Context: an optimization exercise on an open-source flow, tuned for small area and a short achievable clock period. The choices shown serve that exercise and are no tape-out recipe.
At most, simulation tests tie the RTL to the original design; equivalence was not proved.
Not every run is shown, and edits may drop behaviour that the tests do not exercise.
For run 2, only the layout was checked, not whether the RTL still works.

### run.sh
#!/bin/bash
# synth_recipe.tcl (not shown) runs the flow's synth.tcl, then flattens the netlist and writes it again
# the make line also repeats each setting of config.mk as NAME=value (left out here)
make -C /OpenROAD-flow-scripts/flow DESIGN_CONFIG=/design/flow/config.mk WORK_HOME=/design/flow/orfs CLKGATE_MAP_FILE= SYNTH_SCRIPT=/design/flow/synth_recipe.tcl finish
### config.mk
export PLATFORM = sky130hd
export DESIGN_NAME = mips
export DESIGN_NICKNAME = mips
export VERILOG_FILES = /design/flow/design.v
export SDC_FILE = /design/flow/constraint.sdc
export NUM_CORES = 4
export LEC_CHECK = 0
export ABC_AREA = 1
export ABC_CLOCK_PERIOD_IN_PS = 50000
export CAP_MARGIN = 40
export CELL_PAD_IN_SITES_DETAIL_PLACEMENT = 0
export CELL_PAD_IN_SITES_GLOBAL_PLACEMENT = 1
export CORE_MARGIN = 2
export CORE_UTILIZATION = 40
export PLACE_DENSITY = 0.6
export SLEW_MARGIN = 40
### constraint.sdc
create_clock -name core_clock -period 125.0 [get_ports {clk}]
set_input_delay 25.0000 -clock core_clock [delete_from_list [all_inputs] [get_ports {clk}]]
set_output_delay 25.0000 -clock core_clock [all_outputs]
set_load 0.01 [all_outputs]
### design.v
`timescale 1ns / 1ps
module mips(
	input clk,                     
    input reset,                   
    input interrupt,               
    output [31:0] macroscopic_pc,  
    output [31:0] i_inst_addr,     
    input  [31:0] i_inst_rdata,    
    output [31:0] m_data_addr,     
    input  [31:0] m_data_rdata,    
    output [31:0] m_data_wdata,    
    output [3 :0] m_data_byteen,   
    output [31:0] m_int_addr,      
    output [3 :0] m_int_byteen,    
    output [31:0] m_inst_addr,     
    output w_grf_we,               
    output [4 :0] w_grf_addr,      
    output [31:0] w_grf_wdata,     
    output [31:0] w_inst_addr      
    );
wire IRQ0, IRQ1, DM_Wr, Timer0_Wr, Timer1_Wr;
wire [5:0] HWInt = {{3{1'b0}},interrupt,IRQ1,IRQ0};
wire [31:0] DIV_RD,DIV_WD, timer1_RD, timer0_RD, CPU_WD;
wire [3:0] DIV_Byteen, CPU_Byteen;
assign m_data_wdata = CPU_WD;
assign m_int_addr = m_data_addr;
assign m_int_byteen = CPU_Byteen;
CPU cpu(
	.clk (clk),
	.reset (reset),
    .i_inst_rdata (i_inst_rdata),
    .m_data_rdata (m_data_rdata),
	.HWInt (HWInt),
    .i_inst_addr (i_inst_addr),
    .m_data_addr (m_data_addr),
    .m_data_wdata (CPU_WD),
    .m_data_byteen (CPU_Byteen),
    .m_inst_addr (m_inst_addr),
    .w_grf_we (w_grf_we),
    .w_grf_addr (w_grf_addr),
    .w_grf_wdata (w_grf_wdata),
    .w_inst_addr (w_inst_addr),
	.macroscopic_pc (macroscopic_pc)
	);
wire DIV_Wr = |CPU_Byteen;
BRIDGE bridge(
	.DM_RD (m_data_rdata),
	.timer0_RD (timer0_RD),
	.timer1_RD (timer1_RD),
	.CPU_WD (CPU_WD),
	.DIV_Wr (DIV_Wr),
	.addr (m_data_addr),
	.CPU_Byteen (CPU_Byteen),
	.DM_Wr (DM_Wr),
	.DM_Byteen (m_data_byteen),
	.Timer0_Wr (Timer0_Wr),
	.Timer1_Wr (Timer1_Wr),
	.DIV_RD (DIV_RD),
	.DIV_WD (DIV_WD)
	);
TC timer0(
	.clk(clk), 
    .reset(reset), 
    .Addr(m_data_addr[31:2]), 
    .WE(Timer0_Wr), 
    .Din(DIV_WD), 
    .Dout(timer0_RD), 
    .IRQ(IRQ0)
	);
TC timer1(
	.clk(clk), 
    .reset(reset), 
    .Addr(m_data_addr[31:2]), 
    .WE(Timer1_Wr), 
    .Din(DIV_WD), 
    .Dout(timer1_RD), 
    .IRQ(IRQ1)
	);
endmodule
`timescale 1ns / 1ps
 `timescale 1ns / 1ps
module CPU(
    input clk,
    input reset,
	input [5:0] HWInt,
    input [31:0] i_inst_rdata,
    input [31:0] m_data_rdata,
    output [31:0] i_inst_addr,
    output [31:0] m_data_addr,
    output [31:0] m_data_wdata,
    output [3 :0] m_data_byteen,
    output [31:0] m_inst_addr,
    output w_grf_we,
    output [4:0] w_grf_addr,
    output [31:0] w_grf_wdata,
    output [31:0] w_inst_addr,
	output [31:0] macroscopic_pc  
    );
assign i_inst_addr = PC ; 
assign m_data_addr = AO_M;
assign m_data_wdata = DM_WD;
assign m_inst_addr = PC_M;
assign w_grf_we = RF_Wr;
assign w_grf_addr = A3_W;
assign w_grf_wdata = (A3_W == 0) 		   ? 0:
					 (RF_WD_Sel == 0) ? AO_W :
					 (RF_WD_Sel == 1) ? DR_W :
					 (RF_WD_Sel == 2) ? RA_W :
					 (RF_WD_Sel == 3) ? MD_W : 
					 (RF_WD_Sel == 4) ? CP0_W : AO_W;
assign w_inst_addr = PC_W;
assign macroscopic_pc = PC_M;
wire EXT_Sel,DM_Wr,RF_Wr,Stall;
wire [31:0] Instr,PC,RA,RD1,RD2,EXT_Ext,DM_D,ALU_C,HI,LO,Dout,Din;
wire [31:0] RA_D, PC_D,
			V1_E, V2_E, EXT_E, RA_E, PC_E,
			V2_M, AO_M, RA_M, PC_M, MD_M,DM_WD,
			DR_W, AO_W, RA_W, PC_W, MD_W,
			CP0_M, CP0_W, epc;
wire [4:0] RS_D,RT_D,RD_D,A3_E,A3_M,A3_W,RD,RD_E,RD_M;
wire [4:0] excCode_D,excCode_toD,excCode_E,excCode_toE,excCode_M,excCode_toM,excCode_toCP0;
wire [1:0] RF_A3_Sel,storeType,loadType,bType,detectType;
wire [2:0] RF_WD_Sel,ALU_Op,NPC_Op;
wire [3:0] MD_Op,CPU_Byteen;
wire [25:0] IMM_D; 
wire AO_M_For_ALU_A,AO_M_For_ALU_B,DR_W_For_ALU_A,DR_W_For_ALU_B,AO_M_For_V2_M,
	 AO_M_For_rs,AO_M_For_rt,DR_W_For_rs,DR_W_For_rt,AO_W_For_rs,AO_W_For_rt;
wire [5:0] opCode_D;
wire ALU_B_Sel, CP0_W_For_ALU_A, CP0_W_For_ALU_B, CP0_W_For_DM_WD, CP0_W_For_V2_M, CP0_W_For_rs, CP0_W_For_rt, CP0_Wr, DR_W_For_DM_WD, DR_W_For_V2_M, DStall, DisExc, EisExc, MD_M_For_ALU_A, MD_M_For_ALU_B, MD_M_For_V2_M, MD_M_For_rs, MD_M_For_rt, MD_W_For_rs, MD_W_For_rt, MisExc, RA_E_For_rs, RA_E_For_rt, RA_M_For_rs, RA_M_For_rt, RA_W_For_rs, RA_W_For_rt, busy, isBD, isERET, isExc_toCP0, isExc_toD, isExc_toE, isExc_toM, isJump, isOverflow_M, isOverflow_toM, req;
assign Instr = i_inst_rdata;
NPC npc(
	.clk (clk),  
	.reset (reset),
	.En (!DStall),
	.req (req),
	.PC (PC),
	.RF_RD1 ((RA_E_For_rs == 1) ? RA_E :
			 (AO_M_For_rs == 1) ? AO_M :
			 (MD_M_For_rs == 1) ? MD_M :
			 (RA_M_For_rs == 1) ? RA_M :
			 (DR_W_For_rs == 1) ? DR_W :
			 (CP0_W_For_rs == 1) ? CP0_W :
			 (AO_W_For_rs == 1) ? AO_W :
			 (MD_W_For_rs == 1) ? MD_W :
			 (RA_W_For_rs == 1) ? RA_W : RD1),
	.EPC (epc),
	.isJump (isJump),
	.Imm (IMM_D),
	.NPC_Op (NPC_Op),
	.NPC (PC),
	.RA (RA)
	);
IF_ExcDetect IF_Exc(
	.PC (PC),
	.isExc (isExc_toD),
	.excCode (excCode_toD)
	);
CONTROLLER controller(
	.clk (clk),
	.reset (reset),
	.instr (NPC_Op == 5 ? 0 : Instr),
	.flush (req),
	.busy (busy),
	.AO_M_For_ALU_A (AO_M_For_ALU_A),
	.AO_M_For_ALU_B (AO_M_For_ALU_B),
	.AO_M_For_V2_M (AO_M_For_V2_M),
	.AO_M_For_rs (AO_M_For_rs),
	.AO_M_For_rt (AO_M_For_rt),
	.MD_M_For_ALU_A (MD_M_For_ALU_A),
	.MD_M_For_ALU_B (MD_M_For_ALU_B),
	.MD_M_For_V2_M (MD_M_For_V2_M),
	.MD_M_For_rs (MD_M_For_rs),
	.MD_M_For_rt (MD_M_For_rt),
	.DR_W_For_rs (DR_W_For_rs),
	.DR_W_For_rt (DR_W_For_rt),
	.CP0_W_For_rs (CP0_W_For_rs),
	.CP0_W_For_rt (CP0_W_For_rt),
	.AO_W_For_rs (AO_W_For_rs), 
	.AO_W_For_rt (AO_W_For_rt),
	.MD_W_For_rs (MD_W_For_rs), 
	.MD_W_For_rt (MD_W_For_rt),
	.DR_W_For_ALU_A (DR_W_For_ALU_A),
	.DR_W_For_ALU_B (DR_W_For_ALU_B),
	.DR_W_For_DM_WD (DR_W_For_DM_WD),
	.DR_W_For_V2_M  (DR_W_For_V2_M),
	.CP0_W_For_ALU_A (CP0_W_For_ALU_A),
	.CP0_W_For_ALU_B (CP0_W_For_ALU_B),
	.CP0_W_For_DM_WD (CP0_W_For_DM_WD),
	.CP0_W_For_V2_M  (CP0_W_For_V2_M),
	.RA_E_For_rs (RA_E_For_rs),
	.RA_E_For_rt (RA_E_For_rt),
	.RA_M_For_rs (RA_M_For_rs),
	.RA_M_For_rt (RA_M_For_rt),
	.RA_W_For_rs (RA_W_For_rs),
	.RA_W_For_rt (RA_W_For_rt),
	.Dstop (DStall),
	.RF_A3_Sel (RF_A3_Sel),
	.RF_WD_Sel (RF_WD_Sel),
	.ALU_B_Sel (ALU_B_Sel),
	.EXT_Sel (EXT_Sel),
	.DM_Wr (DM_Wr),
	.CP0_Wr (CP0_Wr),
	.NPC_Op (NPC_Op),
	.RF_Wr (RF_Wr),
	.ALU_Op (ALU_Op),
	.MD_Op (MD_Op),
	.loadType (loadType),
	.storeType (storeType),
	.bType (bType),
	.detectType (detectType),
	.isBD (isBD),
	.isERET (isERET)
	);
regD D(
	.clk (clk),
	.reset (reset || req),
	.En (!DStall),
	.PC_Start (PC),
	.IM25_21 (Instr[25:21]),
	.IM20_16 (Instr[20:16]),
	.IM15_11 (Instr[15:11]),
	.IM25_0 (Instr[25:0]),
	.opCode (Instr[31:26]),
	.ADD4 (PC+8),
	.IFisExc (isExc_toD),
	.excCode_IF (excCode_toD),
	.rs (RS_D),
	.rt (RT_D),
	.rd (RD_D),
	.imm (IMM_D),
	.RA (RA_D),
	.PC (PC_D),
	.isExc (DisExc),
	.excCode (excCode_D),
	.opCode_D (opCode_D)
	);
D_ExcDetect D_Exc(
	.isD_Exc (DisExc),
	.D_ExcCode (excCode_D),
	.opCode (opCode_D),
	.isExc (isExc_toE),
	.excCode (excCode_toE)
	);
CMP cmp(
	.A ((RA_E_For_rs == 1) ? RA_E :
		(AO_M_For_rs == 1) ? AO_M :
		(MD_M_For_rs == 1) ? MD_M :
		(RA_M_For_rs == 1) ? RA_M :
		(DR_W_For_rs == 1) ? DR_W :
		(CP0_W_For_rs == 1) ? CP0_W :
		(AO_W_For_rs == 1) ? AO_W :
		(MD_W_For_rs == 1) ? MD_W :
		(RA_W_For_rs == 1) ? RA_W : RD1),
	.B ((RA_E_For_rt == 1) ? RA_E :
		(MD_M_For_rt == 1) ? MD_M :
		(RA_M_For_rt == 1) ? RA_M :
		(AO_M_For_rt == 1) ? AO_M :
		(DR_W_For_rt == 1) ? DR_W :
		(CP0_W_For_rt == 1) ? CP0_W :
		(AO_W_For_rt == 1) ? AO_W :
		(MD_W_For_rt == 1) ? MD_W :
		(RA_W_For_rt == 1) ? RA_W :RD2),
	.bType (bType),
	.isJump (isJump)
	);
GRF grf(
	.clk (clk),
	.reset (reset),
	.WE (RF_Wr),
	.WD ((A3_W == 0) ? 0 :
		 (RF_WD_Sel == 0) ? AO_W :
		 (RF_WD_Sel == 1) ? DR_W :
		 (RF_WD_Sel == 2) ? RA_W :
		 (RF_WD_Sel == 3) ? MD_W :
		 (RF_WD_Sel == 4) ? CP0_W : AO_W),		 
	.A1 (RS_D),
	.A2 (RT_D),
	.A3 (A3_W),
	.WPC (PC_W),
	.RD1 (RD1),
	.RD2 (RD2)	
	);
EXT ext(
	.IM_D (IMM_D[15:0]),
	.EXT_Sel (EXT_Sel),
	.EXT_Ext (EXT_Ext)
	);
regE E(
	.clk (clk),
	.En (!DStall),
	.reset (reset),
	.clear (DStall || req),
	.RD1 ((RA_E_For_rs == 1) ? RA_E :
		  (AO_M_For_rs == 1) ? AO_M :
		  (MD_M_For_rs == 1) ? MD_M :
		  (RA_M_For_rs == 1) ? RA_M :
		  (DR_W_For_rs == 1) ? DR_W :
		  (AO_W_For_rs == 1) ? AO_W :
		  (MD_W_For_rs == 1) ? MD_W :
		  (RA_W_For_rs == 1) ? RA_W : RD1),
	.RD2 ((RA_E_For_rt == 1) ? RA_E :
		  (MD_M_For_rt == 1) ? MD_M :
		  (RA_M_For_rt == 1) ? RA_M :
		  (AO_M_For_rt == 1) ? AO_M :
		  (DR_W_For_rt == 1) ? DR_W :
		  (AO_W_For_rt == 1) ? AO_W :
		  (MD_W_For_rt == 1) ? MD_W :
		  (RA_W_For_rt == 1) ? RA_W :RD2),
	.A3_D ((RF_A3_Sel == 0) ? RT_D:
		   (RF_A3_Sel == 1) ? RD_D:
		   (RF_A3_Sel == 2   ) ? 5'b11111 : RD_D), 
	.RD_D (RD_D),
	.EXT (EXT_Ext),
	.RA_D (RA_D),
	.PC_D (PC_D), 
	.DisExc (isExc_toE),
	.DExcCode (excCode_toE),
	.V1 (V1_E),
	.V2 (V2_E),
	.A3 (A3_E),
	.RD (RD_E),
	.ext (EXT_E),
	.RA (RA_E),
	.PC (PC_E),
	.EisExc (EisExc),
	.EExcCode (excCode_E)
	);	
ALU alu(
	.ALU_A ((AO_M_For_ALU_A == 1) ? AO_M : 
			(MD_M_For_ALU_A == 1) ? MD_M :
			(DR_W_For_ALU_A == 1) ? DR_W :
			(CP0_W_For_ALU_A == 1) ? CP0_W: V1_E),
	.ALU_B ((ALU_B_Sel == 0) ? EXT_E : 
			(AO_M_For_ALU_B == 1) ? AO_M :
			(MD_M_For_ALU_B == 1) ? MD_M :
			(DR_W_For_ALU_B == 1) ? DR_W :
			(CP0_W_For_ALU_B == 1) ? CP0_W : V2_E),
	.ALUOp (ALU_Op),
	.ALU_C (ALU_C)
	);
MULTDIV md(
	.clk (clk),
	.reset (reset),
	.A ((AO_M_For_ALU_A == 1) ? AO_M : 
		(MD_M_For_ALU_A == 1) ? MD_M :
		(DR_W_For_ALU_A == 1) ? DR_W :
		(CP0_W_For_ALU_A == 1) ? CP0_W: V1_E),
	.B ((ALU_B_Sel == 0) ? EXT_E : 
		(AO_M_For_ALU_B == 1) ? AO_M :
		(MD_M_For_ALU_B == 1) ? MD_M :
		(DR_W_For_ALU_B == 1) ? DR_W :
		(CP0_W_For_ALU_B == 1) ? CP0_W : V2_E),
	.MD_Op (MD_Op),
	.busy (busy),
	.HI (HI),
	.LO (LO)
	);
E_ExcDetect E_Exc(
	.isE_Exc (EisExc),
	.E_ExcCode (excCode_E),
	.ALU_A ((AO_M_For_ALU_A == 1) ? AO_M : 
			(MD_M_For_ALU_A == 1) ? MD_M :
			(DR_W_For_ALU_A == 1) ? DR_W :
			(CP0_W_For_ALU_A == 1) ? CP0_W :V1_E),
	.ALU_B ((ALU_B_Sel == 0) ? EXT_E : 
			(AO_M_For_ALU_B == 1) ? AO_M :
			(MD_M_For_ALU_B == 1) ? MD_M :
			(DR_W_For_ALU_B == 1) ? DR_W :
			(CP0_W_For_ALU_B == 1) ? CP0_W :V2_E),
	.detectType (detectType),
	.isOverflow (isOverflow_toM),
	.isExc (isExc_toM),
	.excCode (excCode_toM)
);	
regM M(
	.clk (clk),
	.reset (reset || req),
	.V2_E ((AO_M_For_V2_M == 1) ? AO_M :
		   (MD_M_For_V2_M == 1) ? MD_M :
		   (DR_W_For_V2_M == 1) ? DR_W :
		   (CP0_W_For_V2_M == 1) ? CP0_W : V2_E),
	.ALU_C (ALU_C),
	.A3_E (A3_E),
	.RD_E (RD_E),
	.RA_E (RA_E),
	.PC_E (PC_E),
	.MD ((MD_Op == 6) ? HI :
		 (MD_Op == 7) ? LO : 0),
	.EisExc (isExc_toM),
	.excCode_E (excCode_toM),
	.isOverflow_E (isOverflow_toM),
	.V2 (V2_M),
	.AO (AO_M),
	.A3 (A3_M),
	.RD (RD_M),
	.RA (RA_M),
	.PC (PC_M), 
	.MD_O (MD_M),
	.isExc (MisExc),
	.excCode (excCode_M),
	.isOverflow (isOverflow_M)
	);
M_ExcDetect M_Exc(
	.isOverflow (isOverflow_M),
	.isE_Exc (MisExc),
	.AO_M (AO_M),
	.E_ExcCode (excCode_M),
    .loadType (loadType),
    .storeType (storeType),
	.isExc (isExc_toCP0),
	.excCode (excCode_toCP0)
	);
CP0 cp0(
	.clk (clk),
	.reset (reset),
	.CP0_Wr (CP0_Wr),
	.readReg (RD_M),  
	.writeReg (RD_M),  
	.V2_M (V2_M),  
	.PC (PC_M),  
	.isBD (isBD),  
	.isExc (isExc_toCP0), 
	.excCode (excCode_toCP0),
	.HWInt (HWInt),  
	.EXLclear (isERET),
	.epc (epc),
	.req (req), 
	.CP0out (CP0_M)  
	);
assign m_data_byteen = (req) ? 0 : CPU_Byteen;	
DATA_BYTE data_byte(
	.sType (storeType),
	.DM_RD (m_data_rdata),
	.tempWD ((DR_W_For_DM_WD) ? DR_W : V2_M),
	.lowAddr (AO_M[1:0]),
    .m_data_byteen (CPU_Byteen),
	.DM_WD (DM_WD)
	);
DATA_EXTEND data_extend(
	.A (AO_M[1:0]),
	.Din (m_data_rdata),
	.loadType (loadType),
	.Dout (Dout)
	);
regW W(
	.clk (clk),
	.reset (reset || req),
	.D (Dout),
	.AO_M (AO_M),
	.A3_M (A3_M),
	.RA_M (RA_M),
	.PC_M (PC_M),
	.MD_M (MD_M),
	.CP0_M (CP0_M),
	.DR (DR_W),
	.AO (AO_W),
	.A3 (A3_W),
	.RA (RA_W),
	.PC (PC_W),
	.MD (MD_W),
	.CP0 (CP0_W)
	);
endmodule
`timescale 1ns / 1ps
module BRIDGE(
	input [31:0] DM_RD,
	input [31:0] timer0_RD,
	input [31:0] timer1_RD,
	input [31:0] CPU_WD,
	input DIV_Wr,
	input [31:0] addr,
	input [3:0] CPU_Byteen,
	output DM_Wr,
	output [3:0] DM_Byteen,
	output Timer0_Wr,
	output Timer1_Wr,
	output [31:0] DIV_RD,
	output [31:0] DIV_WD
    );
wire hitDM = (32'h0 <= addr && addr <= 32'h0000_2fff) ? 1 : 0;
wire hitTimer0 = (32'h0000_7f00 <= addr && addr <= 32'h0000_7f0b) ? 1 : 0;
wire hitTimer1 = (32'h0000_7f01 <= addr && addr <= 32'h0000_7f1b) ? 1 : 0;
assign DM_Wr = DIV_Wr && hitDM;
assign Timer0_Wr = DIV_Wr && hitTimer0;
assign Timer1_Wr = DIV_Wr && hitTimer1;
assign DM_Byteen = (DM_Wr) ? CPU_Byteen : 4'b0;
assign DIV_RD = (hitDM) ? DM_RD :
				(hitTimer0) ? timer0_RD :
				(hitTimer1) ? timer1_RD : 0 ;
assign DIV_WD = CPU_WD;
endmodule
`timescale 1ns / 1ps
module TC(
    input clk,
    input reset,
    input [31:2] Addr,
    input WE,
    input [31:0] Din,
    output [31:0] Dout,
    output IRQ
    );
	reg [1:0] state;
	reg [31:0] mem [2:0];
	reg _IRQ;
	assign IRQ = mem[0][3] & _IRQ;
	assign Dout = mem[Addr[3:2]];
	wire [31:0] load = Addr[3:2] == 0 ? {28'h0, Din[3:0]} : Din;
	integer i;
	always @(posedge clk) begin
		if(reset) begin
			state <= 0; 
			for(i = 0; i < 3; i = i+1) mem[i] <= 0;
			_IRQ <= 0;
		end
		else if(WE) begin
			mem[Addr[3:2]] <= load;
		end
		else begin
			case(state)
				2'b00 : if(mem[0][0]) begin
					state <= 2'b01;
					_IRQ <= 1'b0;
				end
				2'b01 : begin
					mem[2] <= mem[1];
					state <= 2'b10;
				end
				2'b10  : 
					if(mem[0][0]) begin
						if(mem[2] > 1) mem[2] <= mem[2]-1;
						else begin
							mem[2] <= 0;
							state <= 2'b11;
							_IRQ <= 1'b1;
						end
					end
					else state <= 2'b00;
				default : begin
					if(mem[0][2:1] == 2'b00) mem[0][0] <= 1'b0;
					else _IRQ <= 1'b0;
					state <= 2'b00;
				end
			endcase
		end
	end
endmodule
`timescale 1ns / 1ps
 `timescale 1ns / 1ps
module CONTROLLER(
	input clk,
	input reset,
	input flush,
    input [31:0] instr,
	input busy,
	output AO_M_For_ALU_A,
	output AO_M_For_ALU_B,
	output AO_M_For_V2_M,
	output MD_M_For_ALU_A,
	output MD_M_For_ALU_B,
	output MD_M_For_V2_M,
	output reg AO_M_For_rs,
	output reg AO_M_For_rt,
	output reg MD_M_For_rs,
	output reg MD_M_For_rt, 
	output reg DR_W_For_rs, 
	output reg DR_W_For_rt,
	output reg CP0_W_For_rs,
	output reg CP0_W_For_rt,
	output reg AO_W_For_rs, 
	output reg AO_W_For_rt,
	output reg MD_W_For_rs,
	output reg MD_W_For_rt,
	output reg DR_W_For_ALU_A, 
	output reg DR_W_For_ALU_B,
	output reg DR_W_For_DM_WD,
	output reg DR_W_For_V2_M,
	output reg CP0_W_For_ALU_A, 
	output reg CP0_W_For_ALU_B,
	output reg CP0_W_For_DM_WD,
	output reg CP0_W_For_V2_M,
	output reg RA_E_For_rs,
	output reg RA_E_For_rt,
	output reg RA_M_For_rs,
	output reg RA_M_For_rt,
	output reg RA_W_For_rs,
	output reg RA_W_For_rt,
	output reg Dstop,
	output [1:0] RF_A3_Sel,  
    output [2:0] RF_WD_Sel,  
    output ALU_B_Sel,  
    output EXT_Sel,  
    output DM_Wr,
	output CP0_Wr,
    output [2:0] NPC_Op,  
	output [1:0] bType,
    output RF_Wr,
	output [2:0] ALU_Op,
	output [3:0] MD_Op,
	output [1:0] loadType,
	output [1:0] storeType,
	output [1:0] detectType,
	output isBD,
	output isERET
    );
reg [31:0] Dinstr, Einstr, Minstr, Winstr;
reg [2:0] Dread,Dwrite,Eread,Ewrite,Mread,Mwrite,Wread,Wwrite;
reg [4:0] Drs, Drt, Drd, Ers, Ert, Erd, Mrs, Mrt, Mrd, Wrs, Wrt, Wrd;
reg DisLW,EisLW,MisLW,WisLW,DisJ,EisJ,MisJ,WisJ,
	DisCP0,EisCP0,MisCP0,WisCP0,DisMTC0,WisMTC0,DisERET,EisERET,MisERET,WisERET,
	DisPreBD,DisBD,EisBD,MisBD;
reg [1:0] DrsUse,DrtUse,Dnew,Enew,Mnew;
wire EisMTC0 = 1'b0;
wire MisMTC0 = 1'b0;
reg rsStopByE,rtStopByE,rsStopByM,rtStopByM,eretStopByMTC0;
reg [1:0] DRF_A3_Sel,
		  DdetectType,EdetectType,
		  DloadType,EloadType,MloadType,
		  DstoreType,EstoreType,MstoreType;
reg [2:0] DNPC_Op,
		  DRF_WD_Sel,ERF_WD_Sel,MRF_WD_Sel,WRF_WD_Sel,
		  DALU_Op,EALU_Op;
reg [3:0]		  DMD_Op,EMD_Op,MMD_Op,WMD_Op;
reg DRF_Wr,ERF_Wr,MRF_Wr,WRF_Wr,
	DALU_B_Sel,EALU_B_Sel,
	DEXT_Sel,
	DbType,
	DDM_Wr,EDM_Wr,MDM_Wr,WDM_Wr,
	DCP0_Wr,ECP0_Wr,MCP0_Wr,WCP0_Wr,
	DAO_M_For_ALU_A,DAO_M_For_ALU_B,EAO_M_For_ALU_A,EAO_M_For_ALU_B,
	DMD_M_For_ALU_A,DMD_M_For_ALU_B,EMD_M_For_ALU_A,EMD_M_For_ALU_B,
	DAO_M_For_V2_M,EAO_M_For_V2_M,
	DMD_M_For_V2_M,EMD_M_For_V2_M;
assign RF_A3_Sel = DRF_A3_Sel;
assign RF_WD_Sel = WRF_WD_Sel;
assign ALU_B_Sel = EALU_B_Sel;
assign EXT_Sel = DEXT_Sel;
assign DM_Wr = MDM_Wr;
assign CP0_Wr = MCP0_Wr;
assign NPC_Op = DNPC_Op;
assign bType = DbType;
assign RF_Wr = WRF_Wr;
assign ALU_Op = EALU_Op;
assign MD_Op = EMD_Op;
assign loadType = MloadType;
assign storeType = MstoreType;
assign detectType = EdetectType;
assign isBD = MisBD;
assign isERET = MisERET;
assign AO_M_For_ALU_A = EAO_M_For_ALU_A;
assign AO_M_For_ALU_B = EAO_M_For_ALU_B;
assign AO_M_For_V2_M = EAO_M_For_V2_M;
assign MD_M_For_ALU_A = EMD_M_For_ALU_A;
assign MD_M_For_ALU_B = EMD_M_For_ALU_B;
assign MD_M_For_V2_M = EMD_M_For_V2_M;
always @(posedge clk) begin
	if (reset) begin
		Dinstr <= 0;
		Einstr <= 0;
		Minstr <= 0;
		Winstr <= 0;
		Ewrite <= 5;
		Mwrite <= 5;
		Wwrite <= 5;
		Eread <= 5;
		Mread <= 5;
		Wread <= 5;
		DisBD <= 0; EisBD <= 0; MisBD <= 0;
		Ers <= 0; Ert <= 0; Erd <= 0;
		Mrs <= 0; Mrt <= 0; Mrd <= 0;
		Wrs <= 0; Wrt <= 0; Wrd <= 0;
		EisLW <= 0; MisLW <= 0; WisLW <= 0;
		EisCP0 <= 0; MisCP0 <= 0; WisCP0 <= 0;
		EisERET <= 0; MisERET <= 0; WisERET <= 0;
		EisJ <= 0; MisJ <= 0; WisJ <= 0;
		Enew <= 0; Mnew <= 0;
		ERF_WD_Sel <= 0; MRF_WD_Sel <= 0; WRF_WD_Sel <= 0;
		EALU_B_Sel <= 0;
		EDM_Wr <= 0; MDM_Wr <= 0;
		ECP0_Wr <= 0; MCP0_Wr <= 0;
		ERF_Wr <= 0; MRF_Wr <= 0; WRF_Wr <= 0;
		EMD_Op <= 8; MMD_Op <= 8; WMD_Op <= 8;
		EALU_Op <= 0;
		EloadType <= 3; MloadType <= 3;
		EstoreType <= 3; MstoreType <= 3;
		EdetectType <= 2;
		EAO_M_For_ALU_A <= 0;
		EAO_M_For_ALU_B <= 0;
		EAO_M_For_V2_M <= 0;
		EMD_M_For_ALU_A <= 0;
		EMD_M_For_ALU_B <= 0;
		EMD_M_For_V2_M <= 0;
		end
	else if (flush) begin
		Dinstr <= 0;
		Einstr <= 0;
		Minstr <= 0;
		Winstr <= 0;
		Ewrite <= 5;
		Mwrite <= 5;
		Wwrite <= 5;
		Eread <= 5;
		Mread <= 5;
		Wread <= 5;
		EDM_Wr <= 0;
		MDM_Wr <= 0;
		ECP0_Wr <= 0;
		MCP0_Wr <= 0;
		ERF_Wr <= 0;
		MRF_Wr <= 0;
		WRF_Wr <= 0;
		EloadType <= 3;
		EstoreType <= 3;
		MloadType <= 3;
		MstoreType <= 3;
	end
	else begin 
		if (Dstop == 0) begin
			Dinstr <= instr;
			DisBD <= (DisPreBD) ? 1 : 0;
			Einstr <= Dinstr;
			Ers <= Drs;
			Ert <= Drt;
			Erd <= Drd;
			Eread <= Dread;
			Ewrite <= Dwrite;
			EisLW <= DisLW;
			EisCP0 <= DisCP0;
			EisBD <= DisBD;
			EisERET <= DisERET;
			EisJ <= DisJ;
			Enew <= (Dnew == 0) ? 0 : Dnew - 1;
			ERF_WD_Sel <= DRF_WD_Sel;
			EALU_B_Sel <= DALU_B_Sel;
			EDM_Wr <= DDM_Wr;
			ECP0_Wr <= DCP0_Wr;
			ERF_Wr <= DRF_Wr;
			EMD_Op <= DMD_Op;
			EALU_Op <= DALU_Op;
			EstoreType <= DstoreType;
			EloadType <= DloadType;
			EdetectType <= DdetectType;
			EAO_M_For_ALU_A <= DAO_M_For_ALU_A;
			EAO_M_For_ALU_B <= DAO_M_For_ALU_B;
			EAO_M_For_V2_M  <= DAO_M_For_V2_M;
			EMD_M_For_ALU_A <= DMD_M_For_ALU_A;
			EMD_M_For_ALU_B <= DMD_M_For_ALU_B;
			EMD_M_For_V2_M  <= DMD_M_For_V2_M;
			end
		else if (Dstop == 1) begin
			Dinstr <= Dinstr;
			Einstr <= 0;
			Ers <= 0;
			Ert <= 0;
			Eread <= 5;
			Ewrite <= 5;
			EisLW <= 0;
			EisJ <= 0;
			EisCP0 <= 0;
			EisBD <= 0;
			EisERET <= 0;
			Enew <= 0;
			EALU_B_Sel <= 0;
			EDM_Wr <= 0;
			ECP0_Wr <= 0;
			ERF_Wr <= 0;
			EMD_Op <= 8;
			EALU_Op <= 0;
			EloadType <= 3;
			EstoreType <= 3;
			EdetectType <= 2;
			EAO_M_For_ALU_A <= 0;
			EAO_M_For_ALU_B <= 0;
			EAO_M_For_V2_M <= 0;
			EMD_M_For_ALU_A <= 0;
			EMD_M_For_ALU_B <= 0;
			EMD_M_For_V2_M <= 0;
			end
		Mread <= Eread;
		Minstr <= Einstr;
		Mrs <= Ers;
		Mrt <= Ert;	
		Mrd <= Erd;						
		Mwrite <= Ewrite;		
		MisLW <= EisLW;		
		MisJ <= EisJ;
		MisBD <= EisBD;
		MisERET <= EisERET;
		MisCP0 <= EisCP0;
		MMD_Op <= EMD_Op;			
		Mnew <= (Enew == 0) ? 0 : Enew - 1;
		MRF_WD_Sel <= ERF_WD_Sel;							
		MDM_Wr <= EDM_Wr;	
		MCP0_Wr <= ECP0_Wr;
		MRF_Wr <= ERF_Wr;					
		MloadType <= EloadType;
		MstoreType <= EstoreType;
		Wread <= Mread;
		Winstr <= Minstr;
		Wrs <= Mrs;
		Wrt <= Mrt;
		Wrd <= Mrd;
		Wwrite <= Mwrite;
		WisLW <= MisLW;
		WisJ <= MisJ;
		WisCP0 <= MisCP0;
		WisERET <= MisERET;
		WMD_Op <= MMD_Op;
		WRF_WD_Sel <= MRF_WD_Sel;
		WRF_Wr <= MRF_Wr;
end
end
always @(*) begin
	decode(Dinstr, Drs, Drt, Drd, Dread, Dwrite, DisLW, DisJ, DisCP0, DisMTC0, DisERET, DrsUse, DrtUse, Dnew,
		   DRF_A3_Sel, DRF_WD_Sel, DALU_B_Sel, DEXT_Sel, DDM_Wr,DCP0_Wr, DNPC_Op, DRF_Wr, 
		   DALU_Op, DMD_Op, DloadType, DstoreType, DbType, DdetectType, DisPreBD);
	DAO_M_For_ALU_A = (!EisJ) && (EMD_Op == 8) && ((DrsUse == Enew) && (Enew == 1))
				  && (Dread == 2 || Dread == 0)
				  && ((Ewrite == 3 && Erd == Drs && Erd != 0) || (Ewrite == 1 && Ert == Drs && Ert!= 0));
	DAO_M_For_ALU_B = (!EisJ) && (EMD_Op == 8) && ((DrtUse == Enew) && (Enew == 1))
				  && ((Dread == 2) || (Dread == 1))
				  && ((Ewrite == 3 && Erd == Drt && Erd != 0) || (Ewrite == 1 && Ert == Drt && Ert != 0));
	DMD_M_For_ALU_A = (EMD_Op == 6 || EMD_Op == 7)
				  && (Dread == 2 || Dread == 0)
				  && (Ewrite == 3 && Erd == Drs && Erd != 0);
	DMD_M_For_ALU_B = (EMD_Op == 6 || EMD_Op == 7)
				  && ((Dread == 2) || (Dread == 1))
				  && (Ewrite == 3 && Erd == Drt && Erd != 0);
	RA_E_For_rs = (EisJ)
				  && (Dread == 2 || Dread == 0)
				  && (Ewrite == 1 && Ert == Drs);
	RA_E_For_rt = (EisJ)
				  && ((Dread == 2) || (Dread == 1))
				  && (Ewrite == 1 && Ert == Drt);
	RA_M_For_rs = (MisJ)
				  && (Dread == 2 || Dread == 0)
				  && (Mwrite == 1 && Mrt == Drs)
				  && ((Ewrite == 3 && Erd != Drs) || (Ewrite == 1 && Ert != Drs) || (Ewrite == 5) || (Ewrite == 4) ||(Ewrite == 6) || (Mwrite == 7));
	RA_M_For_rt = (MisJ)
				  && ((Dread == 2) || (Dread == 1))
				  && (Mwrite == 1 && Mrt == Drt)
				  && ((Ewrite == 3 && Erd != Drt) || (Ewrite == 1 && Ert != Drt) || (Ewrite == 5) ||(Ewrite == 4)||(Ewrite == 6)  || (Mwrite == 7));
	RA_W_For_rs = (WisJ)
				  && (Dread == 2 || Dread == 0)
				  && (Wwrite == 1 && Wrt == Drs);
	RA_W_For_rt = (WisJ)
				  && ((Dread == 2) || (Dread == 1))
				  && (Wwrite == 1 && Wrt == Drt);
	DR_W_For_ALU_A = (WisLW)
				  && (Eread == 2 || Eread == 0)
				  && (Wrt == Ers && Wrt != 0)
				  && (((Mwrite == 3) && (Mrd != Ers)) || ((Mwrite == 1) && (Mrt != Ers)) || Mwrite == 5 || Mwrite == 4 || Mwrite == 6 || Mwrite == 7);
	DR_W_For_ALU_B = (WisLW)
				  && ((Eread == 2) || (Eread == 1)) 
				  && (Wrt == Ert && Wrt != 0)
				  && (((Mwrite == 3) && (Mrd != Ert)) || ((Mwrite == 1) && (Mrt != Ert)) || Mwrite == 5 || Mwrite == 4 || Mwrite == 6 || Mwrite == 7);
	DR_W_For_V2_M = (WisLW)
				  && ((Eread == 2) || (Eread == 1))
				  && (Wrt == Ert && Wrt != 0)
				  && (((Mwrite == 3) && (Mrd != Ert)) || ((Mwrite == 1) && (Mrt != Ert)) || Mwrite == 5 || Mwrite == 4 || Mwrite == 6 || Mwrite == 7);
	DR_W_For_DM_WD = (WisLW)
				  && ((Mread ==2) || (Mread == 1))
				  && (Wrt == Mrt  && Wrt != 0);
	CP0_W_For_ALU_A = (WisCP0)
				  && (Eread == 2 || Eread == 0)
				  && (Wrt == Ers && Wrt != 0)
				  && (((Mwrite == 3) && (Mrd != Ers)) || ((Mwrite == 1) && (Mrt != Ers)) || Mwrite == 5 || Mwrite == 4 || Mwrite == 6 || Mwrite == 7);
	CP0_W_For_ALU_B = (WisCP0)
				  && ((Eread == 2) || (Eread == 1))
				  && (Wrt == Ert && Wrt != 0)
				  && (((Mwrite == 3) && (Mrd != Ert)) || ((Mwrite == 1) && (Mrt != Ert)) || Mwrite == 5 || Mwrite == 4 || Mwrite == 6 || Mwrite == 7);
	CP0_W_For_V2_M = (WisCP0)
				  && ((Eread == 2) || (Eread == 1))
				  && (Wrt == Ert && Wrt != 0)
				  && (((Mwrite == 3) && (Mrd != Ert)) || ((Mwrite == 1) && (Mrt != Ert)) || Mwrite == 5 || Mwrite == 4 || Mwrite == 6 || Mwrite == 7);
	CP0_W_For_DM_WD = (WisCP0)
				  && ((Mread ==2) || (Mread == 1))
				  && (Wrt == Mrt  && Wrt != 0);
	DAO_M_For_V2_M =  (!EisJ) && (!EisLW) && (EMD_Op == 8)
				  && (DrtUse >= Enew)
				  && ((Dread == 2) || (Dread == 1))
				  && ((Ewrite == 3 && Erd == Drt && Erd != 0) || (Ewrite == 1 && Ert == Drt && Ert != 0));
	DMD_M_For_V2_M = (EMD_Op == 6 || EMD_Op == 7)
				  && (DrtUse >= Enew)
				  && (Dread == 2 || Dread == 1)
				  && (Ewrite == 3 && Erd == Drt && Erd != 0);
	AO_M_For_rs = (!MisJ) && (Mnew == 0) && (MMD_Op == 8)
	           && (Dread == 2 || Dread == 0)
			   && ((Mwrite == 3 && Mrd == Drs && Mrd != 0) || (Mwrite == 1 && Mrt == Drs && Mrt != 0))			
			   && ((Ewrite == 3 && Erd != Drs) || (Ewrite == 1 && Ert != Drs) || Ewrite == 5 || Ewrite == 4 || Ewrite == 6);
	MD_M_For_rs = (MMD_Op == 6 || MMD_Op == 7)
			   && (Dread == 2 || Dread == 0)
			   && (Mwrite == 3 && Mrd == Drs && Mrd != 0)			
			   && ((Ewrite == 3 && Erd != Drs) || (Ewrite == 1 && Ert != Drs) || Ewrite == 5 || Ewrite == 4 || Ewrite == 6);
	AO_M_For_rt = (!MisJ) && (Mnew == 0) && (MMD_Op == 8) && (!MisLW)
			   && ((Dread == 2) || (Dread == 1))
			   && ((Mwrite == 3 && Mrd == Drt && Mrd != 0) || (Mwrite == 1 && Mrt == Drt && Mrt != 0))
			   && ((Ewrite == 3 && Erd != Drt) || (Ewrite == 1 && Ert != Drt) || Ewrite == 5 || Ewrite == 4 || Ewrite == 6);
	MD_M_For_rt = (MMD_Op == 6 || MMD_Op == 7)
			   && ((Dread == 2) || (Dread == 1))
			   && (Mwrite == 3 && Mrd == Drt && Mrd != 0)		
			   && ((Ewrite == 3 && Erd != Drt) || (Ewrite == 1 && Ert != Drt) || Ewrite == 5 || Ewrite == 4 || Ewrite == 6);
	DR_W_For_rs = (WisLW)
			   && (Dread == 2 || Dread == 0)
			   && (Wrt == Drs && Wrt != 0);
	DR_W_For_rt = (WisLW)
			   && ((Dread == 2) || (Dread == 1))
			   && (Wrt == Drt && Wrt != 0);
	CP0_W_For_rs = (WisCP0)
			   && (Dread == 2 || Dread == 0)
			   && (Wrt == Drs && Wrt != 0);
	CP0_W_For_rt = (WisCP0)
			   && ((Dread == 2) || (Dread == 1))
			   && (Wrt == Drt && Wrt != 0);
	AO_W_For_rs = (!WisLW && !WisJ && WMD_Op == 8)
			   && (Dread == 2 || Dread == 0)
			   && ((Wwrite == 3 && Wrd == Drs && Wrd !=0 ) || (Wwrite == 1 && Wrt == Drs && Wrt != 0));
	MD_W_For_rs = (WMD_Op == 6 || WMD_Op == 7)
			   && (Dread == 2 || Dread == 0)
			   && (Wwrite == 3 && Wrd == Drs && Wrd !=0 );
	AO_W_For_rt = (!WisLW && !WisJ && WMD_Op == 8)
			   && ((Dread == 2) || (Dread == 1))
			   && ((Wwrite == 3 && Wrd == Drt && Wrd != 0) || (Wwrite == 1 && Wrt == Drt && Wrt != 0));
	MD_W_For_rt = (WMD_Op == 6 || WMD_Op == 7)
			   && ((Dread == 2) || (Dread == 1))
			   && (Wwrite == 3 && Wrd == Drt && Wrd !=0 );
	rsStopByE = (Dread == 2 || Dread == 0) 
			 && (Enew > DrsUse) 
			 && ((Ewrite == 3 && Erd == Drs && Erd != 0 ) || (Ewrite == 1 && Ert == Drs && Ert != 0));
	rsStopByM = (Dread == 2 || Dread == 0) 
			 && (Mnew > DrsUse)
			 && ((Mwrite == 3 && Mrd == Drs && Mrd != 0 ) || (Mwrite == 1 && Mrt == Drs && Mrt != 0));
	rtStopByE = (Dread == 2)
			 && (Enew > DrtUse)
			 && ((Ewrite == 3 && Erd == Drt && Erd != 0) || (Ewrite == 1 && Ert == Drt && Ert != 0));
	rtStopByM = (Dread == 2)
			 && (Mnew > DrtUse)
			 && ((Mwrite == 3 && Mrd == Drt && Mrd != 0) || (Mwrite == 1 && Mrt == Drt & Mrt != 0));
	eretStopByMTC0 = (DisERET) 
			 && ((EisMTC0 && Erd == 14) || (MisMTC0 && Mrd == 14));
	Dstop = (rsStopByE || rsStopByM || rtStopByE || rtStopByM)
		  ||(busy && (DMD_Op == 6 || DMD_Op == 7 || DMD_Op == 4 || DMD_Op == 5))
		  ||((EMD_Op == 0 || EMD_Op == 2 || EMD_Op == 1 || EMD_Op == 3) && (DMD_Op == 6 || DMD_Op == 7 || DMD_Op == 4 || DMD_Op == 5))
		  || eretStopByMTC0;
end
task decode;
	input [31:0] Instr;
	output [4:0] rs;
	output [4:0] rt;
	output [4:0] rd;
	output [2:0] read;
	output [2:0] write;
	output isLW;
	output isJ;
	output isCP0;
	output isMTC0;
	output isERET;
	output [1:0] rsUse;
	output [1:0] rtUse;
	output [1:0] new_c;
	output [1:0] RF_A3_Sel;  
    output [2:0] RF_WD_Sel;  
    output ALU_B_Sel;  
    output EXT_Sel;  
    output DM_Wr;
	output CP0_Wr;
    output [2:0] NPC_Op;  
    output RF_Wr;
	output [2:0] ALU_Op;
	output [3:0] MD_Op;
	output [1:0] loadType;
	output [1:0] storeType;
	output [1:0] bType;
	output [1:0] detectType;
	output isPreBD;
reg add, sub, And, Or, slt, sltu, lui, addi, andi, ori, addu, subu,
	lb, lh, lw, sb, sh, sw,
	mult, multu, div, divu, mfhi, mflo, mthi, mtlo,
	beq, bne, jal, jr,j,nop,
	mtc0, mfc0, eret, syscall;
reg [5:0] op,func;
reg [4:0] CP0;
begin
	rsUse = 0;
	rtUse = 0;
	new_c = 0;	
	op = Instr[31:26];
	func = Instr[5:0];
	CP0 = Instr[25:21];
	add = (op == 6'b000000) && (func == 6'b100000);
	addu = (op == 6'b000000) && (func == 6'b100001);
	addi = (op == 6'b001000);
	And = (op == 6'b000000) && (func == 6'b100100);
	andi = (op == 6'b001100);
	sub = (op == 6'b000000) && (func == 6'b100010);
	subu = (op == 6'b000000) && (func == 6'b100011);
	Or = (op == 6'b000000) && (func == 6'b100101);
	ori = (op == 6'b001101);
	lui = (op == 6'b001111);
	slt = (op == 6'b000000) && (func == 6'b101010);
	sltu = (op == 6'b000000) && (func == 6'b101011);
	mult = (op == 6'b000000) && (func == 6'b011000);
	multu = (op == 6'b000000) && (func == 6'b011001);
	div = (op == 6'b000000) && (func == 6'b011010);
	divu = (op == 6'b000000) && (func == 6'b011011);
	mfhi = (op == 6'b000000) && (func == 6'b010000);
	mflo = (op == 6'b000000) && (func == 6'b010010);
	mthi = (op == 6'b000000) && (func == 6'b010001);
	mtlo = (op == 6'b000000) && (func == 6'b010011);
	beq = (op == 6'b 000100);
	bne = (op == 6'b 000101);
	lb = (op == 6'b100000);
	lh = (op == 6'b100001);
	lw = (op == 6'b100011);
	sb = (op == 6'b101000);
	sh = (op == 6'b101001);
	sw = (op == 6'b101011);
	jal = (op == 6'b000011);
	jr = (op == 6'b000000) && (func == 6'b001000);
	j = (op == 6'b000010);
	nop = (Instr == 0);
	mtc0 = (op == 6'b010000) && (CP0 == 5'b00100);
	mfc0 = (op == 6'b010000) && (CP0 == 5'b00000);
	eret = (op == 6'b010000) && (func == 6'b011000);
	syscall = (op == 6'b000000) && (func == 6'b001100);
	rs = Instr[25:21];
	rt = (jal) ? 31 : Instr[20:16];
	rd = Instr[15:11];
	isLW = lw || lh || lb;
	isJ = jal || j;
	isPreBD = beq || bne ;
	RF_A3_Sel =    					  (ori || lui || lw || addi || andi || mfc0) ? 0 :
				(add || addu || sub || subu	|| And || Or || slt || sltu || mfhi || mflo) ? 1 :
																		(jal) ? 2 : 0;
	RF_WD_Sel = (add || addu || sub || subu || ori || lui || addi || And || andi || Or || slt || sltu) ? 0 :
																					  (lw || lh || lb) ? 1 :
																								 (jal) ? 2 : 
																						(mfhi || mflo) ? 3 : 
																								(mfc0) ? 4 : 0;
	ALU_B_Sel = (add || sub || addu || subu || beq || Or || And || slt || sltu || mult || multu || div || divu) ? 1 : 0;
	EXT_Sel = (lw || lh || lb || sw || sh || sb || addi) ? 1 : 0;
	DM_Wr = sw || sh || sb; 
	NPC_Op = (beq || bne) ? 1 :
			 (jal) ? 2 :
			 (jr)  ? 3  :
			 (j)   ? 4 : 
			 (eret)? 5 : 0;
	bType = (beq) ? 0 : 
			(bne) ? 1 : 2;
	RF_Wr = add ||addi || And || andi || slt || sltu || sub || addu|| subu || Or || ori 
			|| lw || lb || lh || lui || jal || addi || mfhi || mflo || mfc0;
	MD_Op = (mult ) ? 0 :
			(div )  ? 1  : 
			(multu) ? 2 :
			(divu) 	? 3 :
			(mthi)	? 4		:
			(mtlo)	? 5		: 
			(mfhi)	? 6		:
			(mflo)	? 7		: 8;
	isCP0 = mfc0;
	isMTC0 = mtc0;
	isERET = eret;
	CP0_Wr = mtc0;
	ALU_Op = (add || addu || lw ||lh || lb || sw || sh || sb || addi) ? 0 :
						  (sub || subu || beq) ? 1 :
								   (ori || Or) ? 2 : 
										 (lui) ? 3 : 
								 (And || andi) ? 4:
										  (slt)? 5: 
										 (sltu)? 6 :0;
	storeType = (sw) ? 0:
				(sh) ? 1:
				(sb) ? 2: 3;
	loadType = (lw) ? 0:
			   (lh) ? 1:
			   (lb) ? 2 : 3;
	detectType = (add || addi) ? 0 :
				 (sub)		   ? 1 : 2;
	if (add || sub || addu || subu || Or || And || slt || sltu) begin
		read = 2;
		write = 3;
		rsUse = 1;
		rtUse = 1;
		new_c = 2;
		end
	else if (ori || addi || andi) begin
		read = 0;
		write = 1;
		rsUse = 1;
		new_c = 2;
		end
	else if (lw || lh || lb) begin
		read = 0;
		write = 1;
		rsUse = 1;
		new_c = 3;
		end
	else if (sw || sh || sb) begin
		read = 2;
		write = 4;
		rsUse = 1;
		rtUse = 2;
		end
	else if (beq || bne) begin
		read = 2;
		write = 5;
		rsUse = 0;
		rtUse = 0;
		end
	else if (lui) begin
		read = 5;
		write = 1;
		rsUse = 1;
		new_c = 2;
		end
	else if (jal) begin
		read = 5;
		write = 1;
		new_c = 0;
		end
	else if (jr) begin
		read = 0;
		write = 5;
		rsUse = 0;
		end
	else if (mthi || mtlo) begin
		read = 0;
		write = 6;
		rsUse = 1;
		end
	else if (mult || multu || div || divu) begin
		read = 2;
		write = 6;
		rsUse = 1;
		rtUse = 1;
		end
	else if (mfhi || mflo) begin
		read = 6;
		write = 3;
		new_c = 2;
		end
	else if (mtc0) begin
		read = 1;
		write = 7;
		rtUse = 3;
		new_c = 3;
	end
	else if (mfc0) begin
		read = 7;
		write = 1;
		new_c = 3;
	end 
	else if (eret) begin
		read = 7;
		write = 5;
	end
	else begin
		read = 5;
		write = 5;
	end	
	end
endtask
endmodule 
`timescale 1ns / 1ps
 `timescale 1ns / 1ps
module NPC(
	input clk,
	input reset,
	input req,
	input En,
    input [31:0] PC,
	input [31:0] RF_RD1,
	input [31:0] EPC,
    input isJump,
	input [25:0] Imm,  
    input [2:0] NPC_Op,
    output reg [31:0] NPC,
	output reg [31:0] RA
    );
wire [2:0] option = NPC_Op;
wire [31:0] branch = {{14{Imm[15]}} , {Imm[15:0] , {2{1'b0}}}};  
wire [31:0] jal = {PC[31:28] , Imm , {2{1'b0}}};  
wire [31:0] j = {PC[31:28] , Imm , {2{1'b0}}};
always @(posedge clk) begin 
	if (reset) begin
		NPC <= 32'h00003000;
		RA <= 0;
	end
	else begin
		if (req) begin
			NPC <= 32'h0000_4180;
		end
	else if (En) begin
			case (NPC_Op)
				0 : NPC <= PC + 4;
				1 : if(isJump) NPC <= PC + branch  ;
					   else NPC <= PC + 4;
				2: begin
					NPC <= jal;
					RA <= PC + 4;
					end
				3 : NPC <= RF_RD1;
				4 : NPC <= j;
				5: NPC <= EPC;
				default : NPC <= PC + 4;
				endcase
				end
	end
end	
endmodule
`timescale 1ns / 1ps
module GRF(
	input clk,
	input reset,
	input WE,
	input [31:0] WD,
	input [4:0] A1,
	input [4:0] A2,
	input [4:0] A3,
	input [31:0] WPC,
	output [31:0] RD1,
	output [31:0] RD2
    );
reg [31:0] register [31:0];
assign RD1 = register[A1];
assign RD2 = register[A2];
integer i;
wire zero = 0;
always @(posedge clk) begin
	if (reset) begin
		for (i = 0; i < 32; i = i + 1) begin
		register[i] = 0;
		end
	end
	else begin 
		if(WE) begin
				register[A3] <= WD;
		end
	end
end
endmodule
`timescale 1ns / 1ps
 `timescale 1ns / 1ps
module CMP(
    input [31:0] A,
    input [31:0] B,
	input [1:0] bType,
	output reg isJump
    );
always @(*) begin
	case (bType)
		0 : isJump = (A == B) ? 1 : 0;
		1 : isJump = (A != B) ? 1 : 0;
		default : isJump = 0;
		endcase
end
endmodule
`timescale 1ns / 1ps
 `timescale 1ns / 1ps
module EXT(
    input [15:0] IM_D,
    input EXT_Sel,
    output [31:0] EXT_Ext
    );
assign EXT_Ext = (EXT_Sel == 0) ? {{16{2'b0}},IM_D} : {{16{IM_D[15]}},IM_D};
endmodule
`timescale 1ns / 1ps
 `timescale 1ns / 1ps
module ALU(
	input [31:0] ALU_A,
	input [31:0] ALU_B,
	input [2:0] ALUOp,
	output reg [31:0] ALU_C
    );
reg [32:0] temp;
always @(*) begin
	ALU_C = ALU_A + ALU_B;
	case (ALUOp)
		0:
			ALU_C = ALU_A + ALU_B;
		1:
			ALU_C = ALU_A - ALU_B;
		2:
			ALU_C = ALU_A | ALU_B;
		3:
			ALU_C = ALU_B << 16;
		4:
			ALU_C = ALU_A & ALU_B;
		5: begin
			ALU_C = (((ALU_A[31] == 1'd1) && (ALU_B[31] == 1'd0)) ||((ALU_A[31] == ALU_B[31]) &&(ALU_A[30:0] < ALU_B[30:0]))) ? 32'd1 : 32'd0;
			end
		6:
			ALU_C = ({1'b0,ALU_A} < {1'b0,ALU_B}) ? 1 : 0;
		endcase
end
function [31:0] opposite;
	input [31:0] temp;
	integer i;
	begin
		for (i = 0; i < 32; i = i + 1) begin
			opposite[i] = !temp[i];
		end
		opposite = opposite + 1'b1; 
	end
endfunction
endmodule
`timescale 1ns / 1ps
 `timescale 1ns / 1ps
module CP0(
	input clk,
	input reset,
	input CP0_Wr,
	input [4:0] readReg,  
	input [4:0] writeReg,  
	input [31:0] V2_M,  
	input [31:0] PC,  
	input isBD,  
	input isExc,
	input [4:0] excCode,
	input [5:0] HWInt,  
	input EXLclear,
	output [31:0] epc,
	output req, 
	output [31:0] CP0out  
    );
reg [31:0]SR, Cause, EPC, Prid;
reg[5:0] IM,IP;
reg [4:0] Cau_excCode;
reg IE, EXL;
wire CPU_Exc;
wire Int_Req;
wire [31:0] returnPC = (isBD) ? PC - 4 : PC;
assign Int_Req = |(HWInt[5:0] & IM[5:0]) & IE & !EXL ;
assign CPU_Exc = (isExc) && (excCode != 0) && (!EXL);
assign req = Int_Req || CPU_Exc;	
assign epc = EPC;
assign CP0out = (readReg == 12) ? SR :
				(readReg == 13) ? Cause :
				(readReg == 14) ? EPC :
				(readReg == 15) ? Prid : 0;
always @(*) begin
	IM = SR[15:10];
	EXL = SR[1];
	IE = SR[0];
	IP = Cause[15:10];
	Cau_excCode = Cause[6:2];
end
always @(posedge clk) begin
	if (reset) begin
		SR <= 0;
		Cause <= 0;
		EPC <= 0;
		Prid <= 0;
	end
	else begin
		Cause[15:10] <= HWInt;
		if (EXLclear) begin
			SR[1] <= 0;
		end
		else begin
			if (req) begin
				Cause[6:2] <= (Int_Req) ? 0 : excCode;
				SR[1] <= 1;
				EPC <= PC;
				Cause[31] <= isBD;
			end
			else if (CP0_Wr) begin
				if (writeReg == 12) SR <= V2_M;
				else if (writeReg == 14) EPC <= V2_M;
			end
		end
	end
end	
endmodule
`timescale 1ns / 1ps
 `timescale 1ns / 1ps
module MULTDIV(
    input clk,
    input reset,
	input [3:0] MD_Op,
    input [31:0] A,
    input [31:0] B,
	output reg busy,
    output reg [31:0] HI,
    output reg [31:0] LO
    );
reg [3:0] cnt;
wire isMult = (MD_Op == 0) || (MD_Op == 2);
wire isDiv = (MD_Op == 1) || (MD_Op == 3);
wire isSigned = (MD_Op == 0) || (MD_Op == 1);
wire issue = isMult || isDiv;
reg mode_div;           
reg neg_q, neg_r, dz;   
reg [32:0] ph;          
reg [34:0] pl;          
reg [32:0] md;          
wire aNeg = isSigned & A[31];
wire bNeg = isSigned & B[31];
wire negA = isDiv ? aNeg : bNeg;
wire [32:0] A33 = {aNeg, A};
wire [32:0] nA = negA ? (~A33 + 33'd1) : A33;
wire [31:0] absB = bNeg ? (~B + 32'd1) : B;
reg [32:0] h;
reg [34:0] l;
reg [32:0] t;
reg [33:0] s;
integer k;
always @(*) begin
	h = ph;
	l = pl;
	for (k = 0; k < 7; k = k + 1) begin
		if (mode_div) begin
			t = {h[31:0], l[34]};
			s = {1'b0, t} - {1'b0, md};
			l = {l[33:0], ~s[33]};
			h = s[33] ? t : s[32:0];
		end
		else begin
			s = {h[32], h} + (l[0] ? {md[32], md} : 34'd0);
			h = s[33:1];
			l = {s[0], l[34:1]};
		end
	end
end
wire [31:0] q = l[31:0];
wire [31:0] r = h[31:0];
wire [31:0] resLo = mode_div ? (dz ? 32'd0 : (neg_q ? (~q + 32'd1) : q)) : l[31:0];
wire [31:0] resHi = mode_div ? (dz ? 32'd0 : (neg_r ? (~r + 32'd1) : r)) : {h[28:0], l[34:32]};
wire iterate = (cnt != 0) && (cnt <= 5);
always @(posedge clk) begin
	if (issue) begin
		mode_div <= isDiv;
		neg_q <= aNeg ^ bNeg;
		neg_r <= aNeg;
		dz <= (B == 0);
		ph <= 0;
		pl <= {3'b000, isDiv ? nA[31:0] : absB};
		md <= isDiv ? {1'b0, absB} : nA;
	end
	else if (iterate) begin
		ph <= h;
		pl <= l;
	end
end
always @(posedge clk) begin
	if (reset) begin
		busy <= 0;
		cnt <= 0;
		HI <= 0;
		LO <= 0;
	end
	else if (cnt == 0) begin
		case (MD_Op) 
			0, 2: begin
				busy <= 1;
				cnt <= 5;
				end
			1, 3: begin
				busy <= 1;
				cnt <= 10;
				end
			4: HI <= A;
			5: LO <= A;
			default: begin
				busy <= 0;
				cnt <= 0;
			end
		endcase
	end
	else begin  
		if (issue) begin
			busy <= 1;
			cnt <= 5;
		end
		else if (cnt == 1) begin
			busy <= 0;
			cnt <= 0;
			HI <= resHi;
			LO <= resLo;
		end
		else begin
			cnt <= cnt - 1;
		end
	end
end
endmodule
`timescale 1ns / 1ps
 `timescale 1ns / 1ps
module regD(
	input clk,
	input reset,
	input En,
	input [31:0] PC_Start,
	input [5:0] opCode,
	input [4:0] IM25_21,
	input [4:0] IM20_16,
	input [4:0] IM15_11,
	input [25:0] IM25_0,
	input [31:0] ADD4,
	input IFisExc,
	input [4:0] excCode_IF,
	output reg isExc,
	output reg [4:0] rs,
	output reg [4:0] rt,
	output reg [4:0] rd,
	output reg [25:0] imm,
	output reg [31:0] RA,
	output reg [31:0] PC,
	output reg [5:0] opCode_D,
	output reg [4:0] excCode
    );
always @(posedge clk) begin
	if (reset) begin
		rs <= 0;
		rt <= 0;
		rd <= 0;
		imm <= 0;
		RA <= 0;
		PC <= 0;
		isExc <= 0;
		excCode <= 0;
		opCode_D <= 0;
	end
	else if (En) begin
		rs <= IM25_21;
		rt <= IM20_16;
		rd <= IM15_11;
		imm <= IM25_0;
		RA <= ADD4;
		PC <= PC_Start;
		isExc <= IFisExc;
		excCode <= 10;
		opCode_D <= opCode;
	end
end
endmodule
`timescale 1ns / 1ps
module regE(
	input clk,
	input reset,
	input clear,
	input En,
	input [31:0] PC_D,
	input [31:0] RD1,
	input [31:0] RD2,
	input [4:0] A3_D,
	input [31:0] EXT,
	input [31:0] RA_D,
	input [4:0] RD_D,
	input DisExc,
	input [4:0] DExcCode,
	output reg [31:0] V1,
	output reg [31:0] V2,
	output reg [4:0] A3,
	output reg [4:0] RD,
	output reg [31:0] ext,
	output reg [31:0] RA,
	output reg [31:0] PC,
	output reg EisExc,
	output reg [4:0] EExcCode
    );
always @(posedge clk) begin
	if (reset) begin
		V1 <= 0;
		V2 <= 0;
		A3 <= 0;
		ext <= 0;
		RA <= 0;
		PC <= 32'h00003000;
		EisExc <= 0;
		RD <= 0;
		EExcCode <= 0;
		end
	else begin
		if(clear) begin
			V1 <= 0;
			V2 <= 0;
			A3 <= 0;
			ext <= 0;
			RA <= 0;
			PC <= 32'h00003000;
			EisExc <= 0;
			RD <= 0;
		end
		else begin
			V1 <= RD1;
			V2 <= RD2;
			A3 <= A3_D;
			RD <= RD_D;
			ext <= EXT;
			RA <= RA_D;
			PC <= PC_D;
			EisExc <= DisExc;
			EExcCode <= DExcCode;
		end
	end
end
endmodule
`timescale 1ns / 1ps
 `timescale 1ns / 1ps
module regM(
	input clk,
	input reset,
	input [31:0] PC_E,
    input [31:0] V2_E,
    input [31:0] ALU_C,
    input [4:0] A3_E,
	input [4:0] RD_E,
    input [31:0] RA_E,
	input [31:0] MD,
	input EisExc,
	input [4:0] excCode_E,
	input isOverflow_E,
    output reg [31:0] V2,
    output reg [31:0] AO,
    output reg [4:0] A3,
	output reg [4:0] RD,
    output reg [31:0] RA,
	output reg [31:0] PC,
	output reg [31:0] MD_O,
	output reg isExc,
	output reg [4:0] excCode,
	output reg isOverflow
    );
always @(posedge clk) begin
	if (reset) begin
		V2 <= 0;
		AO <= 0;
		A3 <= 0;
		RA <= 0;
		PC <= 32'h00003000;
		MD_O <= 0;
		RD <= 0;
		isExc <= 0;
		isOverflow <= 0;
		excCode <= 0;
	end
	else begin
			V2 <= V2_E;
			AO <= ALU_C;
			A3 <= A3_E;
			RA <= RA_E;
			PC <= PC_E;
			MD_O <= MD;
			RD <= RD_E;
			isExc <= EisExc;
			excCode <= excCode_E;
			isOverflow <= isOverflow_E;
	end
end
endmodule
`timescale 1ns / 1ps
module regW(
	input clk,
	input reset,
	input [31:0] PC_M,
    input [31:0] D,
    input [31:0] AO_M,
    input [4:0] A3_M,
    input [31:0] RA_M,
	input [31:0] MD_M,
	input [31:0] CP0_M,
    output reg [31:0] DR,
    output reg [31:0] AO,
    output reg [4:0] A3,
    output reg [31:0] RA,
	output reg [31:0] PC,
	output reg [31:0] MD,
	output reg [31:0] CP0
    );
always @(posedge clk) begin
	if (reset) begin
		DR <= 0;
		AO <= 0;
		A3 <= 0;
		RA <= 0;
		PC <= 32'h3000;
		MD <= 0;
		CP0 <= 0;
	end
	else begin
		DR <= D;
		AO <= AO_M;
		A3 <= A3_M;
		RA <= RA_M;
		PC <= PC_M;
		MD <= MD_M;
		CP0 <= CP0_M;
	end
end
endmodule
`timescale 1ns / 1ps
module IF_ExcDetect(
	input [31:0] PC,
	output reg isExc,
	output reg [4:0] excCode
    );
always @(*) begin
	excCode = 4;
	if ((32'h00003000 > PC || PC > 32'h00006ffc) || (PC[1:0] != 0)) begin
		isExc = 1;
		excCode = 4;
	end
	else begin
		isExc = 0;
	end
end
endmodule
`timescale 1ns / 1ps
 `timescale 1ns / 1ps
module D_ExcDetect(
	input isD_Exc,
	input [4:0] D_ExcCode,
	input [5:0] opCode,
	output reg isExc,
	output reg [4:0] excCode
    );
wire legal = (opCode == 6'b000000 
		   || opCode == 6'b001000 
		   || opCode == 6'b001100
		   || opCode == 6'b 000100
		   || opCode == 6'b 000101
		   || opCode == 6'b000010
		   || opCode == 6'b000011
		   || opCode == 6'b100000
		   || opCode == 6'b100001
		   || opCode == 6'b100011
		   || opCode == 6'b001111
		   || opCode == 6'b001101
		   || opCode == 6'b010000
		   || opCode == 6'b010010
		   || opCode == 6'b010001
		   || opCode == 6'b010011
		   || opCode == 6'b101000
		   || opCode == 6'b101001
		   || opCode == 6'b101011);
always @(*) begin
	excCode = D_ExcCode;
	if (isD_Exc) begin
		isExc = 1;
		excCode = D_ExcCode;
	end
	else begin
		if (!legal) begin
			isExc = 1;
			excCode = 10;
		end	
		else begin
			isExc = 0;
		end
	end
end
endmodule
`timescale 1ns / 1ps
 `timescale 1ns / 1ps
module E_ExcDetect(
	input isE_Exc,
	input [4:0] E_ExcCode,
    input [31:0] ALU_A,
    input [31:0] ALU_B,
    input [1:0] detectType,
	output reg isOverflow,
	output reg isExc,
	output reg [4:0] excCode
    );
wire [32:0] temp_add = {ALU_A[31],ALU_A} + {ALU_B[31],ALU_B};
wire [32:0] temp_sub = {ALU_A[31],ALU_A} - {ALU_B[31],ALU_B};
always @(*) begin
	isOverflow = 0;
	isExc = 0;
	excCode = E_ExcCode;
	if (isE_Exc) begin
		isExc = 1;
		excCode = E_ExcCode;
	end
	else begin
		case (detectType)
			0: begin
				if (temp_add[32] != temp_add[31]) begin
					isOverflow = 1;
					isExc = 1;
					excCode = 12;
					end
				end
			1: begin
				if (temp_sub[32] != temp_sub[31]) begin
					isOverflow = 0;
					isExc = 1;
					excCode = 12;
					end
				end
			default : ;
		endcase
	end
end
endmodule
`timescale 1ns / 1ps
 `timescale 1ns / 1ps
module M_ExcDetect(
    input isOverflow,
	input isE_Exc,
	input [31:0] AO_M,
	input [4:0] E_ExcCode,
    input [1:0] loadType,
    input [1:0] storeType,
	output reg isExc,
	output reg [4:0] excCode
    );
wire isBeyond = !((32'h0000_7f20 <= AO_M && AO_M <= 32'h0000_7f23) 
			  ||(32'h0000_7f10 <= AO_M && AO_M <= 32'h0000_7f1b)
			  ||(32'h0000_7f00 <= AO_M && AO_M <= 32'h0000_7f0b)
			  ||(32'h0000_0000 <= AO_M && AO_M <= 32'h0000_2fff));
wire getTimer = (32'h0000_7f10 <= AO_M && AO_M <= 32'h0000_7f1b)
			  ||(32'h0000_7f00 <= AO_M && AO_M <= 32'h0000_7f0b);
always @(*) begin
	isExc = 0;
	excCode = E_ExcCode;
	if (isE_Exc) begin
		isExc = isE_Exc;
		excCode = E_ExcCode;
		end
	else if (loadType == 3 || storeType == 3) begin
		isExc = 0;
		end
	else begin
		case(loadType) 
			0 : begin
				if (AO_M[1:0] != 0 || isOverflow || isBeyond) begin
					isExc = 1;
					excCode = 4;
					end
				else begin
					isExc = 0;
					end
				end
			1 : begin
				if (AO_M[0] != 0 || isOverflow || isBeyond || getTimer) begin
					isExc = 1;
					excCode = 4;
				end
				else begin
					isExc = 0;
					end
				end
			2 : begin
				if (isOverflow || isBeyond || getTimer) begin
					isExc = 1;
					excCode = 4;
				end
				else begin
					isExc = 0;
					end
				end
		endcase
		case (storeType) 
			0 : begin
				if ((AO_M[1:0] != 0 || isOverflow || isBeyond || getTimer) && AO_M[3:2] == 2'd2) begin
					isExc = 1;
					excCode = 4;
					end
				else begin
					isExc = 0;
					end
				end
			1 : begin
				if (AO_M[0] != 0 || isOverflow || isBeyond || getTimer) begin
					isExc = 1;
					excCode = 4;
					end
				else begin
					isExc = 0;
					end
				end
			2 : begin
				if (isOverflow || isBeyond || getTimer) begin
					isExc = 1;
					excCode = 4;
				end
				else begin
					isExc = 0;
					end	
				end
		endcase
	end
end
endmodule
`timescale 1ns / 1ps
 `timescale 1ns / 1ps
module DATA_BYTE(
	input [1:0] sType,
	input [31:0] DM_RD,
	input [31:0] tempWD, 
	input [1:0] lowAddr,
    output reg [3:0] m_data_byteen,
	output reg [31:0] DM_WD
    );
always @(*) begin
	DM_WD = tempWD;
	case (sType)
		0 : begin
				m_data_byteen = 4'b1111;
				DM_WD = tempWD;
				end
		1 : begin
			   if (lowAddr[1] == 0) begin
				m_data_byteen = 4'b0011;
				DM_WD = {2{tempWD[15:0]}};
				end
			   else begin
				m_data_byteen = 4'b1100;
				DM_WD = {2{tempWD[15:0]}};
				end
			    end
		2 : begin
			case(lowAddr)
				0 : begin
					m_data_byteen = 4'b0001;
					DM_WD = {4{tempWD[7:0]}};
					end
				1 : begin
					m_data_byteen = 4'b0010;
					DM_WD = {4{tempWD[7:0]}};
					end
				2 : begin
					m_data_byteen = 4'b0100;
					DM_WD = {4{tempWD[7:0]}};
					end
				3 : begin
					m_data_byteen = 4'b1000;
					DM_WD = {4{tempWD[7:0]}};
					end
			endcase
			end
		default : m_data_byteen = 0;
	endcase
end
endmodule
`timescale 1ns / 1ps
 `timescale 1ns / 1ps
module DATA_EXTEND(
    input [1:0] A,
    input [31:0] Din, 
    input [1:0] loadType,
    output reg [31:0] Dout
    );
wire byteLh = A[1];
wire [1:0] byteLb = A;
always @(*) begin
	case (loadType)
		0 : Dout = Din;
		1 : if (byteLh == 1) Dout = {{16{Din[31]}},Din[31:16]};
			  else Dout = {{16{Din[15]}}, Din[15:0]};
		2 : begin
			case(byteLb)
				0: Dout = {{24{Din[7]}},Din[7:0]};
				1: Dout = {{24{Din[15]}},Din[15:8]};
				2: Dout = {{24{Din[23]}},Din[23:16]};
				3: Dout = {{24{Din[31]}},Din[31:24]};
				endcase
			end
		default: Dout = Din;
		endcase
end
endmodule
`timescale 1ns / 1ps
**Run 1: placement by cell class**

Drawn at 1 px/µm.
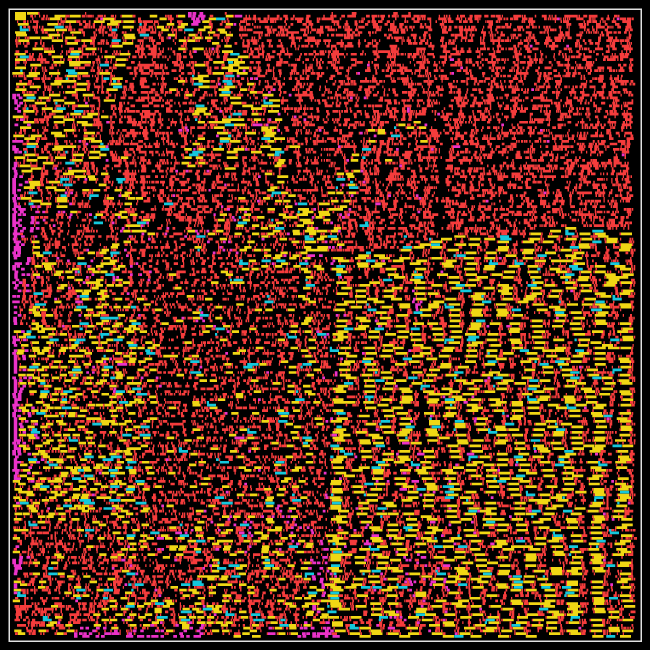
red -> remaining logic cells  # cells 19529, share of their area 57%
cyan -> clock drivers and dummy loads  # cells 482, share of their area 5.4%
yellow -> registers  # cells 2204, share of their area 34%
magenta -> remaining buffers and delay cells  # cells 775, share of their area 4.1%

**Run 1: sequential cells colored by netlist name**

Drawn at 1 px/µm. Other sequential cells in the stronger gray, the rest of the logic in the fainter gray.
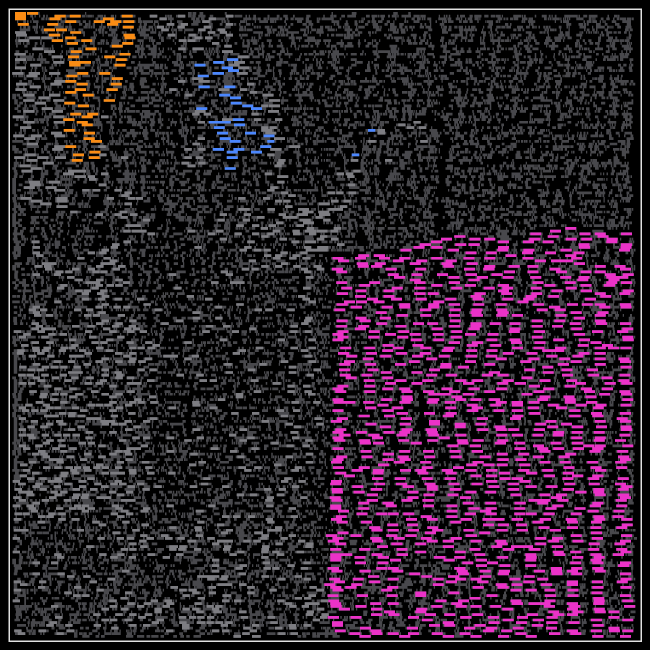
blue -> cpu.md.pl  # sequential cells 35
orange -> timer1.mem  # sequential cells 68, where north-west
magenta -> cpu.grf.register  # sequential cells 1024

==> results.sh, run 1 <==
export IMPL_status="no timing/DRC/antenna violations"
export IMPL_clk_path_buf_depth=4
export IMPL_hpwl_um=570000
export IMPL_r2r_start="cpu.md.pl[0]$_DFFE_PP_"
export IMPL_coreArea_um2=392000
export IMPL_die_w_um=630
export IMPL_cts_tree="built"
export IMPL_critPathTopFamily="buffers and inverters"
export IMPL_synth_edff_count=1229
export IMPL_grt_max_degree=135
export IMPL_layout_common_cells="nand2_1 (5515), nor2_1 (2861), inv_1 (2314), a21oi_1 (2086), nand3_1 (1785)"
export IMPL_nets=23500
export IMPL_whs_ns=0.403
export IMPL_rows=230
export IMPL_max_freq_mhz=19.1
export IMPL_clk_latency_ns=0.97
export IMPL_drive_above_1_share_pct=5.15
export IMPL_cp_start_kind="primary input"
export IMPL_cp_cell_sequence="clkdlybuf4s50_1 -> inv_1 -> o211ai_1 -> nand2_1 -> nand2_4 -> inv_2 -> o21ai_0 -> nand2_2 -> nand4_1 -> nor2_1 -> clkdlybuf4s50_1"
export IMPL_maxCapViolations=0
export IMPL_critPathCapture="m_data_byteen[3]"
export IMPL_cts_clk_slew_worst_paths_ns=0.06
export IMPL_die_area_um2=397000
export IMPL_synth_main_ff_cell="edfxtp_1"
export IMPL_ys_seq_elements=2204
export IMPL_fp_dieH_um=630
export IMPL_slowest_stage="clkdlybuf4s50_1"
export IMPL_rr_worst_depth=124
export IMPL_grt_antenna_before_repair=35
export IMPL_fillCellCount=41200
export IMPL_synthCells=23200
export IMPL_routed_via_density=5.82
**Run 1: sequential cells colored by instance or generate block**

Drawn at 1 px/µm. Other sequential cells in the stronger gray, the rest of the logic in the fainter gray.
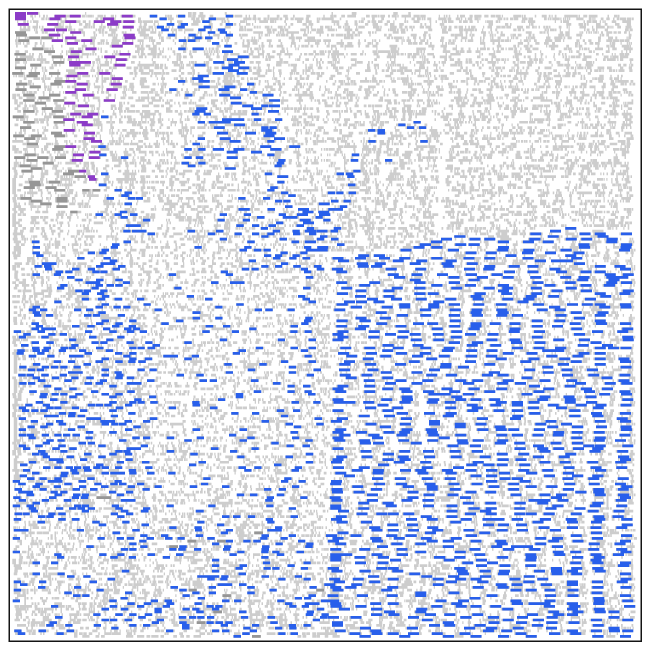
blue -> cpu  # sequential cells 2050
purple -> timer1  # sequential cells 71, where north-west
not colored = 83

-- run 1: registers in the layout, indices dropped and copies added, names as in the netlist, 33 cells and up, named ones only --
register	flops
timer0.mem	68
timer1.mem	68
cpu.grf.register	1024
cpu.md.ph	33
cpu.md.pl	35
cpu.md.md	33
-- run 1: cell families after synthesis --
kind of cell             Yosys count
other                              1
AO/OA/AOI/OAI                   5021
XOR/XNOR                         502
multiplexers                       8
AND/OR/NAND/NOR                10900
adder cells (fa/ha/maj)          662
flip-flops                      2204
buffers and inverters           3839
-- run 1: layer usage --
metal | track usage, % | share of wire, %
met5 | 0 | 0.017
met4 | 23.2 | 6.9
met3 | 6.58 | 8.9
met2 | 59.1 | 42
met1 | 52.7 | 42
-- run 1: Yosys cell counts, types with 14 or more instances --
cell type	n	area share [%]
fa_1	17	0.22
nand4_1	145	0.58
nand2_1	5585	13
o22ai_1	139	0.55
or2_2	66	0.26
a22oi_1	80	0.38
inv_2	23	0.055
nor4_1	55	0.22
a221oi_1	31	0.17
nor2_1	2886	6.9
xnor2_1	199	1.1
o31ai_1	23	0.11
a21oi_1	2094	6.7
dfxtp_1	975	12
buf_2	101	0.32
a21o_1	43	0.21
clkinv_1	29	0.069
a21boi_0	30	0.14
xor2_1	303	1.7
a31oi_1	259	1.0
ha_1	645	5.1
inv_1	2337	5.6
a22o_1	33	0.18
a311oi_1	26	0.15
o21ai_1	61	0.19
o21bai_1	56	0.27
buf_1	132	0.32
nand2_2	14	0.056
o221ai_1	65	0.36
nor3_1	238	0.76
o21ai_0	1674	5.3
buf_4	93	0.44
nand3b_1	64	0.31
a211oi_1	169	0.81
edfxtp_1	1229	24
o21a_1	33	0.16
nand3_1	1793	5.7
o211ai_1	137	0.66
clkbuf_1	1114	2.7
-- run 1: final cells by class --
type	instances	area [µm²]	area share [%]
multi-input combinational	17100	86500	49.5
tap	5220	6530	3.74
inverter	2389	9040	5.18
clock inverter	114	1330	0.762
clock buffer	368	7760	4.44
antenna	21	52.6	0.0301
timing repair buffer	775	6930	3.97
sequential	2204	56500	32.3
**Run 1: M4 wires**

Drawn at 1 px/µm.
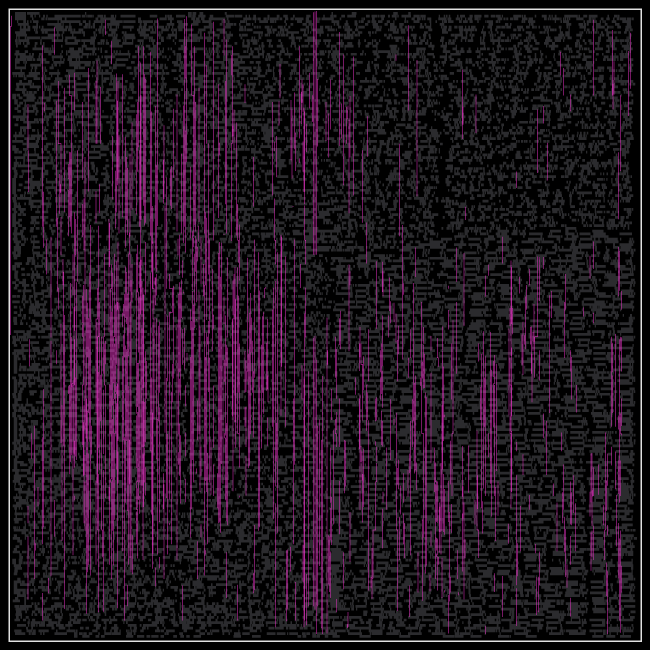

==> inputs of run 2 (changes only) <==
--- a/design.v
+++ b/design.v
@@ -1383,62 +1383,18 @@
     output reg [31:0] HI,
     output reg [31:0] LO
     );
+reg [63:0] temp;
 reg [3:0] cnt;
-wire isMult = (MD_Op == 0) || (MD_Op == 2);
-wire isDiv = (MD_Op == 1) || (MD_Op == 3);
-wire isSigned = (MD_Op == 0) || (MD_Op == 1);
-wire issue = isMult || isDiv;
-reg mode_div;           
-reg neg_q, neg_r, dz;   
-reg [32:0] ph;          
-reg [34:0] pl;          
-reg [32:0] md;          
-wire aNeg = isSigned & A[31];
-wire bNeg = isSigned & B[31];
-wire negA = isDiv ? aNeg : bNeg;
-wire [32:0] A33 = {aNeg, A};
-wire [32:0] nA = negA ? (~A33 + 33'd1) : A33;
-wire [31:0] absB = bNeg ? (~B + 32'd1) : B;
-reg [32:0] h;
-reg [34:0] l;
-reg [32:0] t;
-reg [33:0] s;
-integer k;
-always @(*) begin
-	h = ph;
-	l = pl;
-	for (k = 0; k < 7; k = k + 1) begin
-		if (mode_div) begin
-			t = {h[31:0], l[34]};
-			s = {1'b0, t} - {1'b0, md};
-			l = {l[33:0], ~s[33]};
-			h = s[33] ? t : s[32:0];
-		end
-		else begin
-			s = {h[32], h} + (l[0] ? {md[32], md} : 34'd0);
-			h = s[33:1];
-			l = {s[0], l[34:1]};
-		end
-	end
-end
-wire [31:0] q = l[31:0];
-wire [31:0] r = h[31:0];
-wire [31:0] resLo = mode_div ? (dz ? 32'd0 : (neg_q ? (~q + 32'd1) : q)) : l[31:0];
-wire [31:0] resHi = mode_div ? (dz ? 32'd0 : (neg_r ? (~r + 32'd1) : r)) : {h[28:0], l[34:32]};
-wire iterate = (cnt != 0) && (cnt <= 5);
+reg [31:0] hi,lo,tempA,tempB;
+reg [31:0] res_hi,res_lo;
 always @(posedge clk) begin
-	if (issue) begin
-		mode_div <= isDiv;
-		neg_q <= aNeg ^ bNeg;
-		neg_r <= aNeg;
-		dz <= (B == 0);
-		ph <= 0;
-		pl <= {3'b000, isDiv ? nA[31:0] : absB};
-		md <= isDiv ? {1'b0, absB} : nA;
-	end
-	else if (iterate) begin
-		ph <= h;
-		pl <= l;
+	if (reset) begin
+		hi <= 0;
+		lo <= 0;
+	end
+	else if (MD_Op == 0 || MD_Op == 2 || MD_Op == 1 || MD_Op == 3) begin
+		hi <= res_hi;
+		lo <= res_lo;
 	end
 end
 always @(posedge clk) begin
@@ -1450,11 +1406,19 @@
 	end
 	else if (cnt == 0) begin
 		case (MD_Op) 
-			0, 2: begin
+			0: begin
 				busy <= 1;
 				cnt <= 5;
 				end
-			1, 3: begin
+			2: begin
+				busy <= 1;
+				cnt <= 5;
+				end	
+			1: begin
+				busy <= 1;
+				cnt <= 10;
+				end
+			3: begin
 				busy <= 1;
 				cnt <= 10;
 				end
@@ -1467,21 +1431,86 @@
 		endcase
 	end
 	else begin  
-		if (issue) begin
-			busy <= 1;
-			cnt <= 5;
-		end
-		else if (cnt == 1) begin
-			busy <= 0;
-			cnt <= 0;
-			HI <= resHi;
-			LO <= resLo;
-		end
-		else begin
-			cnt <= cnt - 1;
-		end
+		case (MD_Op) 
+			0: begin
+				busy <= 1;
+				cnt <= 5;
+				end	
+			2: begin
+				busy <= 1;
+				cnt <= 5;
+				end	
+			1: begin
+				busy <= 1;
+				cnt <= 5;
+				end
+			3: begin
+				busy <= 1;
+				cnt <= 5;
+				end
+			default:begin
+				if (cnt == 1) begin
+					busy <= 0;
+					cnt <= 0;
+					HI <= hi;
+					LO <= lo;
+					end
+				else begin
+					cnt <= (cnt == 0) ? 0 : cnt - 1;
+					end
+				end
+		endcase
 	end
 end
+always @(*) begin
+	tempA = 0;
+	tempB = 0;
+	temp = 0;
+	res_hi = hi;
+	res_lo = lo;
+	case (MD_Op)
+		0: begin
+			tempA = (A[31] == 1) ? opposite(A) : A;
+			tempB = (B[31] == 1) ? opposite(B) : B;
+			temp = tempA * tempB;
+			temp = (A[31] == B[31]) ? temp : ~temp + 1;
+			res_hi = temp[63:32];
+			res_lo = temp[31:0];
+			end
+		2: begin
+			temp = {{1'b0},A} * {{1'b0},B};
+			res_hi = temp[63:32];
+			res_lo = temp[31:0];
+			end
+		1: begin
+			res_hi = $signed(A) % $signed(B);
+			res_lo = $signed(A) / $signed(B);
+			if (A == 32'h80000000 && B == 32'hffffffff) begin
+				res_hi = 0;
+				res_lo = 32'h80000000;
+				end
+			if (B == 0) begin
+				res_hi = 0;
+				res_lo = 0;
+				end
+			end
+		3: begin
+			res_hi = {{1'b0},A} % {{1'b0},B};
+			res_lo = {{1'b0},A} / {{1'b0},B};
+			if (B == 0) begin
+				res_hi = 0;
+				res_lo = 0;
+				end
+			end
+		default: ;
+	endcase
+end
+function [31:0] opposite;
+	input [31:0] temp;
+	begin
+		opposite = ~temp + 1;
+	end
+endfunction
 endmodule
 `timescale 1ns / 1ps
  `timescale 1ns / 1ps
@@ -1894,7 +1923,7 @@
 	output reg [31:0] DM_WD
     );
 always @(*) begin
-	DM_WD = tempWD;
+	DM_WD = DM_RD;
 	case (sType)
 		0 : begin
 				m_data_byteen = 4'b1111;
@@ -1903,30 +1932,30 @@
 		1 : begin
 			   if (lowAddr[1] == 0) begin
 				m_data_byteen = 4'b0011;
-				DM_WD = {2{tempWD[15:0]}};
+				DM_WD[15:0] = tempWD[15:0];
 				end
 			   else begin
 				m_data_byteen = 4'b1100;
-				DM_WD = {2{tempWD[15:0]}};
+				DM_WD[31:16] = tempWD[15:0];
 				end
 			    end
 		2 : begin
 			case(lowAddr)
 				0 : begin
 					m_data_byteen = 4'b0001;
-					DM_WD = {4{tempWD[7:0]}};
+					DM_WD[7:0] = tempWD[7:0];
 					end
 				1 : begin
 					m_data_byteen = 4'b0010;
-					DM_WD = {4{tempWD[7:0]}};
+					DM_WD[15:8] = tempWD[7:0];
 					end
 				2 : begin
 					m_data_byteen = 4'b0100;
-					DM_WD = {4{tempWD[7:0]}};
+					DM_WD[23:16] = tempWD[7:0];
 					end
 				3 : begin
 					m_data_byteen = 4'b1000;
-					DM_WD = {4{tempWD[7:0]}};
+					DM_WD[31:24] = tempWD[7:0];
 					end
 			endcase
 			end
==> config.mk (replaced) <==
export PLATFORM = sky130hd
export DESIGN_NAME = mips
export DESIGN_NICKNAME = mips
export VERILOG_FILES = /design/flow/design.v
export SDC_FILE = /design/flow/constraint.sdc
export NUM_CORES = 4
export LEC_CHECK = 0
export CAP_MARGIN = 40
export CELL_PAD_IN_SITES_DETAIL_PLACEMENT = 1
export CELL_PAD_IN_SITES_GLOBAL_PLACEMENT = 2
export CORE_MARGIN = 2
export CORE_UTILIZATION = 30
export PLACE_DENSITY = 0.5
export SLEW_MARGIN = 40
**Run 2: M4 wires**

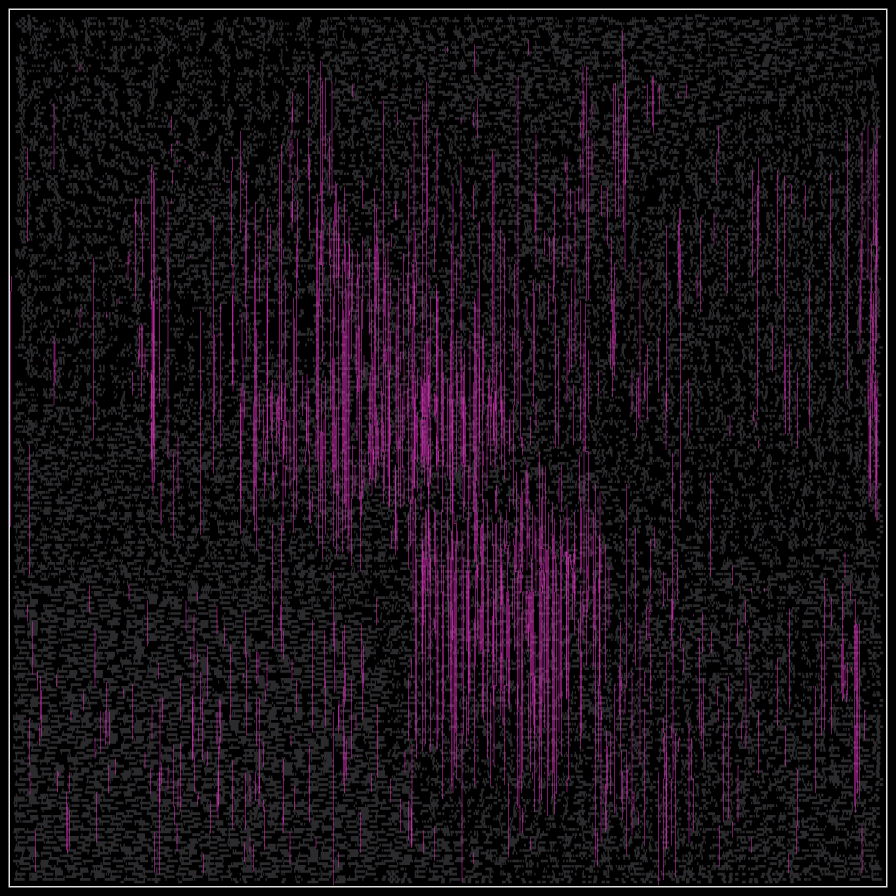
share of all routed wire = 4.9%
nets with wire on the layer = 607

**Run 2: placement by cell class**

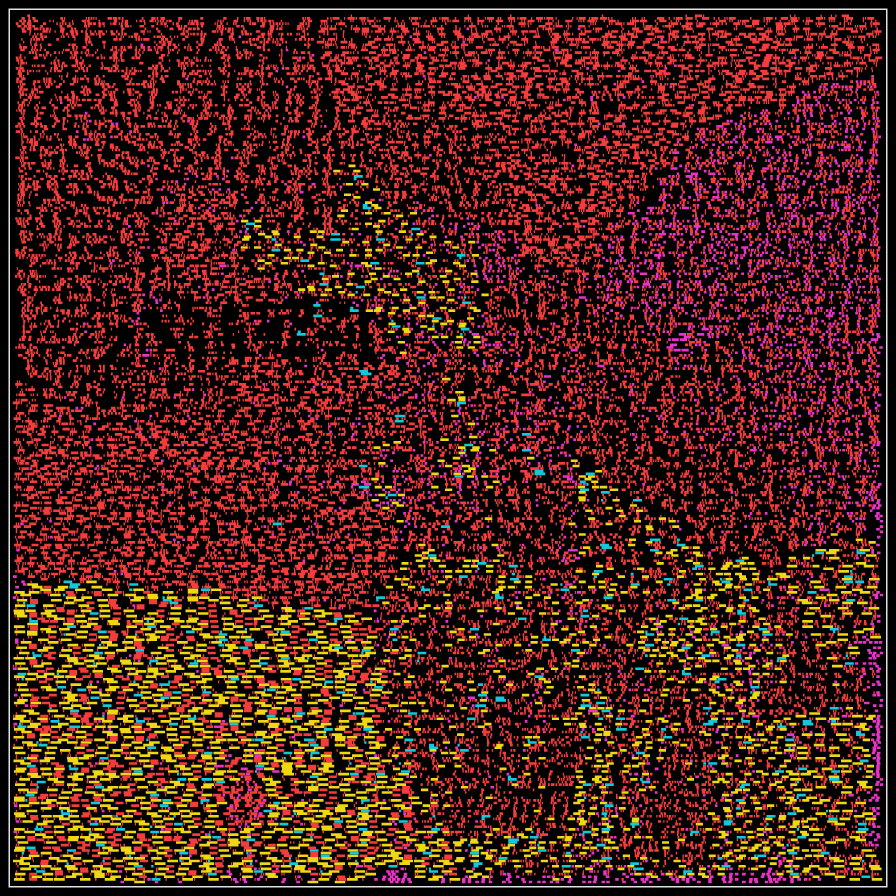
red -> remaining logic cells  # cells 24392, share of their area 68%
cyan -> clock drivers and dummy loads  # cells 486, share of their area 3.2%
magenta -> remaining buffers and delay cells  # cells 2702, share of their area 8.2%
yellow -> registers  # cells 2163, share of their area 20%

**Run 2: routing view**

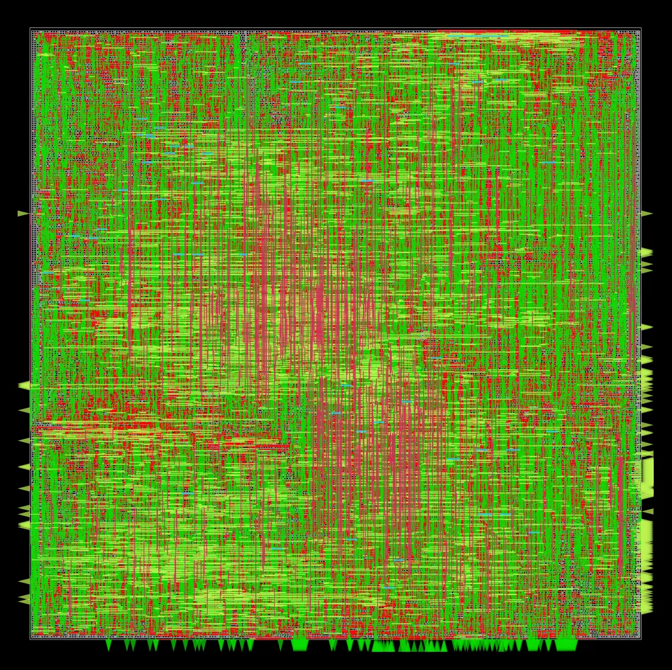
Detailed Route WL: 1540000 µm
wl on met1: 681000 µm
Top Metal Used: met5
per-cell routed wire length: 37.9 µm
Vias: 237000

==> results.sh, run 2 <==
export IMPL_synth_edff_count=1160
export IMPL_grt_antenna_before_repair=231
export IMPL_hpwl_um=1170000
export IMPL_clk_latency_ns=1.03
export IMPL_clk_path_buf_depth=4
export IMPL_grt_max_degree=142
export IMPL_routed_via_density=5.83
export IMPL_largest_register_ffs=1024
export IMPL_synth_top_area_cell="fa_1"
export IMPL_multi_input_area_um2=176000
export IMPL_rr_worst_depth=510
export IMPL_synth_area_leaders="fa_1 (15%), edfxtp_1 (14%), ha_1 (9.3%)"
export IMPL_yosysMostFrequentCell="nand2_1"
export IMPL_fin_crit_sh_pct=95.0
export IMPL_status="no timing/DRC/antenna violations"
export IMPL_cts_tree="built"
export IMPL_fillCellCount=93800
export IMPL_synthCells=28400
export IMPL_whs_ns=0.407
export IMPL_regArea_um2=55000
export IMPL_coreArea_um2=808000
export IMPL_fp_dieH_um=905
export IMPL_cp_start_kind="register"
export IMPL_largestRegisters="cpu.grf.register x1024, timer0.mem x68, timer1.mem x68"
export IMPL_drive_above_1_share_pct=15.0
export IMPL_ys_top_cells_by_count="nand2_1 (3664), nor2_1 (3458), inv_1 (2451)"
export IMPL_largest_register="cpu.grf.register"
export IMPL_cts_clk_slew_worst_paths_ns=0.06
export IMPL_critPathCapture="cpu.md.lo[25]$_SDFFE_PP0P_"
export IMPL_r2r_start="cpu.controller.Ert[1]$_SDFFE_PP0P_"
export IMPL_rows=330
export IMPL_busiest_layer="met2"
export IMPL_yosysTopAreaCellShare_pct=14.8
export IMPL_ys_seq_elements=2163
export IMPL_layout_common_cells="nand2_1 (3586), nor2_1 (3422), inv_1 (2424), buf_4 (2269), ha_1 (1798)"
export IMPL_maxCapViolations=0
export IMPL_slowest_stage="or4b_2"
export IMPL_synth_main_ff_cell="edfxtp_1"
export IMPL_critPathTopFamily="compound AO/OA/AOI/OAI gates"
export IMPL_max_freq_mhz=8.42
export IMPL_use_met3_pct=7.05
## run 2: cell types whose count changed after synthesis, sizes merged, moves of 303 or more
cell	delta
xnor2	+553
ha	+1156
o21a	+394
nor3	+420
o21ai	-303
fa	+1780
a21oi	-542
mux4	+673
nand3	-1399
nor2	+556
nand2	-1935
mux2i	+547
## run 2: stage by stage
stage | utilization [%] | std cells
after CTS | 35.2 | 40500
after global placement | 33.9 | 40000
after detailed placement | 34.1 | 40000
final | 35.2 | 40600
after global routing | 35.2 | 40500
after floorplan | - | 28400
## run 2: cells by family (layout without fill, tap and decap cells)
logic type	after synthesis	after routing	synth area share, %
adder cells (fa/ha/maj)	3598	3598	24.0
AND/OR/NAND/NOR	9849	9849	17.6
other	1	135	0.00154
multiplexers	1383	1383	9.22
AO/OA/AOI/OAI	5848	5848	15.5
XOR/XNOR	1166	1166	4.20
buffers and inverters	4345	5704	6.89
flip-flops	2163	2163	22.6
## run 2: metal layers
layer  part of all wire (%)  routed length (µm)
met1                     44              681000
met2                     43              659000
met3                    7.9              122000
met4                    4.9               74800
met5                  0.047                 721
## run 2: area by class of cell
class                           count  area share, %
Multi-Input combinational cell  21900           61.7
Antenna cell                      103         0.0905
Inverter                         2516           3.33
Clock buffer                      350           2.57
Sequential cell                  2163           19.3
Tap cell                        10800           4.74
Clock inverter                    136          0.504
Timing Repair Buffer             2702           7.76
## run 2: timing repair
| action | in CTS | in global routing |
|---|---|---|
| gates resized for setup | 0 | 32 |
| setup endpoints to repair | 0 | 59 |
| buffers inserted | 0 | 1 |
| hold endpoints to repair | 0 | 0 |
## run 2: worst max path at each step
| stage | from | endpoint | slack, ns | cells after the start |
|---|---|---|---|---|
| 3_3_place_gp | cpu.controller.Ert[4]$_SDFFE_PP0P_ | cpu.md.lo[25]$_SDFFE_PP0P_ | 3.63 | 494 |
| 3_5_place_dp | cpu.controller.Ert[1]$_SDFFE_PP0P_ | cpu.md.lo[25]$_SDFFE_PP0P_ | 5.96 | 507 |
| 2_1_floorplan | cpu.controller.Wrt[1]$_SDFFE_PP0P_ | cpu.md.lo[30]$_SDFFE_PP0P_ | 22.43 | 520 |
**Run 2: clock tree after CTS**

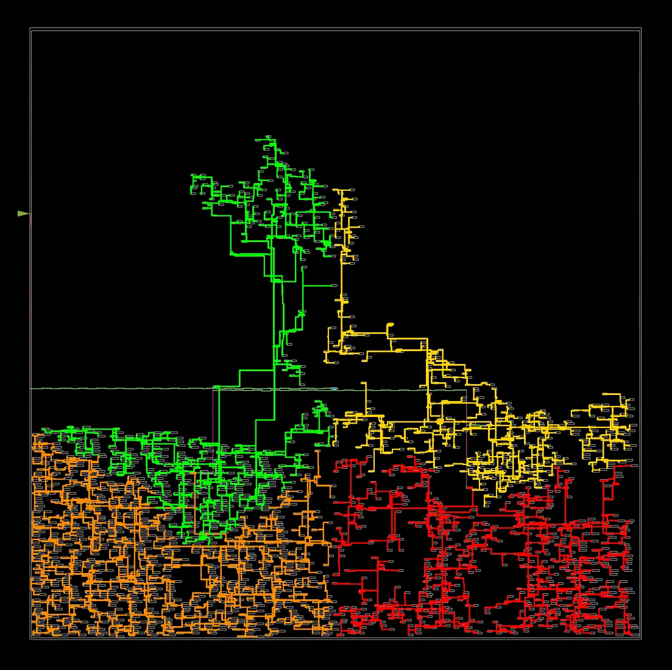

--- run 3: outline of the changes from run 2 ---
design.v: 1993 -> 1852 lines; modules unchanged: 6
  mips: edited, 78 -> 78 lines
  CPU: edited, 382 -> 323 lines
  TC: edited, 54 -> 71 lines
  CONTROLLER: edited, 614 -> 619 lines
  NPC: edited, 45 -> 46 lines
  GRF: edited, 30 -> 25 lines
  ALU: edited, 38 -> 39 lines
  CP0: edited, 66 -> 66 lines
  MULTDIV: edited, 139 -> 152 lines
  cneg: new, 17 lines
  regD: edited, 48 -> 27 lines
  regE: edited, 61 -> 58 lines
  regM: edited, 51 -> 39 lines
  regW: edited, 39 -> 27 lines
  E_ExcDetect: edited, 41 -> 38 lines
  M_ExcDetect: edited, 88 -> 9 lines
  DATA_BYTE: edited, 49 -> 48 lines
==> module regW as of run 3 <==
module regW(
	input clk,
	input reset,
	input [31:0] PC_M,
    input [31:0] AO_M,
    input [4:0] A3_M,
	input [31:0] CP0_M,
    output reg [31:0] AO,
    output reg [4:0] A3,
	output reg [31:0] PC,
	output reg [31:0] CP0
    );
always @(posedge clk) begin
	if (reset) begin
		AO <= 0;
		A3 <= 0;
		PC <= 32'h3000;
		CP0 <= 0;
	end
	else begin
		AO <= AO_M;
		A3 <= A3_M;
		PC <= PC_M;
		CP0 <= CP0_M;
	end
end
endmodule
==> module M_ExcDetect as of run 3 <==
module M_ExcDetect(
	input isE_Exc,
	input [4:0] E_ExcCode,
	output isExc,
	output [4:0] excCode
    );
assign isExc = isE_Exc;
assign excCode = E_ExcCode;
endmodule
==> module NPC as of run 3 <==
module NPC(
	input clk,
	input reset,
	input req,
	input En,
    input [31:0] PC,
	input [31:0] RF_RD1,
	input [31:0] EPC,
    input isJump,
	input [25:0] Imm,  
    input [2:0] NPC_Op,
    output reg [31:0] NPC
    );
wire [31:0] branch = {{14{Imm[15]}} , {Imm[15:0] , {2{1'b0}}}};  
wire [31:0] jal = {PC[31:28] , Imm , {2{1'b0}}};  
wire take = (NPC_Op == 1) && isJump;
wire [31:0] addend = take ? branch : 32'd4;
reg [31:0] sum;
reg c;
integer i;
always @(*) begin
	c = 1'b0;
	for (i = 0; i < 32; i = i + 1) begin
		sum[i] = PC[i] ^ addend[i] ^ c;
		c = (PC[i] & addend[i]) | (PC[i] & c) | (addend[i] & c);
	end
end
always @(posedge clk) begin 
	if (reset) begin
		NPC <= 32'h00003000;
	end
	else begin
		if (req) begin
			NPC <= 32'h0000_4180;
		end
	else if (En) begin
			case (NPC_Op)
				2, 4 : NPC <= jal;
				3 : NPC <= RF_RD1;
				5: NPC <= EPC;
				default : NPC <= sum;
				endcase
				end
	end
end	
endmodule
==> module TC as of run 3 <==
module TC(
    input clk,
    input reset,
    input [31:2] Addr,
    input WE,
    input [31:0] Din,
    output [31:0] Dout,
    output IRQ
    );
	reg [1:0] state;
	reg [3:0] ctrl;
	reg [31:0] preset, count;
	reg _IRQ;
	assign IRQ = ctrl[3] & _IRQ;
	assign Dout = 32'd0;
	reg [31:0] dec;
	reg bw;
	integer j;
	always @(*) begin
		bw = 1'b1;
		for (j = 0; j < 32; j = j + 1) begin
			dec[j] = count[j] ^ bw;
			bw = bw & ~count[j];
		end
	end
	wire gt1 = |count[31:1];
	always @(posedge clk) begin
		if(reset) begin
			state <= 0;
			ctrl <= 0;
			preset <= 0;
			count <= 0;
			_IRQ <= 0;
		end
		else if(WE) begin
			case (Addr[3:2])
				2'd0: ctrl <= Din[3:0];
				2'd1: preset <= Din;
				2'd2: count <= Din;
				default: ;
			endcase
		end
		else begin
			case(state)
				2'b00 : if(ctrl[0]) begin
					state <= 2'b01;
					_IRQ <= 1'b0;
				end
				2'b01 : begin
					count <= preset;
					state <= 2'b10;
				end
				2'b10  :
					if(ctrl[0]) begin
						if(gt1) count <= dec;
						else begin
							count <= 0;
							state <= 2'b11;
							_IRQ <= 1'b1;
						end
					end
					else state <= 2'b00;
				default : begin
					if(ctrl[2:1] == 2'b00) ctrl[0] <= 1'b0;
					else _IRQ <= 1'b0;
					state <= 2'b00;
				end
			endcase
		end
	end
endmodule
==> module regM as of run 3 <==
module regM(
	input clk,
	input reset,
	input [31:0] PC_E,
    input [31:0] V2_E,
    input [31:0] AO_E,
    input [4:0] A3_E,
	input [4:0] RD_E,
	input EisExc,
	input [4:0] excCode_E,
    output reg [31:0] V2,
    output reg [31:0] AO,
    output reg [4:0] A3,
	output reg [4:0] RD,
	output reg [31:0] PC,
	output reg isExc,
	output reg [4:0] excCode
    );
always @(posedge clk) begin
	if (reset) begin
		V2 <= 0;
		AO <= 0;
		A3 <= 0;
		PC <= 32'h00003000;
		RD <= 0;
		isExc <= 0;
		excCode <= 0;
	end
	else begin
			V2 <= V2_E;
			AO <= AO_E;
			A3 <= A3_E;
			PC <= PC_E;
			RD <= RD_E;
			isExc <= EisExc;
			excCode <= excCode_E;
	end
end
endmodule
==> module MULTDIV as of run 3 <==
module MULTDIV(
    input clk,
    input reset,
	input [3:0] MD_Op,
    input [31:0] A,
    input [31:0] B,
	output reg busy,
    output reg [31:0] HI,
    output reg [31:0] LO
    );
reg [3:0] cnt;
wire isMult = (MD_Op == 0) || (MD_Op == 2);
wire isDiv = (MD_Op == 1) || (MD_Op == 3);
wire isSigned = (MD_Op == 0) || (MD_Op == 1);
wire issue = isMult || isDiv;
reg mode_div;           
reg neg_q, neg_r, dz;   
reg [32:0] ph;          
reg [34:0] pl;          
reg [32:0] md;          
wire aNeg = isSigned & A[31];
wire bNeg = isSigned & B[31];
wire negA = isDiv ? aNeg : bNeg;
wire [32:0] A33 = {aNeg, A};
wire [32:0] nA;
wire [31:0] absB;
cneg #(33) negA_u (.x(A33), .n(negA), .y(nA));
cneg #(32) negB_u (.x(B), .n(bNeg), .y(absB));
reg [32:0] h, t, y, hm, ym;
reg [34:0] l, lm;
reg [33:0] s, sm;
reg [32:0] s0, s1;
reg c, c0, c1, cm;
integer k, j, b;
always @(*) begin
	h = ph;
	l = pl;
	s = 0; s0 = 0; s1 = 0; t = 0; y = 0; c = 0; c0 = 0; c1 = 0;
	for (k = 0; k < 7; k = k + 1) begin
		t = {h[31:0], l[34]};
		y = ~md;
		c = 1'b1;
		for (b = 0; b < 3; b = b + 1) begin
			c0 = 1'b0;
			c1 = 1'b1;
			for (j = 11 * b; j < 11 * b + 11; j = j + 1) begin
				s0[j] = t[j] ^ y[j] ^ c0;
				c0 = (t[j] & y[j]) | (t[j] & c0) | (y[j] & c0);
				s1[j] = t[j] ^ y[j] ^ c1;
				c1 = (t[j] & y[j]) | (t[j] & c1) | (y[j] & c1);
				s[j] = c ? s1[j] : s0[j];
			end
			c = c ? c1 : c0;
		end
		l = {l[33:0], c};
		h = c ? s[32:0] : t;
	end
end
always @(*) begin
	hm = ph;
	lm = pl;
	sm = 0; ym = 0; cm = 0;
	for (k = 0; k < 7; k = k + 1) begin
		ym = md & {33{lm[0]}};
		cm = 1'b0;
		for (j = 0; j < 33; j = j + 1) begin
			sm[j] = hm[j] ^ ym[j] ^ cm;
			cm = (hm[j] & ym[j]) | (hm[j] & cm) | (ym[j] & cm);
		end
		sm[33] = hm[32] ^ ym[32] ^ cm;
		hm = sm[33:1];
		lm = {sm[0], lm[34:1]};
	end
end
wire [31:0] q = l[31:0];
wire [31:0] r = h[31:0];
wire [31:0] resLo = mode_div ? (dz ? 32'd0 : q) : lm[31:0];
wire [31:0] resHi = mode_div ? (dz ? 32'd0 : r) : {hm[28:0], lm[34:32]};
reg fix_q, fix_r;
wire [31:0] fixLo, fixHi;
cneg #(32) negQ_u (.x(LO), .n(fix_q), .y(fixLo));
cneg #(32) negR_u (.x(HI), .n(fix_r), .y(fixHi));
wire iterate = (cnt != 0) && (cnt <= 5);
always @(posedge clk) begin
	if (issue) begin
		mode_div <= isDiv;
		neg_q <= aNeg ^ bNeg;
		neg_r <= aNeg;
		dz <= (B == 0);
		ph <= 0;
		pl <= {3'b000, isDiv ? nA[31:0] : absB};
		md <= isDiv ? {1'b0, absB} : nA;
	end
	else if (iterate) begin
		ph <= mode_div ? h : hm;
		pl <= mode_div ? l : lm;
	end
end
always @(posedge clk) begin
	if (reset) begin
		fix_q <= 0;
		fix_r <= 0;
	end
	else begin
		fix_q <= (cnt == 1) && !issue && mode_div && !dz && neg_q;
		fix_r <= (cnt == 1) && !issue && mode_div && !dz && neg_r;
	end
end
always @(posedge clk) begin
	if (reset) begin
		busy <= 0;
		cnt <= 0;
		HI <= 0;
		LO <= 0;
	end
	else if (cnt == 0) begin
		if (fix_q) LO <= fixLo;
		if (fix_r) HI <= fixHi;
		case (MD_Op) 
			0, 2: begin
				busy <= 1;
				cnt <= 5;
				end
			1, 3: begin
				busy <= 1;
				cnt <= 10;
				end
			4: HI <= A;
			5: LO <= A;
			default: begin
				busy <= 0;
				cnt <= 0;
			end
		endcase
	end
	else begin  
		if (issue) begin
			busy <= 1;
			cnt <= 5;
		end
		else if (cnt == 1) begin
			busy <= 0;
			cnt <= 0;
			HI <= resHi;
			LO <= resLo;
		end
		else begin
			cnt <= cnt - 1;
		end
	end
end
endmodule
==> module cneg as of run 3 <==
module cneg #(parameter W = 32) (
	input [W-1:0] x,
	input n,
	output reg [W-1:0] y
	);
reg c;
reg [W-1:0] v;
integer i;
always @(*) begin
	v = x ^ {W{n}};
	c = n;
	for (i = 0; i < W; i = i + 1) begin
		y[i] = v[i] ^ c;
		c = v[i] & c;
	end
end
endmodule
==> module regD as of run 3 <==
module regD(
	input clk,
	input reset,
	input En,
	input [31:0] PC_Start,
	input [31:0] Instr,
	input IFisExc,
	output reg isExc,
	output reg [31:0] instr,
	output reg [31:0] PC,
	output reg [4:0] excCode
    );
always @(posedge clk) begin
	if (reset) begin
		instr <= 0;
		PC <= 0;
		isExc <= 0;
		excCode <= 0;
	end
	else if (En) begin
		instr <= Instr;
		PC <= PC_Start;
		isExc <= IFisExc;
		excCode <= 10;
	end
end
endmodule
==> module GRF as of run 3 <==
module GRF(
	input clk,
	input reset,
	input WE,
	input [31:0] WD,
	input [4:0] A1,
	input [4:0] A2,
	input [4:0] A3,
	input [31:0] WPC,
	output [31:0] RD1,
	output [31:0] RD2
    );
reg [31:0] r [31:1];
wire [31:0] rr [0:31];
wire [31:0] wd = WD & {32{~reset}};
genvar g;
generate for (g = 1; g < 32; g = g + 1) begin: gr
	wire en = reset | (WE && A3 == g);
	always @(posedge clk) if (en) r[g] <= wd;
	assign rr[g] = r[g];
end endgenerate
assign rr[0] = 32'd0;
assign RD1 = rr[A1];
assign RD2 = rr[A2];
endmodule
==> config.mk (replaced) <==
export PLATFORM = sky130hd
export DESIGN_NAME = mips
export DESIGN_NICKNAME = mips
export VERILOG_FILES = /design/flow/design.v
export SDC_FILE = /design/flow/constraint.sdc
export NUM_CORES = 4
export LEC_CHECK = 0
export ABC_AREA = 0
export ABC_CLOCK_PERIOD_IN_PS = 50000
export CAP_MARGIN = 40
export CELL_PAD_IN_SITES_DETAIL_PLACEMENT = 0
export CELL_PAD_IN_SITES_GLOBAL_PLACEMENT = 1
export CORE_MARGIN = 2
export CORE_UTILIZATION = 45
export PLACE_DENSITY = 0.62
export SLEW_MARGIN = 40
**Run 3: clock tree after CTS**

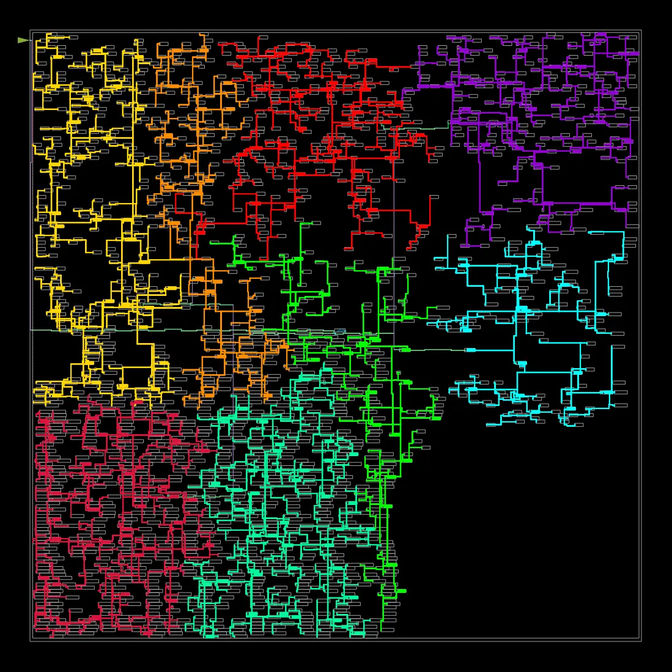
htree depth: 4
Seq cells: 1924

**Run 3: sequential cells colored by netlist name**

Drawn at 1.5 px/µm. Other sequential cells in the stronger gray, the rest of the logic in the fainter gray.
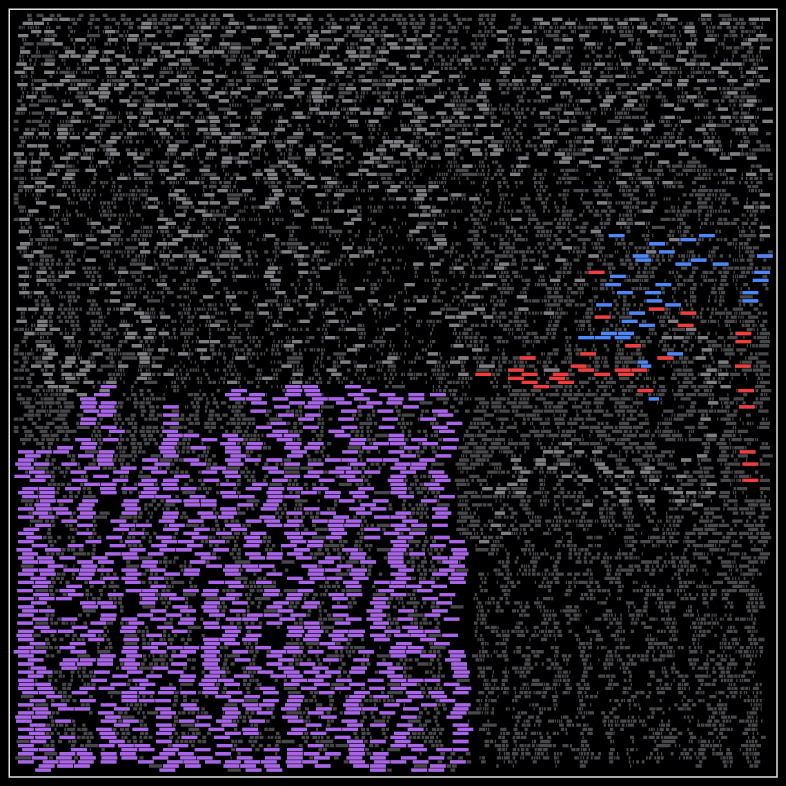
red -> cpu.md.md  # sequential cells 33, where east
purple -> cpu.grf.r  # sequential cells 992
blue -> cpu.md.pl  # sequential cells 35
not colored = 864

**Run 3: M4 wires**

Drawn at 1 px/µm.
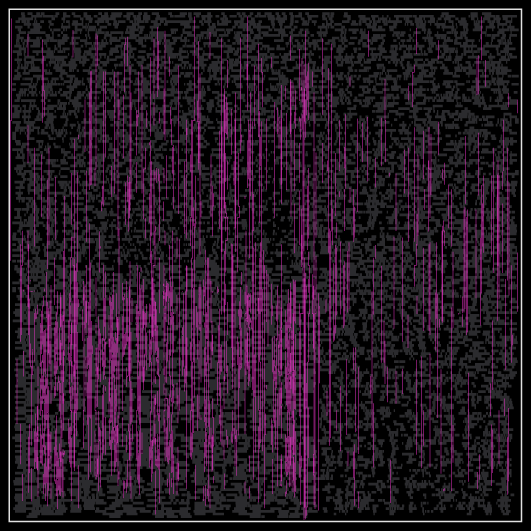
share of all routed wire = 7.9%
main direction = vertical

==> results.sh, run 3 <==
export IMPL_tns_ns=0
export IMPL_synth_top_area_cell="edfxtp_1"
export IMPL_final_common_cell="nand2_1"
export IMPL_die_area_um2=261000
export IMPL_fin_util_pct=51.4
export IMPL_slowest_stage="clkdlybuf4s50_1"
export IMPL_rows=186
export IMPL_cts_setup_buffers=0
export IMPL_cts_tree="built"
export IMPL_nets=13000
export IMPL_post_cts_resized=0
export IMPL_largest_register="cpu.grf.r"
export IMPL_synthMuxAreaShare_pct=2.73
export IMPL_critPathCapture="m_data_byteen[0]"
export IMPL_cts_clk_slew_worst_paths_ns=0.06
export IMPL_synth_area_leaders="edfxtp_1 (28%), dfxtp_1 (15%), fa_1 (6.2%)"
export IMPL_coreArea_um2=256000
export IMPL_gp_congestion=1.03
export IMPL_fin_crit_sh_pct=41.9
export IMPL_synth_fa_ha_area_share_pct=10.5
export IMPL_clk_path_buf_depth=4
export IMPL_synth_main_ff_cell="edfxtp_1"
export IMPL_hpwl_um=396000
export IMPL_wl_um=588000
export IMPL_status="no timing/DRC/antenna violations"
export IMPL_ys_seq_elements=1924
export IMPL_routedWlPerCell_um=37.4
export IMPL_cp_cell_sequence="clkdlybuf4s50_1 -> a32oi_1 -> nand2_1 -> nand3_1 -> nand2_4 -> nor3_1 -> and3_1 -> clkdlybuf4s50_1"
export IMPL_drtIter0Drc=17200
export IMPL_synth_xor_area_share_pct=3.06
export IMPL_whs_ns=0.375
export IMPL_largest_register_ffs=992
export IMPL_fp_dieH_um=511
export IMPL_synth_edff_count=1061
export IMPL_layout_common_cells="nand2_1 (1343), edfxtp_1 (1061), nor2_1 (977), a21oi_1 (977), dfxtp_1 (853)"
export IMPL_worst_slew_margin_rel_pct=31.7
export IMPL_grt_antenna_before_repair=49
export IMPL_drive_above_1_share_pct=10.2
export IMPL_rr_worst_depth=148
export IMPL_cp_start_kind="primary input"
export IMPL_synthCells=12100
export IMPL_vias=108000
export IMPL_dp_cells=15300
export IMPL_synth_compound_area_share_pct=20.6
export IMPL_synth_top_family_by_area="compound AO/OA/AOI/OAI gates"
export IMPL_grt_pass1_wl_um=807000
export IMPL_grt_max_degree=98
export IMPL_routed_via_density=6.89
export IMPL_largestRegisters="cpu.grf.r x992, cpu.md.pl x35"
export IMPL_clk_latency_ns=0.94
export IMPL_maxCapViolations=0
export IMPL_yosysTopAreaCellShare_pct=27.6
export IMPL_max_freq_mhz=19.1
export IMPL_r2r_start="cpu.md.md[0]$_DFFE_PN_"
export IMPL_pre_cts_slack_ns=72.72
export IMPL_instances_no_fill=15700
export IMPL_die_w_um=511
## run 3: cell count changes in the layout (fill, tap and decap cells not counted), moves of 548 or more
| cell | delta |
|---|---|
| ha_1 | -1403 |
| nand2_1 | -2243 |
| mux4_2 | -673 |
| inv_1 | -2014 |
| nor2_1 | -2445 |
| o21ai_0 | -996 |
| a21oi_1 | -548 |
| fa_1 | -1440 |
| buf_4 | -1852 |
## run 3: per-layer routing
layer / track usage, % / vias up / share of wire [%] / wire length (µm)
met4: 27.9 / 18 / 7.9 / 46300
li1: - / 44700 / - / -
met2: 64.0 / 8237 / 42 / 248000
met3: 12.2 / 2053 / 13 / 75000
met5: 0 / - / 0.022 / 130
met1: 55.8 / 53400 / 37 / 218000
## run 3: through the flow
| step | cell area, µm² |
|---|---|
| final | 132000 |
| after global routing | 132000 |
| after CTS | 132000 |
| after detailed placement | 124000 |
| after global placement | 124000 |
| after floorplan | 116000 |
## run 3: critical path, delay by kind of cell
kind | cells | cell delay (ns)
AND/OR/NAND/NOR | 5 | 1.14
AO/OA/AOI/OAI | 1 | 0.18
buffers and inverters | 2 | 1.01
## run 3: logic make-up after synthesis
kind of cell	count (synthesis)
flip-flops	1924
multiplexers	305
XOR/XNOR	404
AND/OR/NAND/NOR	3892
adder cells (fa/ha/maj)	754
buffers and inverters	1384
AO/OA/AOI/OAI	3424
## run 3: layout make-up
type,instances,area [µm²]
clock buffers,285,6060
repair buffers,791,6980
inverters,425,1600
flip-flops and latches,1924,49200
clock inverters,113,1290
well taps,3384,4230
fillers,23400,124000
diodes,24,60.1
multi-input cells,8779,62400
**Run 3: sequential cells colored by instance or generate block**

Drawn at 1 px/µm. Other sequential cells in the stronger gray, the rest of the logic in the fainter gray.
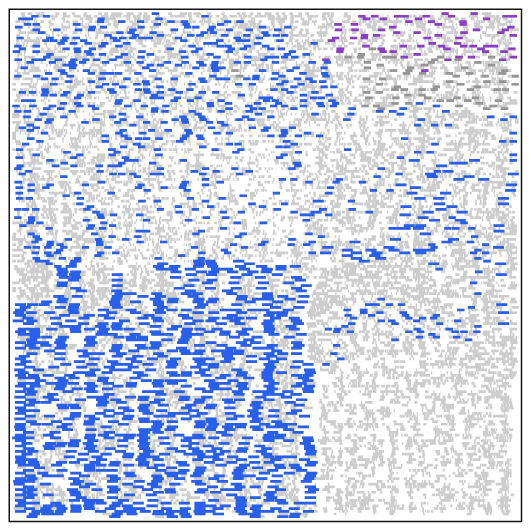

==> inputs of run 4 (changes only) <==
--- a/design.v
+++ b/design.v
@@ -1181,21 +1181,27 @@
 	input [4:0] A2,
 	input [4:0] A3,
 	input [31:0] WPC,
-	output [31:0] RD1,
-	output [31:0] RD2
+	output reg [31:0] RD1,
+	output reg [31:0] RD2
     );
 reg [31:0] r [31:1];
-wire [31:0] rr [0:31];
 wire [31:0] wd = WD & {32{~reset}};
 genvar g;
 generate for (g = 1; g < 32; g = g + 1) begin: gr
 	wire en = reset | (WE && A3 == g);
 	always @(posedge clk) if (en) r[g] <= wd;
-	assign rr[g] = r[g];
 end endgenerate
-assign rr[0] = 32'd0;
-assign RD1 = rr[A1];
-assign RD2 = rr[A2];
+wire [31:0] s1 = 32'd1 << A1;
+wire [31:0] s2 = 32'd1 << A2;
+integer i;
+always @(*) begin
+	RD1 = 32'd0;
+	RD2 = 32'd0;
+	for (i = 1; i < 32; i = i + 1) begin
+		RD1 = RD1 | (r[i] & {32{s1[i]}});
+		RD2 = RD2 | (r[i] & {32{s2[i]}});
+	end
+end
 endmodule
 `timescale 1ns / 1ps
  `timescale 1ns / 1ps
@@ -1350,8 +1356,11 @@
 wire issue = isMult || isDiv;
 reg mode_div;           
 reg neg_q, neg_r, dz;   
-reg [32:0] ph;          
-reg [34:0] pl;          
+reg [2:0] phx;
+reg [7:0] plx;
+wire [34:0] ph = {phx, HI};  
+wire [39:0] pl = {plx, LO};  
+reg pv;                 
 reg [32:0] md;          
 wire aNeg = isSigned & A[31];
 wire bNeg = isSigned & B[31];
@@ -1361,15 +1370,18 @@
 wire [31:0] absB;
 cneg #(33) negA_u (.x(A33), .n(negA), .y(nA));
 cneg #(32) negB_u (.x(B), .n(bNeg), .y(absB));
-reg [32:0] h, t, y, hm, ym;
-reg [34:0] l, lm;
-reg [33:0] s, sm;
+reg [32:0] h, t, y;
+reg [34:0] l, hm, ym, M1, M2;
+reg [39:0] lm;
+reg [33:0] s;
+reg [35:0] sm;
+reg pvm, bneg, bone, btwo;
 reg [32:0] s0, s1;
 reg c, c0, c1, cm;
 integer k, j, b;
 always @(*) begin
-	h = ph;
-	l = pl;
+	h = ph[32:0];
+	l = pl[34:0];
 	s = 0; s0 = 0; s1 = 0; t = 0; y = 0; c = 0; c0 = 0; c1 = 0;
 	for (k = 0; k < 7; k = k + 1) begin
 		t = {h[31:0], l[34]};
@@ -1394,41 +1406,53 @@
 always @(*) begin
 	hm = ph;
 	lm = pl;
-	sm = 0; ym = 0; cm = 0;
-	for (k = 0; k < 7; k = k + 1) begin
-		ym = md & {33{lm[0]}};
-		cm = 1'b0;
-		for (j = 0; j < 33; j = j + 1) begin
+	pvm = pv;
+	M1 = {{2{md[32]}}, md};
+	M2 = {md[32], md, 1'b0};
+	sm = 0; ym = 0; cm = 0; bneg = 0; bone = 0; btwo = 0;
+	for (k = 0; k < 4; k = k + 1) begin
+		bneg = lm[1] & ~(lm[0] & pvm);
+		bone = lm[0] ^ pvm;
+		btwo = (lm[1] & ~lm[0] & ~pvm) | (~lm[1] & lm[0] & pvm);
+		ym = ((M1 & {35{bone}}) | (M2 & {35{btwo}})) ^ {35{bneg}};
+		cm = bneg;
+		for (j = 0; j < 35; j = j + 1) begin
 			sm[j] = hm[j] ^ ym[j] ^ cm;
 			cm = (hm[j] & ym[j]) | (hm[j] & cm) | (ym[j] & cm);
 		end
-		sm[33] = hm[32] ^ ym[32] ^ cm;
-		hm = sm[33:1];
-		lm = {sm[0], lm[34:1]};
+		sm[35] = hm[34] ^ ym[34] ^ cm;
+		pvm = lm[1];
+		hm = {sm[35], sm[35:2]};
+		lm = {sm[1:0], lm[39:2]};
 	end
 end
 wire [31:0] q = l[31:0];
 wire [31:0] r = h[31:0];
 wire [31:0] resLo = mode_div ? (dz ? 32'd0 : q) : lm[31:0];
-wire [31:0] resHi = mode_div ? (dz ? 32'd0 : r) : {hm[28:0], lm[34:32]};
+wire [31:0] resHi = mode_div ? (dz ? 32'd0 : r) : {hm[23:0], lm[39:32]};
 reg fix_q, fix_r;
 wire [31:0] fixLo, fixHi;
 cneg #(32) negQ_u (.x(LO), .n(fix_q), .y(fixLo));
 cneg #(32) negR_u (.x(HI), .n(fix_r), .y(fixHi));
 wire iterate = (cnt != 0) && (cnt <= 5);
+wire [34:0] nh = mode_div ? {2'b00, h} : hm;
+wire [39:0] nl = mode_div ? {5'd0, l} : lm;
+wire [31:0] initL = isDiv ? nA[31:0] : absB;
 always @(posedge clk) begin
 	if (issue) begin
 		mode_div <= isDiv;
 		neg_q <= aNeg ^ bNeg;
 		neg_r <= aNeg;
 		dz <= (B == 0);
-		ph <= 0;
-		pl <= {3'b000, isDiv ? nA[31:0] : absB};
+		pv <= 1'b0;
 		md <= isDiv ? {1'b0, absB} : nA;
+		phx <= 3'd0;
+		plx <= 8'd0;
 	end
 	else if (iterate) begin
-		ph <= mode_div ? h : hm;
-		pl <= mode_div ? l : lm;
+		pv <= pvm;
+		phx <= nh[34:32];
+		plx <= nl[39:32];
 	end
 end
 always @(posedge clk) begin
@@ -1448,18 +1472,16 @@
 		HI <= 0;
 		LO <= 0;
 	end
+	else if (issue) begin
+		busy <= 1;
+		cnt <= (cnt == 0 && isDiv) ? 4'd10 : 4'd5;
+		HI <= 32'd0;
+		LO <= initL;
+	end
 	else if (cnt == 0) begin
 		if (fix_q) LO <= fixLo;
 		if (fix_r) HI <= fixHi;
 		case (MD_Op) 
-			0, 2: begin
-				busy <= 1;
-				cnt <= 5;
-				end
-			1, 3: begin
-				busy <= 1;
-				cnt <= 10;
-				end
 			4: HI <= A;
 			5: LO <= A;
 			default: begin
@@ -1468,19 +1490,17 @@
 			end
 		endcase
 	end
-	else begin  
-		if (issue) begin
-			busy <= 1;
-			cnt <= 5;
-		end
-		else if (cnt == 1) begin
-			busy <= 0;
-			cnt <= 0;
-			HI <= resHi;
-			LO <= resLo;
-		end
-		else begin
-			cnt <= cnt - 1;
+	else if (cnt == 1) begin
+		busy <= 0;
+		cnt <= 0;
+		HI <= resHi;
+		LO <= resLo;
+	end
+	else begin
+		cnt <= cnt - 1;
+		if (iterate) begin
+			HI <= nh[31:0];
+			LO <= nl[31:0];
 		end
 	end
 end
==> config.mk (replaced) <==
export PLATFORM = sky130hd
export DESIGN_NAME = mips
export DESIGN_NICKNAME = mips
export VERILOG_FILES = /design/flow/design.v
export SDC_FILE = /design/flow/constraint.sdc
export NUM_CORES = 4
export LEC_CHECK = 0
export ABC_AREA = 1
export ABC_CLOCK_PERIOD_IN_PS = 50000
export CAP_MARGIN = 15
export CELL_PAD_IN_SITES_DETAIL_PLACEMENT = 0
export CELL_PAD_IN_SITES_GLOBAL_PLACEMENT = 1
export CORE_MARGIN = 2
export CORE_UTILIZATION = 50
export CTS_CLUSTER_DIAMETER = 60
export CTS_CLUSTER_SIZE = 30
export PLACE_DENSITY = 0.66
export SLEW_MARGIN = 15
**Run 4: sequential cells colored by instance or generate block**

Drawn at 1 px/µm. Other sequential cells in the stronger gray, the rest of the logic in the fainter gray.
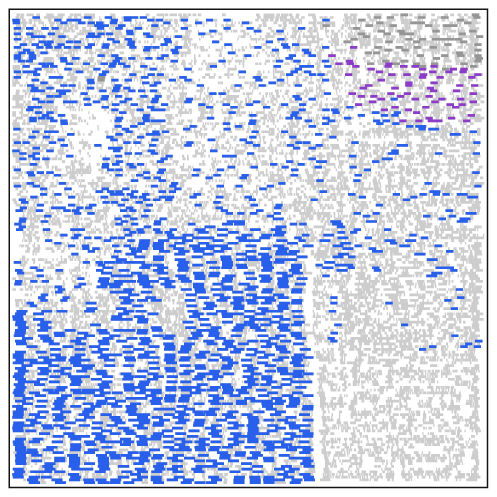
purple -> timer1  # sequential cells 71, where north-east
blue -> cpu  # sequential cells 1723
not colored = 73

**Run 4: routing view**

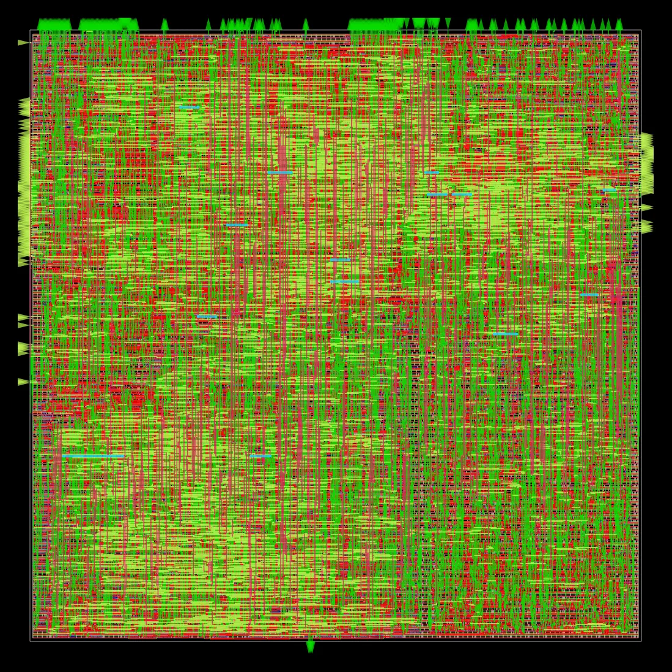
per-cell routed wire length: 30.4 µm
routed length on met2: 210000 µm

**Run 4: sequential cells colored by netlist name**

Drawn at 1.5 px/µm. Other sequential cells in the stronger gray, the rest of the logic in the fainter gray.
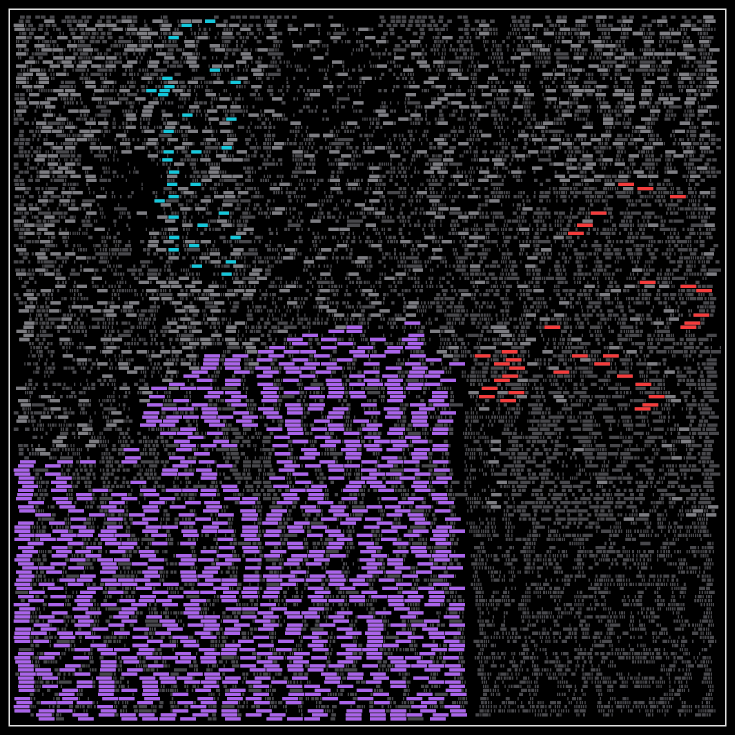
red -> cpu.md.md  # sequential cells 33, where east
purple -> cpu.grf.r  # sequential cells 992
cyan -> cpu.cp0.EPC  # sequential cells 32, where north-west
not colored = 810

==> results.sh, run 4 <==
export IMPL_coreArea_um2=222000
export IMPL_slowest_delay_ns=0.57
export IMPL_synth_edff_count=1029
export IMPL_largestRegisters="cpu.grf.r x992, cpu.md.md x33"
export IMPL_cp_cell_sequence="clkdlybuf4s50_1 -> inv_1 -> o211ai_1 -> nand3_1 -> nand2_2 -> nor2_1 -> inv_1 -> nor2_1 -> nor4_1 -> inv_1 -> nand4_1 -> nor3_1 -> clkdlybuf4s50_1"
export IMPL_cp_end_kind="output port"
export IMPL_fillCellCount=20200
export IMPL_die_w_um=477
export IMPL_slowest_stage="clkdlybuf4s50_1"
export IMPL_post_cts_resized=0
export IMPL_largest_register_ffs=992
export IMPL_fp_dieH_um=477
export IMPL_path_buf_inv=5
export IMPL_fin_crit_sh_pct=42.1
export IMPL_routed_via_density=6.45
export IMPL_grt_antenna_before_repair=35
export IMPL_max_freq_mhz=19.0
export IMPL_worst_slew_margin_rel_pct=7.13
export IMPL_maxCapViolations=0
export IMPL_rr_worst_depth=142
export IMPL_grt_pass1_wl_um=713000
export IMPL_layout_common_cells="nand2_1 (3051), inv_1 (1358), o21ai_0 (1046), edfxtp_1 (1029), dfxtp_1 (836)"
export IMPL_gp_congestion=1.02
export IMPL_tns_ns=0
export IMPL_yosysMostFrequentCell="nand2_1"
export IMPL_reg2reg_to="cpu.md.phx[0]$_SDFFE_PN0P_"
export IMPL_synthCells=13400
export IMPL_nets=14200
export IMPL_cts_tree="built"
export IMPL_fin_util_pct=56.1
export IMPL_status="no timing/DRC/antenna violations"
export IMPL_rows=173
export IMPL_synth_main_ff_cell="edfxtp_1"
export IMPL_final_common_cell="nand2_1"
export IMPL_drtAntennaViolNets=0
export IMPL_synthMuxAreaShare_pct=0.116
export IMPL_ys_top_cells_by_count="nand2_1 (3063), inv_1 (1363), o21ai_0 (1084)"
export IMPL_ys_seq_elements=1867
export IMPL_drive_above_1_share_pct=6.87
export IMPL_h_tree_depth=4
export IMPL_vias=107000
export IMPL_cp_start_kind="primary input"
export IMPL_clk_latency_ns=0.89
export IMPL_wl_um=504000
export IMPL_critPathTopFamily="buffers and inverters"
export IMPL_r2r_start="cpu.md.md[1]$_DFFE_PN_"
export IMPL_synthSimpleGateAreaFrac_pct=17.7
export IMPL_cts_setup_buffers=0
export IMPL_yosysTopAreaCellShare_pct=27.7
export IMPL_synth_compound_area_share_pct=18.4
export IMPL_clk_path_buf_depth=3
export IMPL_synth_top_area_cell="edfxtp_1"
export IMPL_drtIter0Drc=16000
export IMPL_die_area_um2=227000
run 4: cells by family (layout without fill, tap and decap cells):
kind of cell | after synthesis | in the layout
AND/OR/NAND/NOR | 4806 | 4806
AO/OA/AOI/OAI | 3342 | 3342
buffers and inverters | 2261 | 2433
flip-flops | 1867 | 1867
adder cells (fa/ha/maj) | 661 | 661
XOR/XNOR | 478 | 478
multiplexers | 13 | 13
other | 0 | 20
run 4: worst max path at each step:
stage | slack, ns | from | depth (start not counted) | end
global placement | 72.36 | interrupt | 13 | m_data_byteen[0]
floorplan | 73.59 | interrupt | 11 | m_data_byteen[0]
CTS | 72.45 | interrupt | 13 | m_data_byteen[1]
finish | 72.37 | interrupt | 13 | m_data_byteen[1]
detailed placement | 72.46 | interrupt | 13 | m_data_byteen[1]
global route | 72.15 | interrupt | 13 | m_data_byteen[0]
run 4: layer usage:
metal / vias to the layer above / wire length [µm] / global-route usage (%)
met2: 7573 / 210000 / 62.3
li1: 46600 / - / -
met4: 28 / 32700 / 23.1
met3: 1333 / 69000 / 13.3
met5: - / 229 / 0
met1: 51500 / 192000 / 57.0
run 4: worst reg2reg max path, delay by kind of cell (launching register included):
family	cells	cell delay (ns)
adders and majority gates	70	32.34
and+or+nand+nor	46	7.91
buffers and inverters	17	5.45
AOI/OAI and AO/OA	9	1.57
DFF	1	0.56
run 4: cell type report:
type / count / area, µm² / share of cell area, %
Clock inverter: 120 / 1670 / 1.34
Clock buffer: 169 / 3960 / 3.18
Sequential cell: 1867 / 47700 / 38.2
Multi-Input combinational cell: 9300 / 56000 / 44.9
Timing Repair Buffer: 707 / 6170 / 4.95
Inverter: 1437 / 5420 / 4.34
Antenna cell: 20 / 50.0 / 0.0401
Tap cell: 2975 / 3720 / 2.98
run 4: metrics by stage:
step / cells / setup slack, ns / hold slack (ns) / area [µm²]
global route: 16600 / 72.15 / 0.428 / 125000
detailed placement: 16300 / 72.46 / 0.403 / 119000
finish: 16600 / 72.37 / 0.414 / 125000
floorplan: 13400 / 73.59 / 0.393 / 112000
CTS: 16600 / 72.45 / 0.414 / 125000
global placement: 16300 / 72.36 / 0.398 / 119000

-- re-timing with driven ports --
The results above use ideal ports. As a check the final layouts listed here were re-extracted and re-timed, cells and wires unchanged. Step 1, drivers: a clkbuf_16 drives clk and a buf_2 each remaining input, both assumed. Step 2 also shifts input and output timing later by t, the mid clock arrival at the registers, as if the neighbouring blocks saw the same clock. Three values: ideal, step 1, step 2; two values: the first two.
run | shift t [ns] | setup slack, ns | hold slack, ns | slew at the worst register clock pin (ns) | cell pins on the clock port's net
run 1 | 1.062 | 72.723 / 72.696 / 72.696 | 0.403 / 0.403 / 0.403 | 0.07 / 0.07 | 1
run 2 | 1.092 | 6.298 / 6.298 / 6.298 | 0.407 / 0.407 / 0.407 | 0.09 / 0.09 | 1
run 3 | 0.972 | 72.677 / 72.656 / 72.656 | 0.375 / 0.375 / 0.375 | 0.07 / 0.07 | 1
run 4 | 0.941 | 72.374 / 72.343 / 72.343 | 0.414 / 0.414 / 0.414 | 0.11 / 0.11 | 1
After both steps every run listed still meets setup and hold. The setup slack of run 4, which loses most, moves by -0.031 ns with the drivers and by -0.031 ns with both steps.
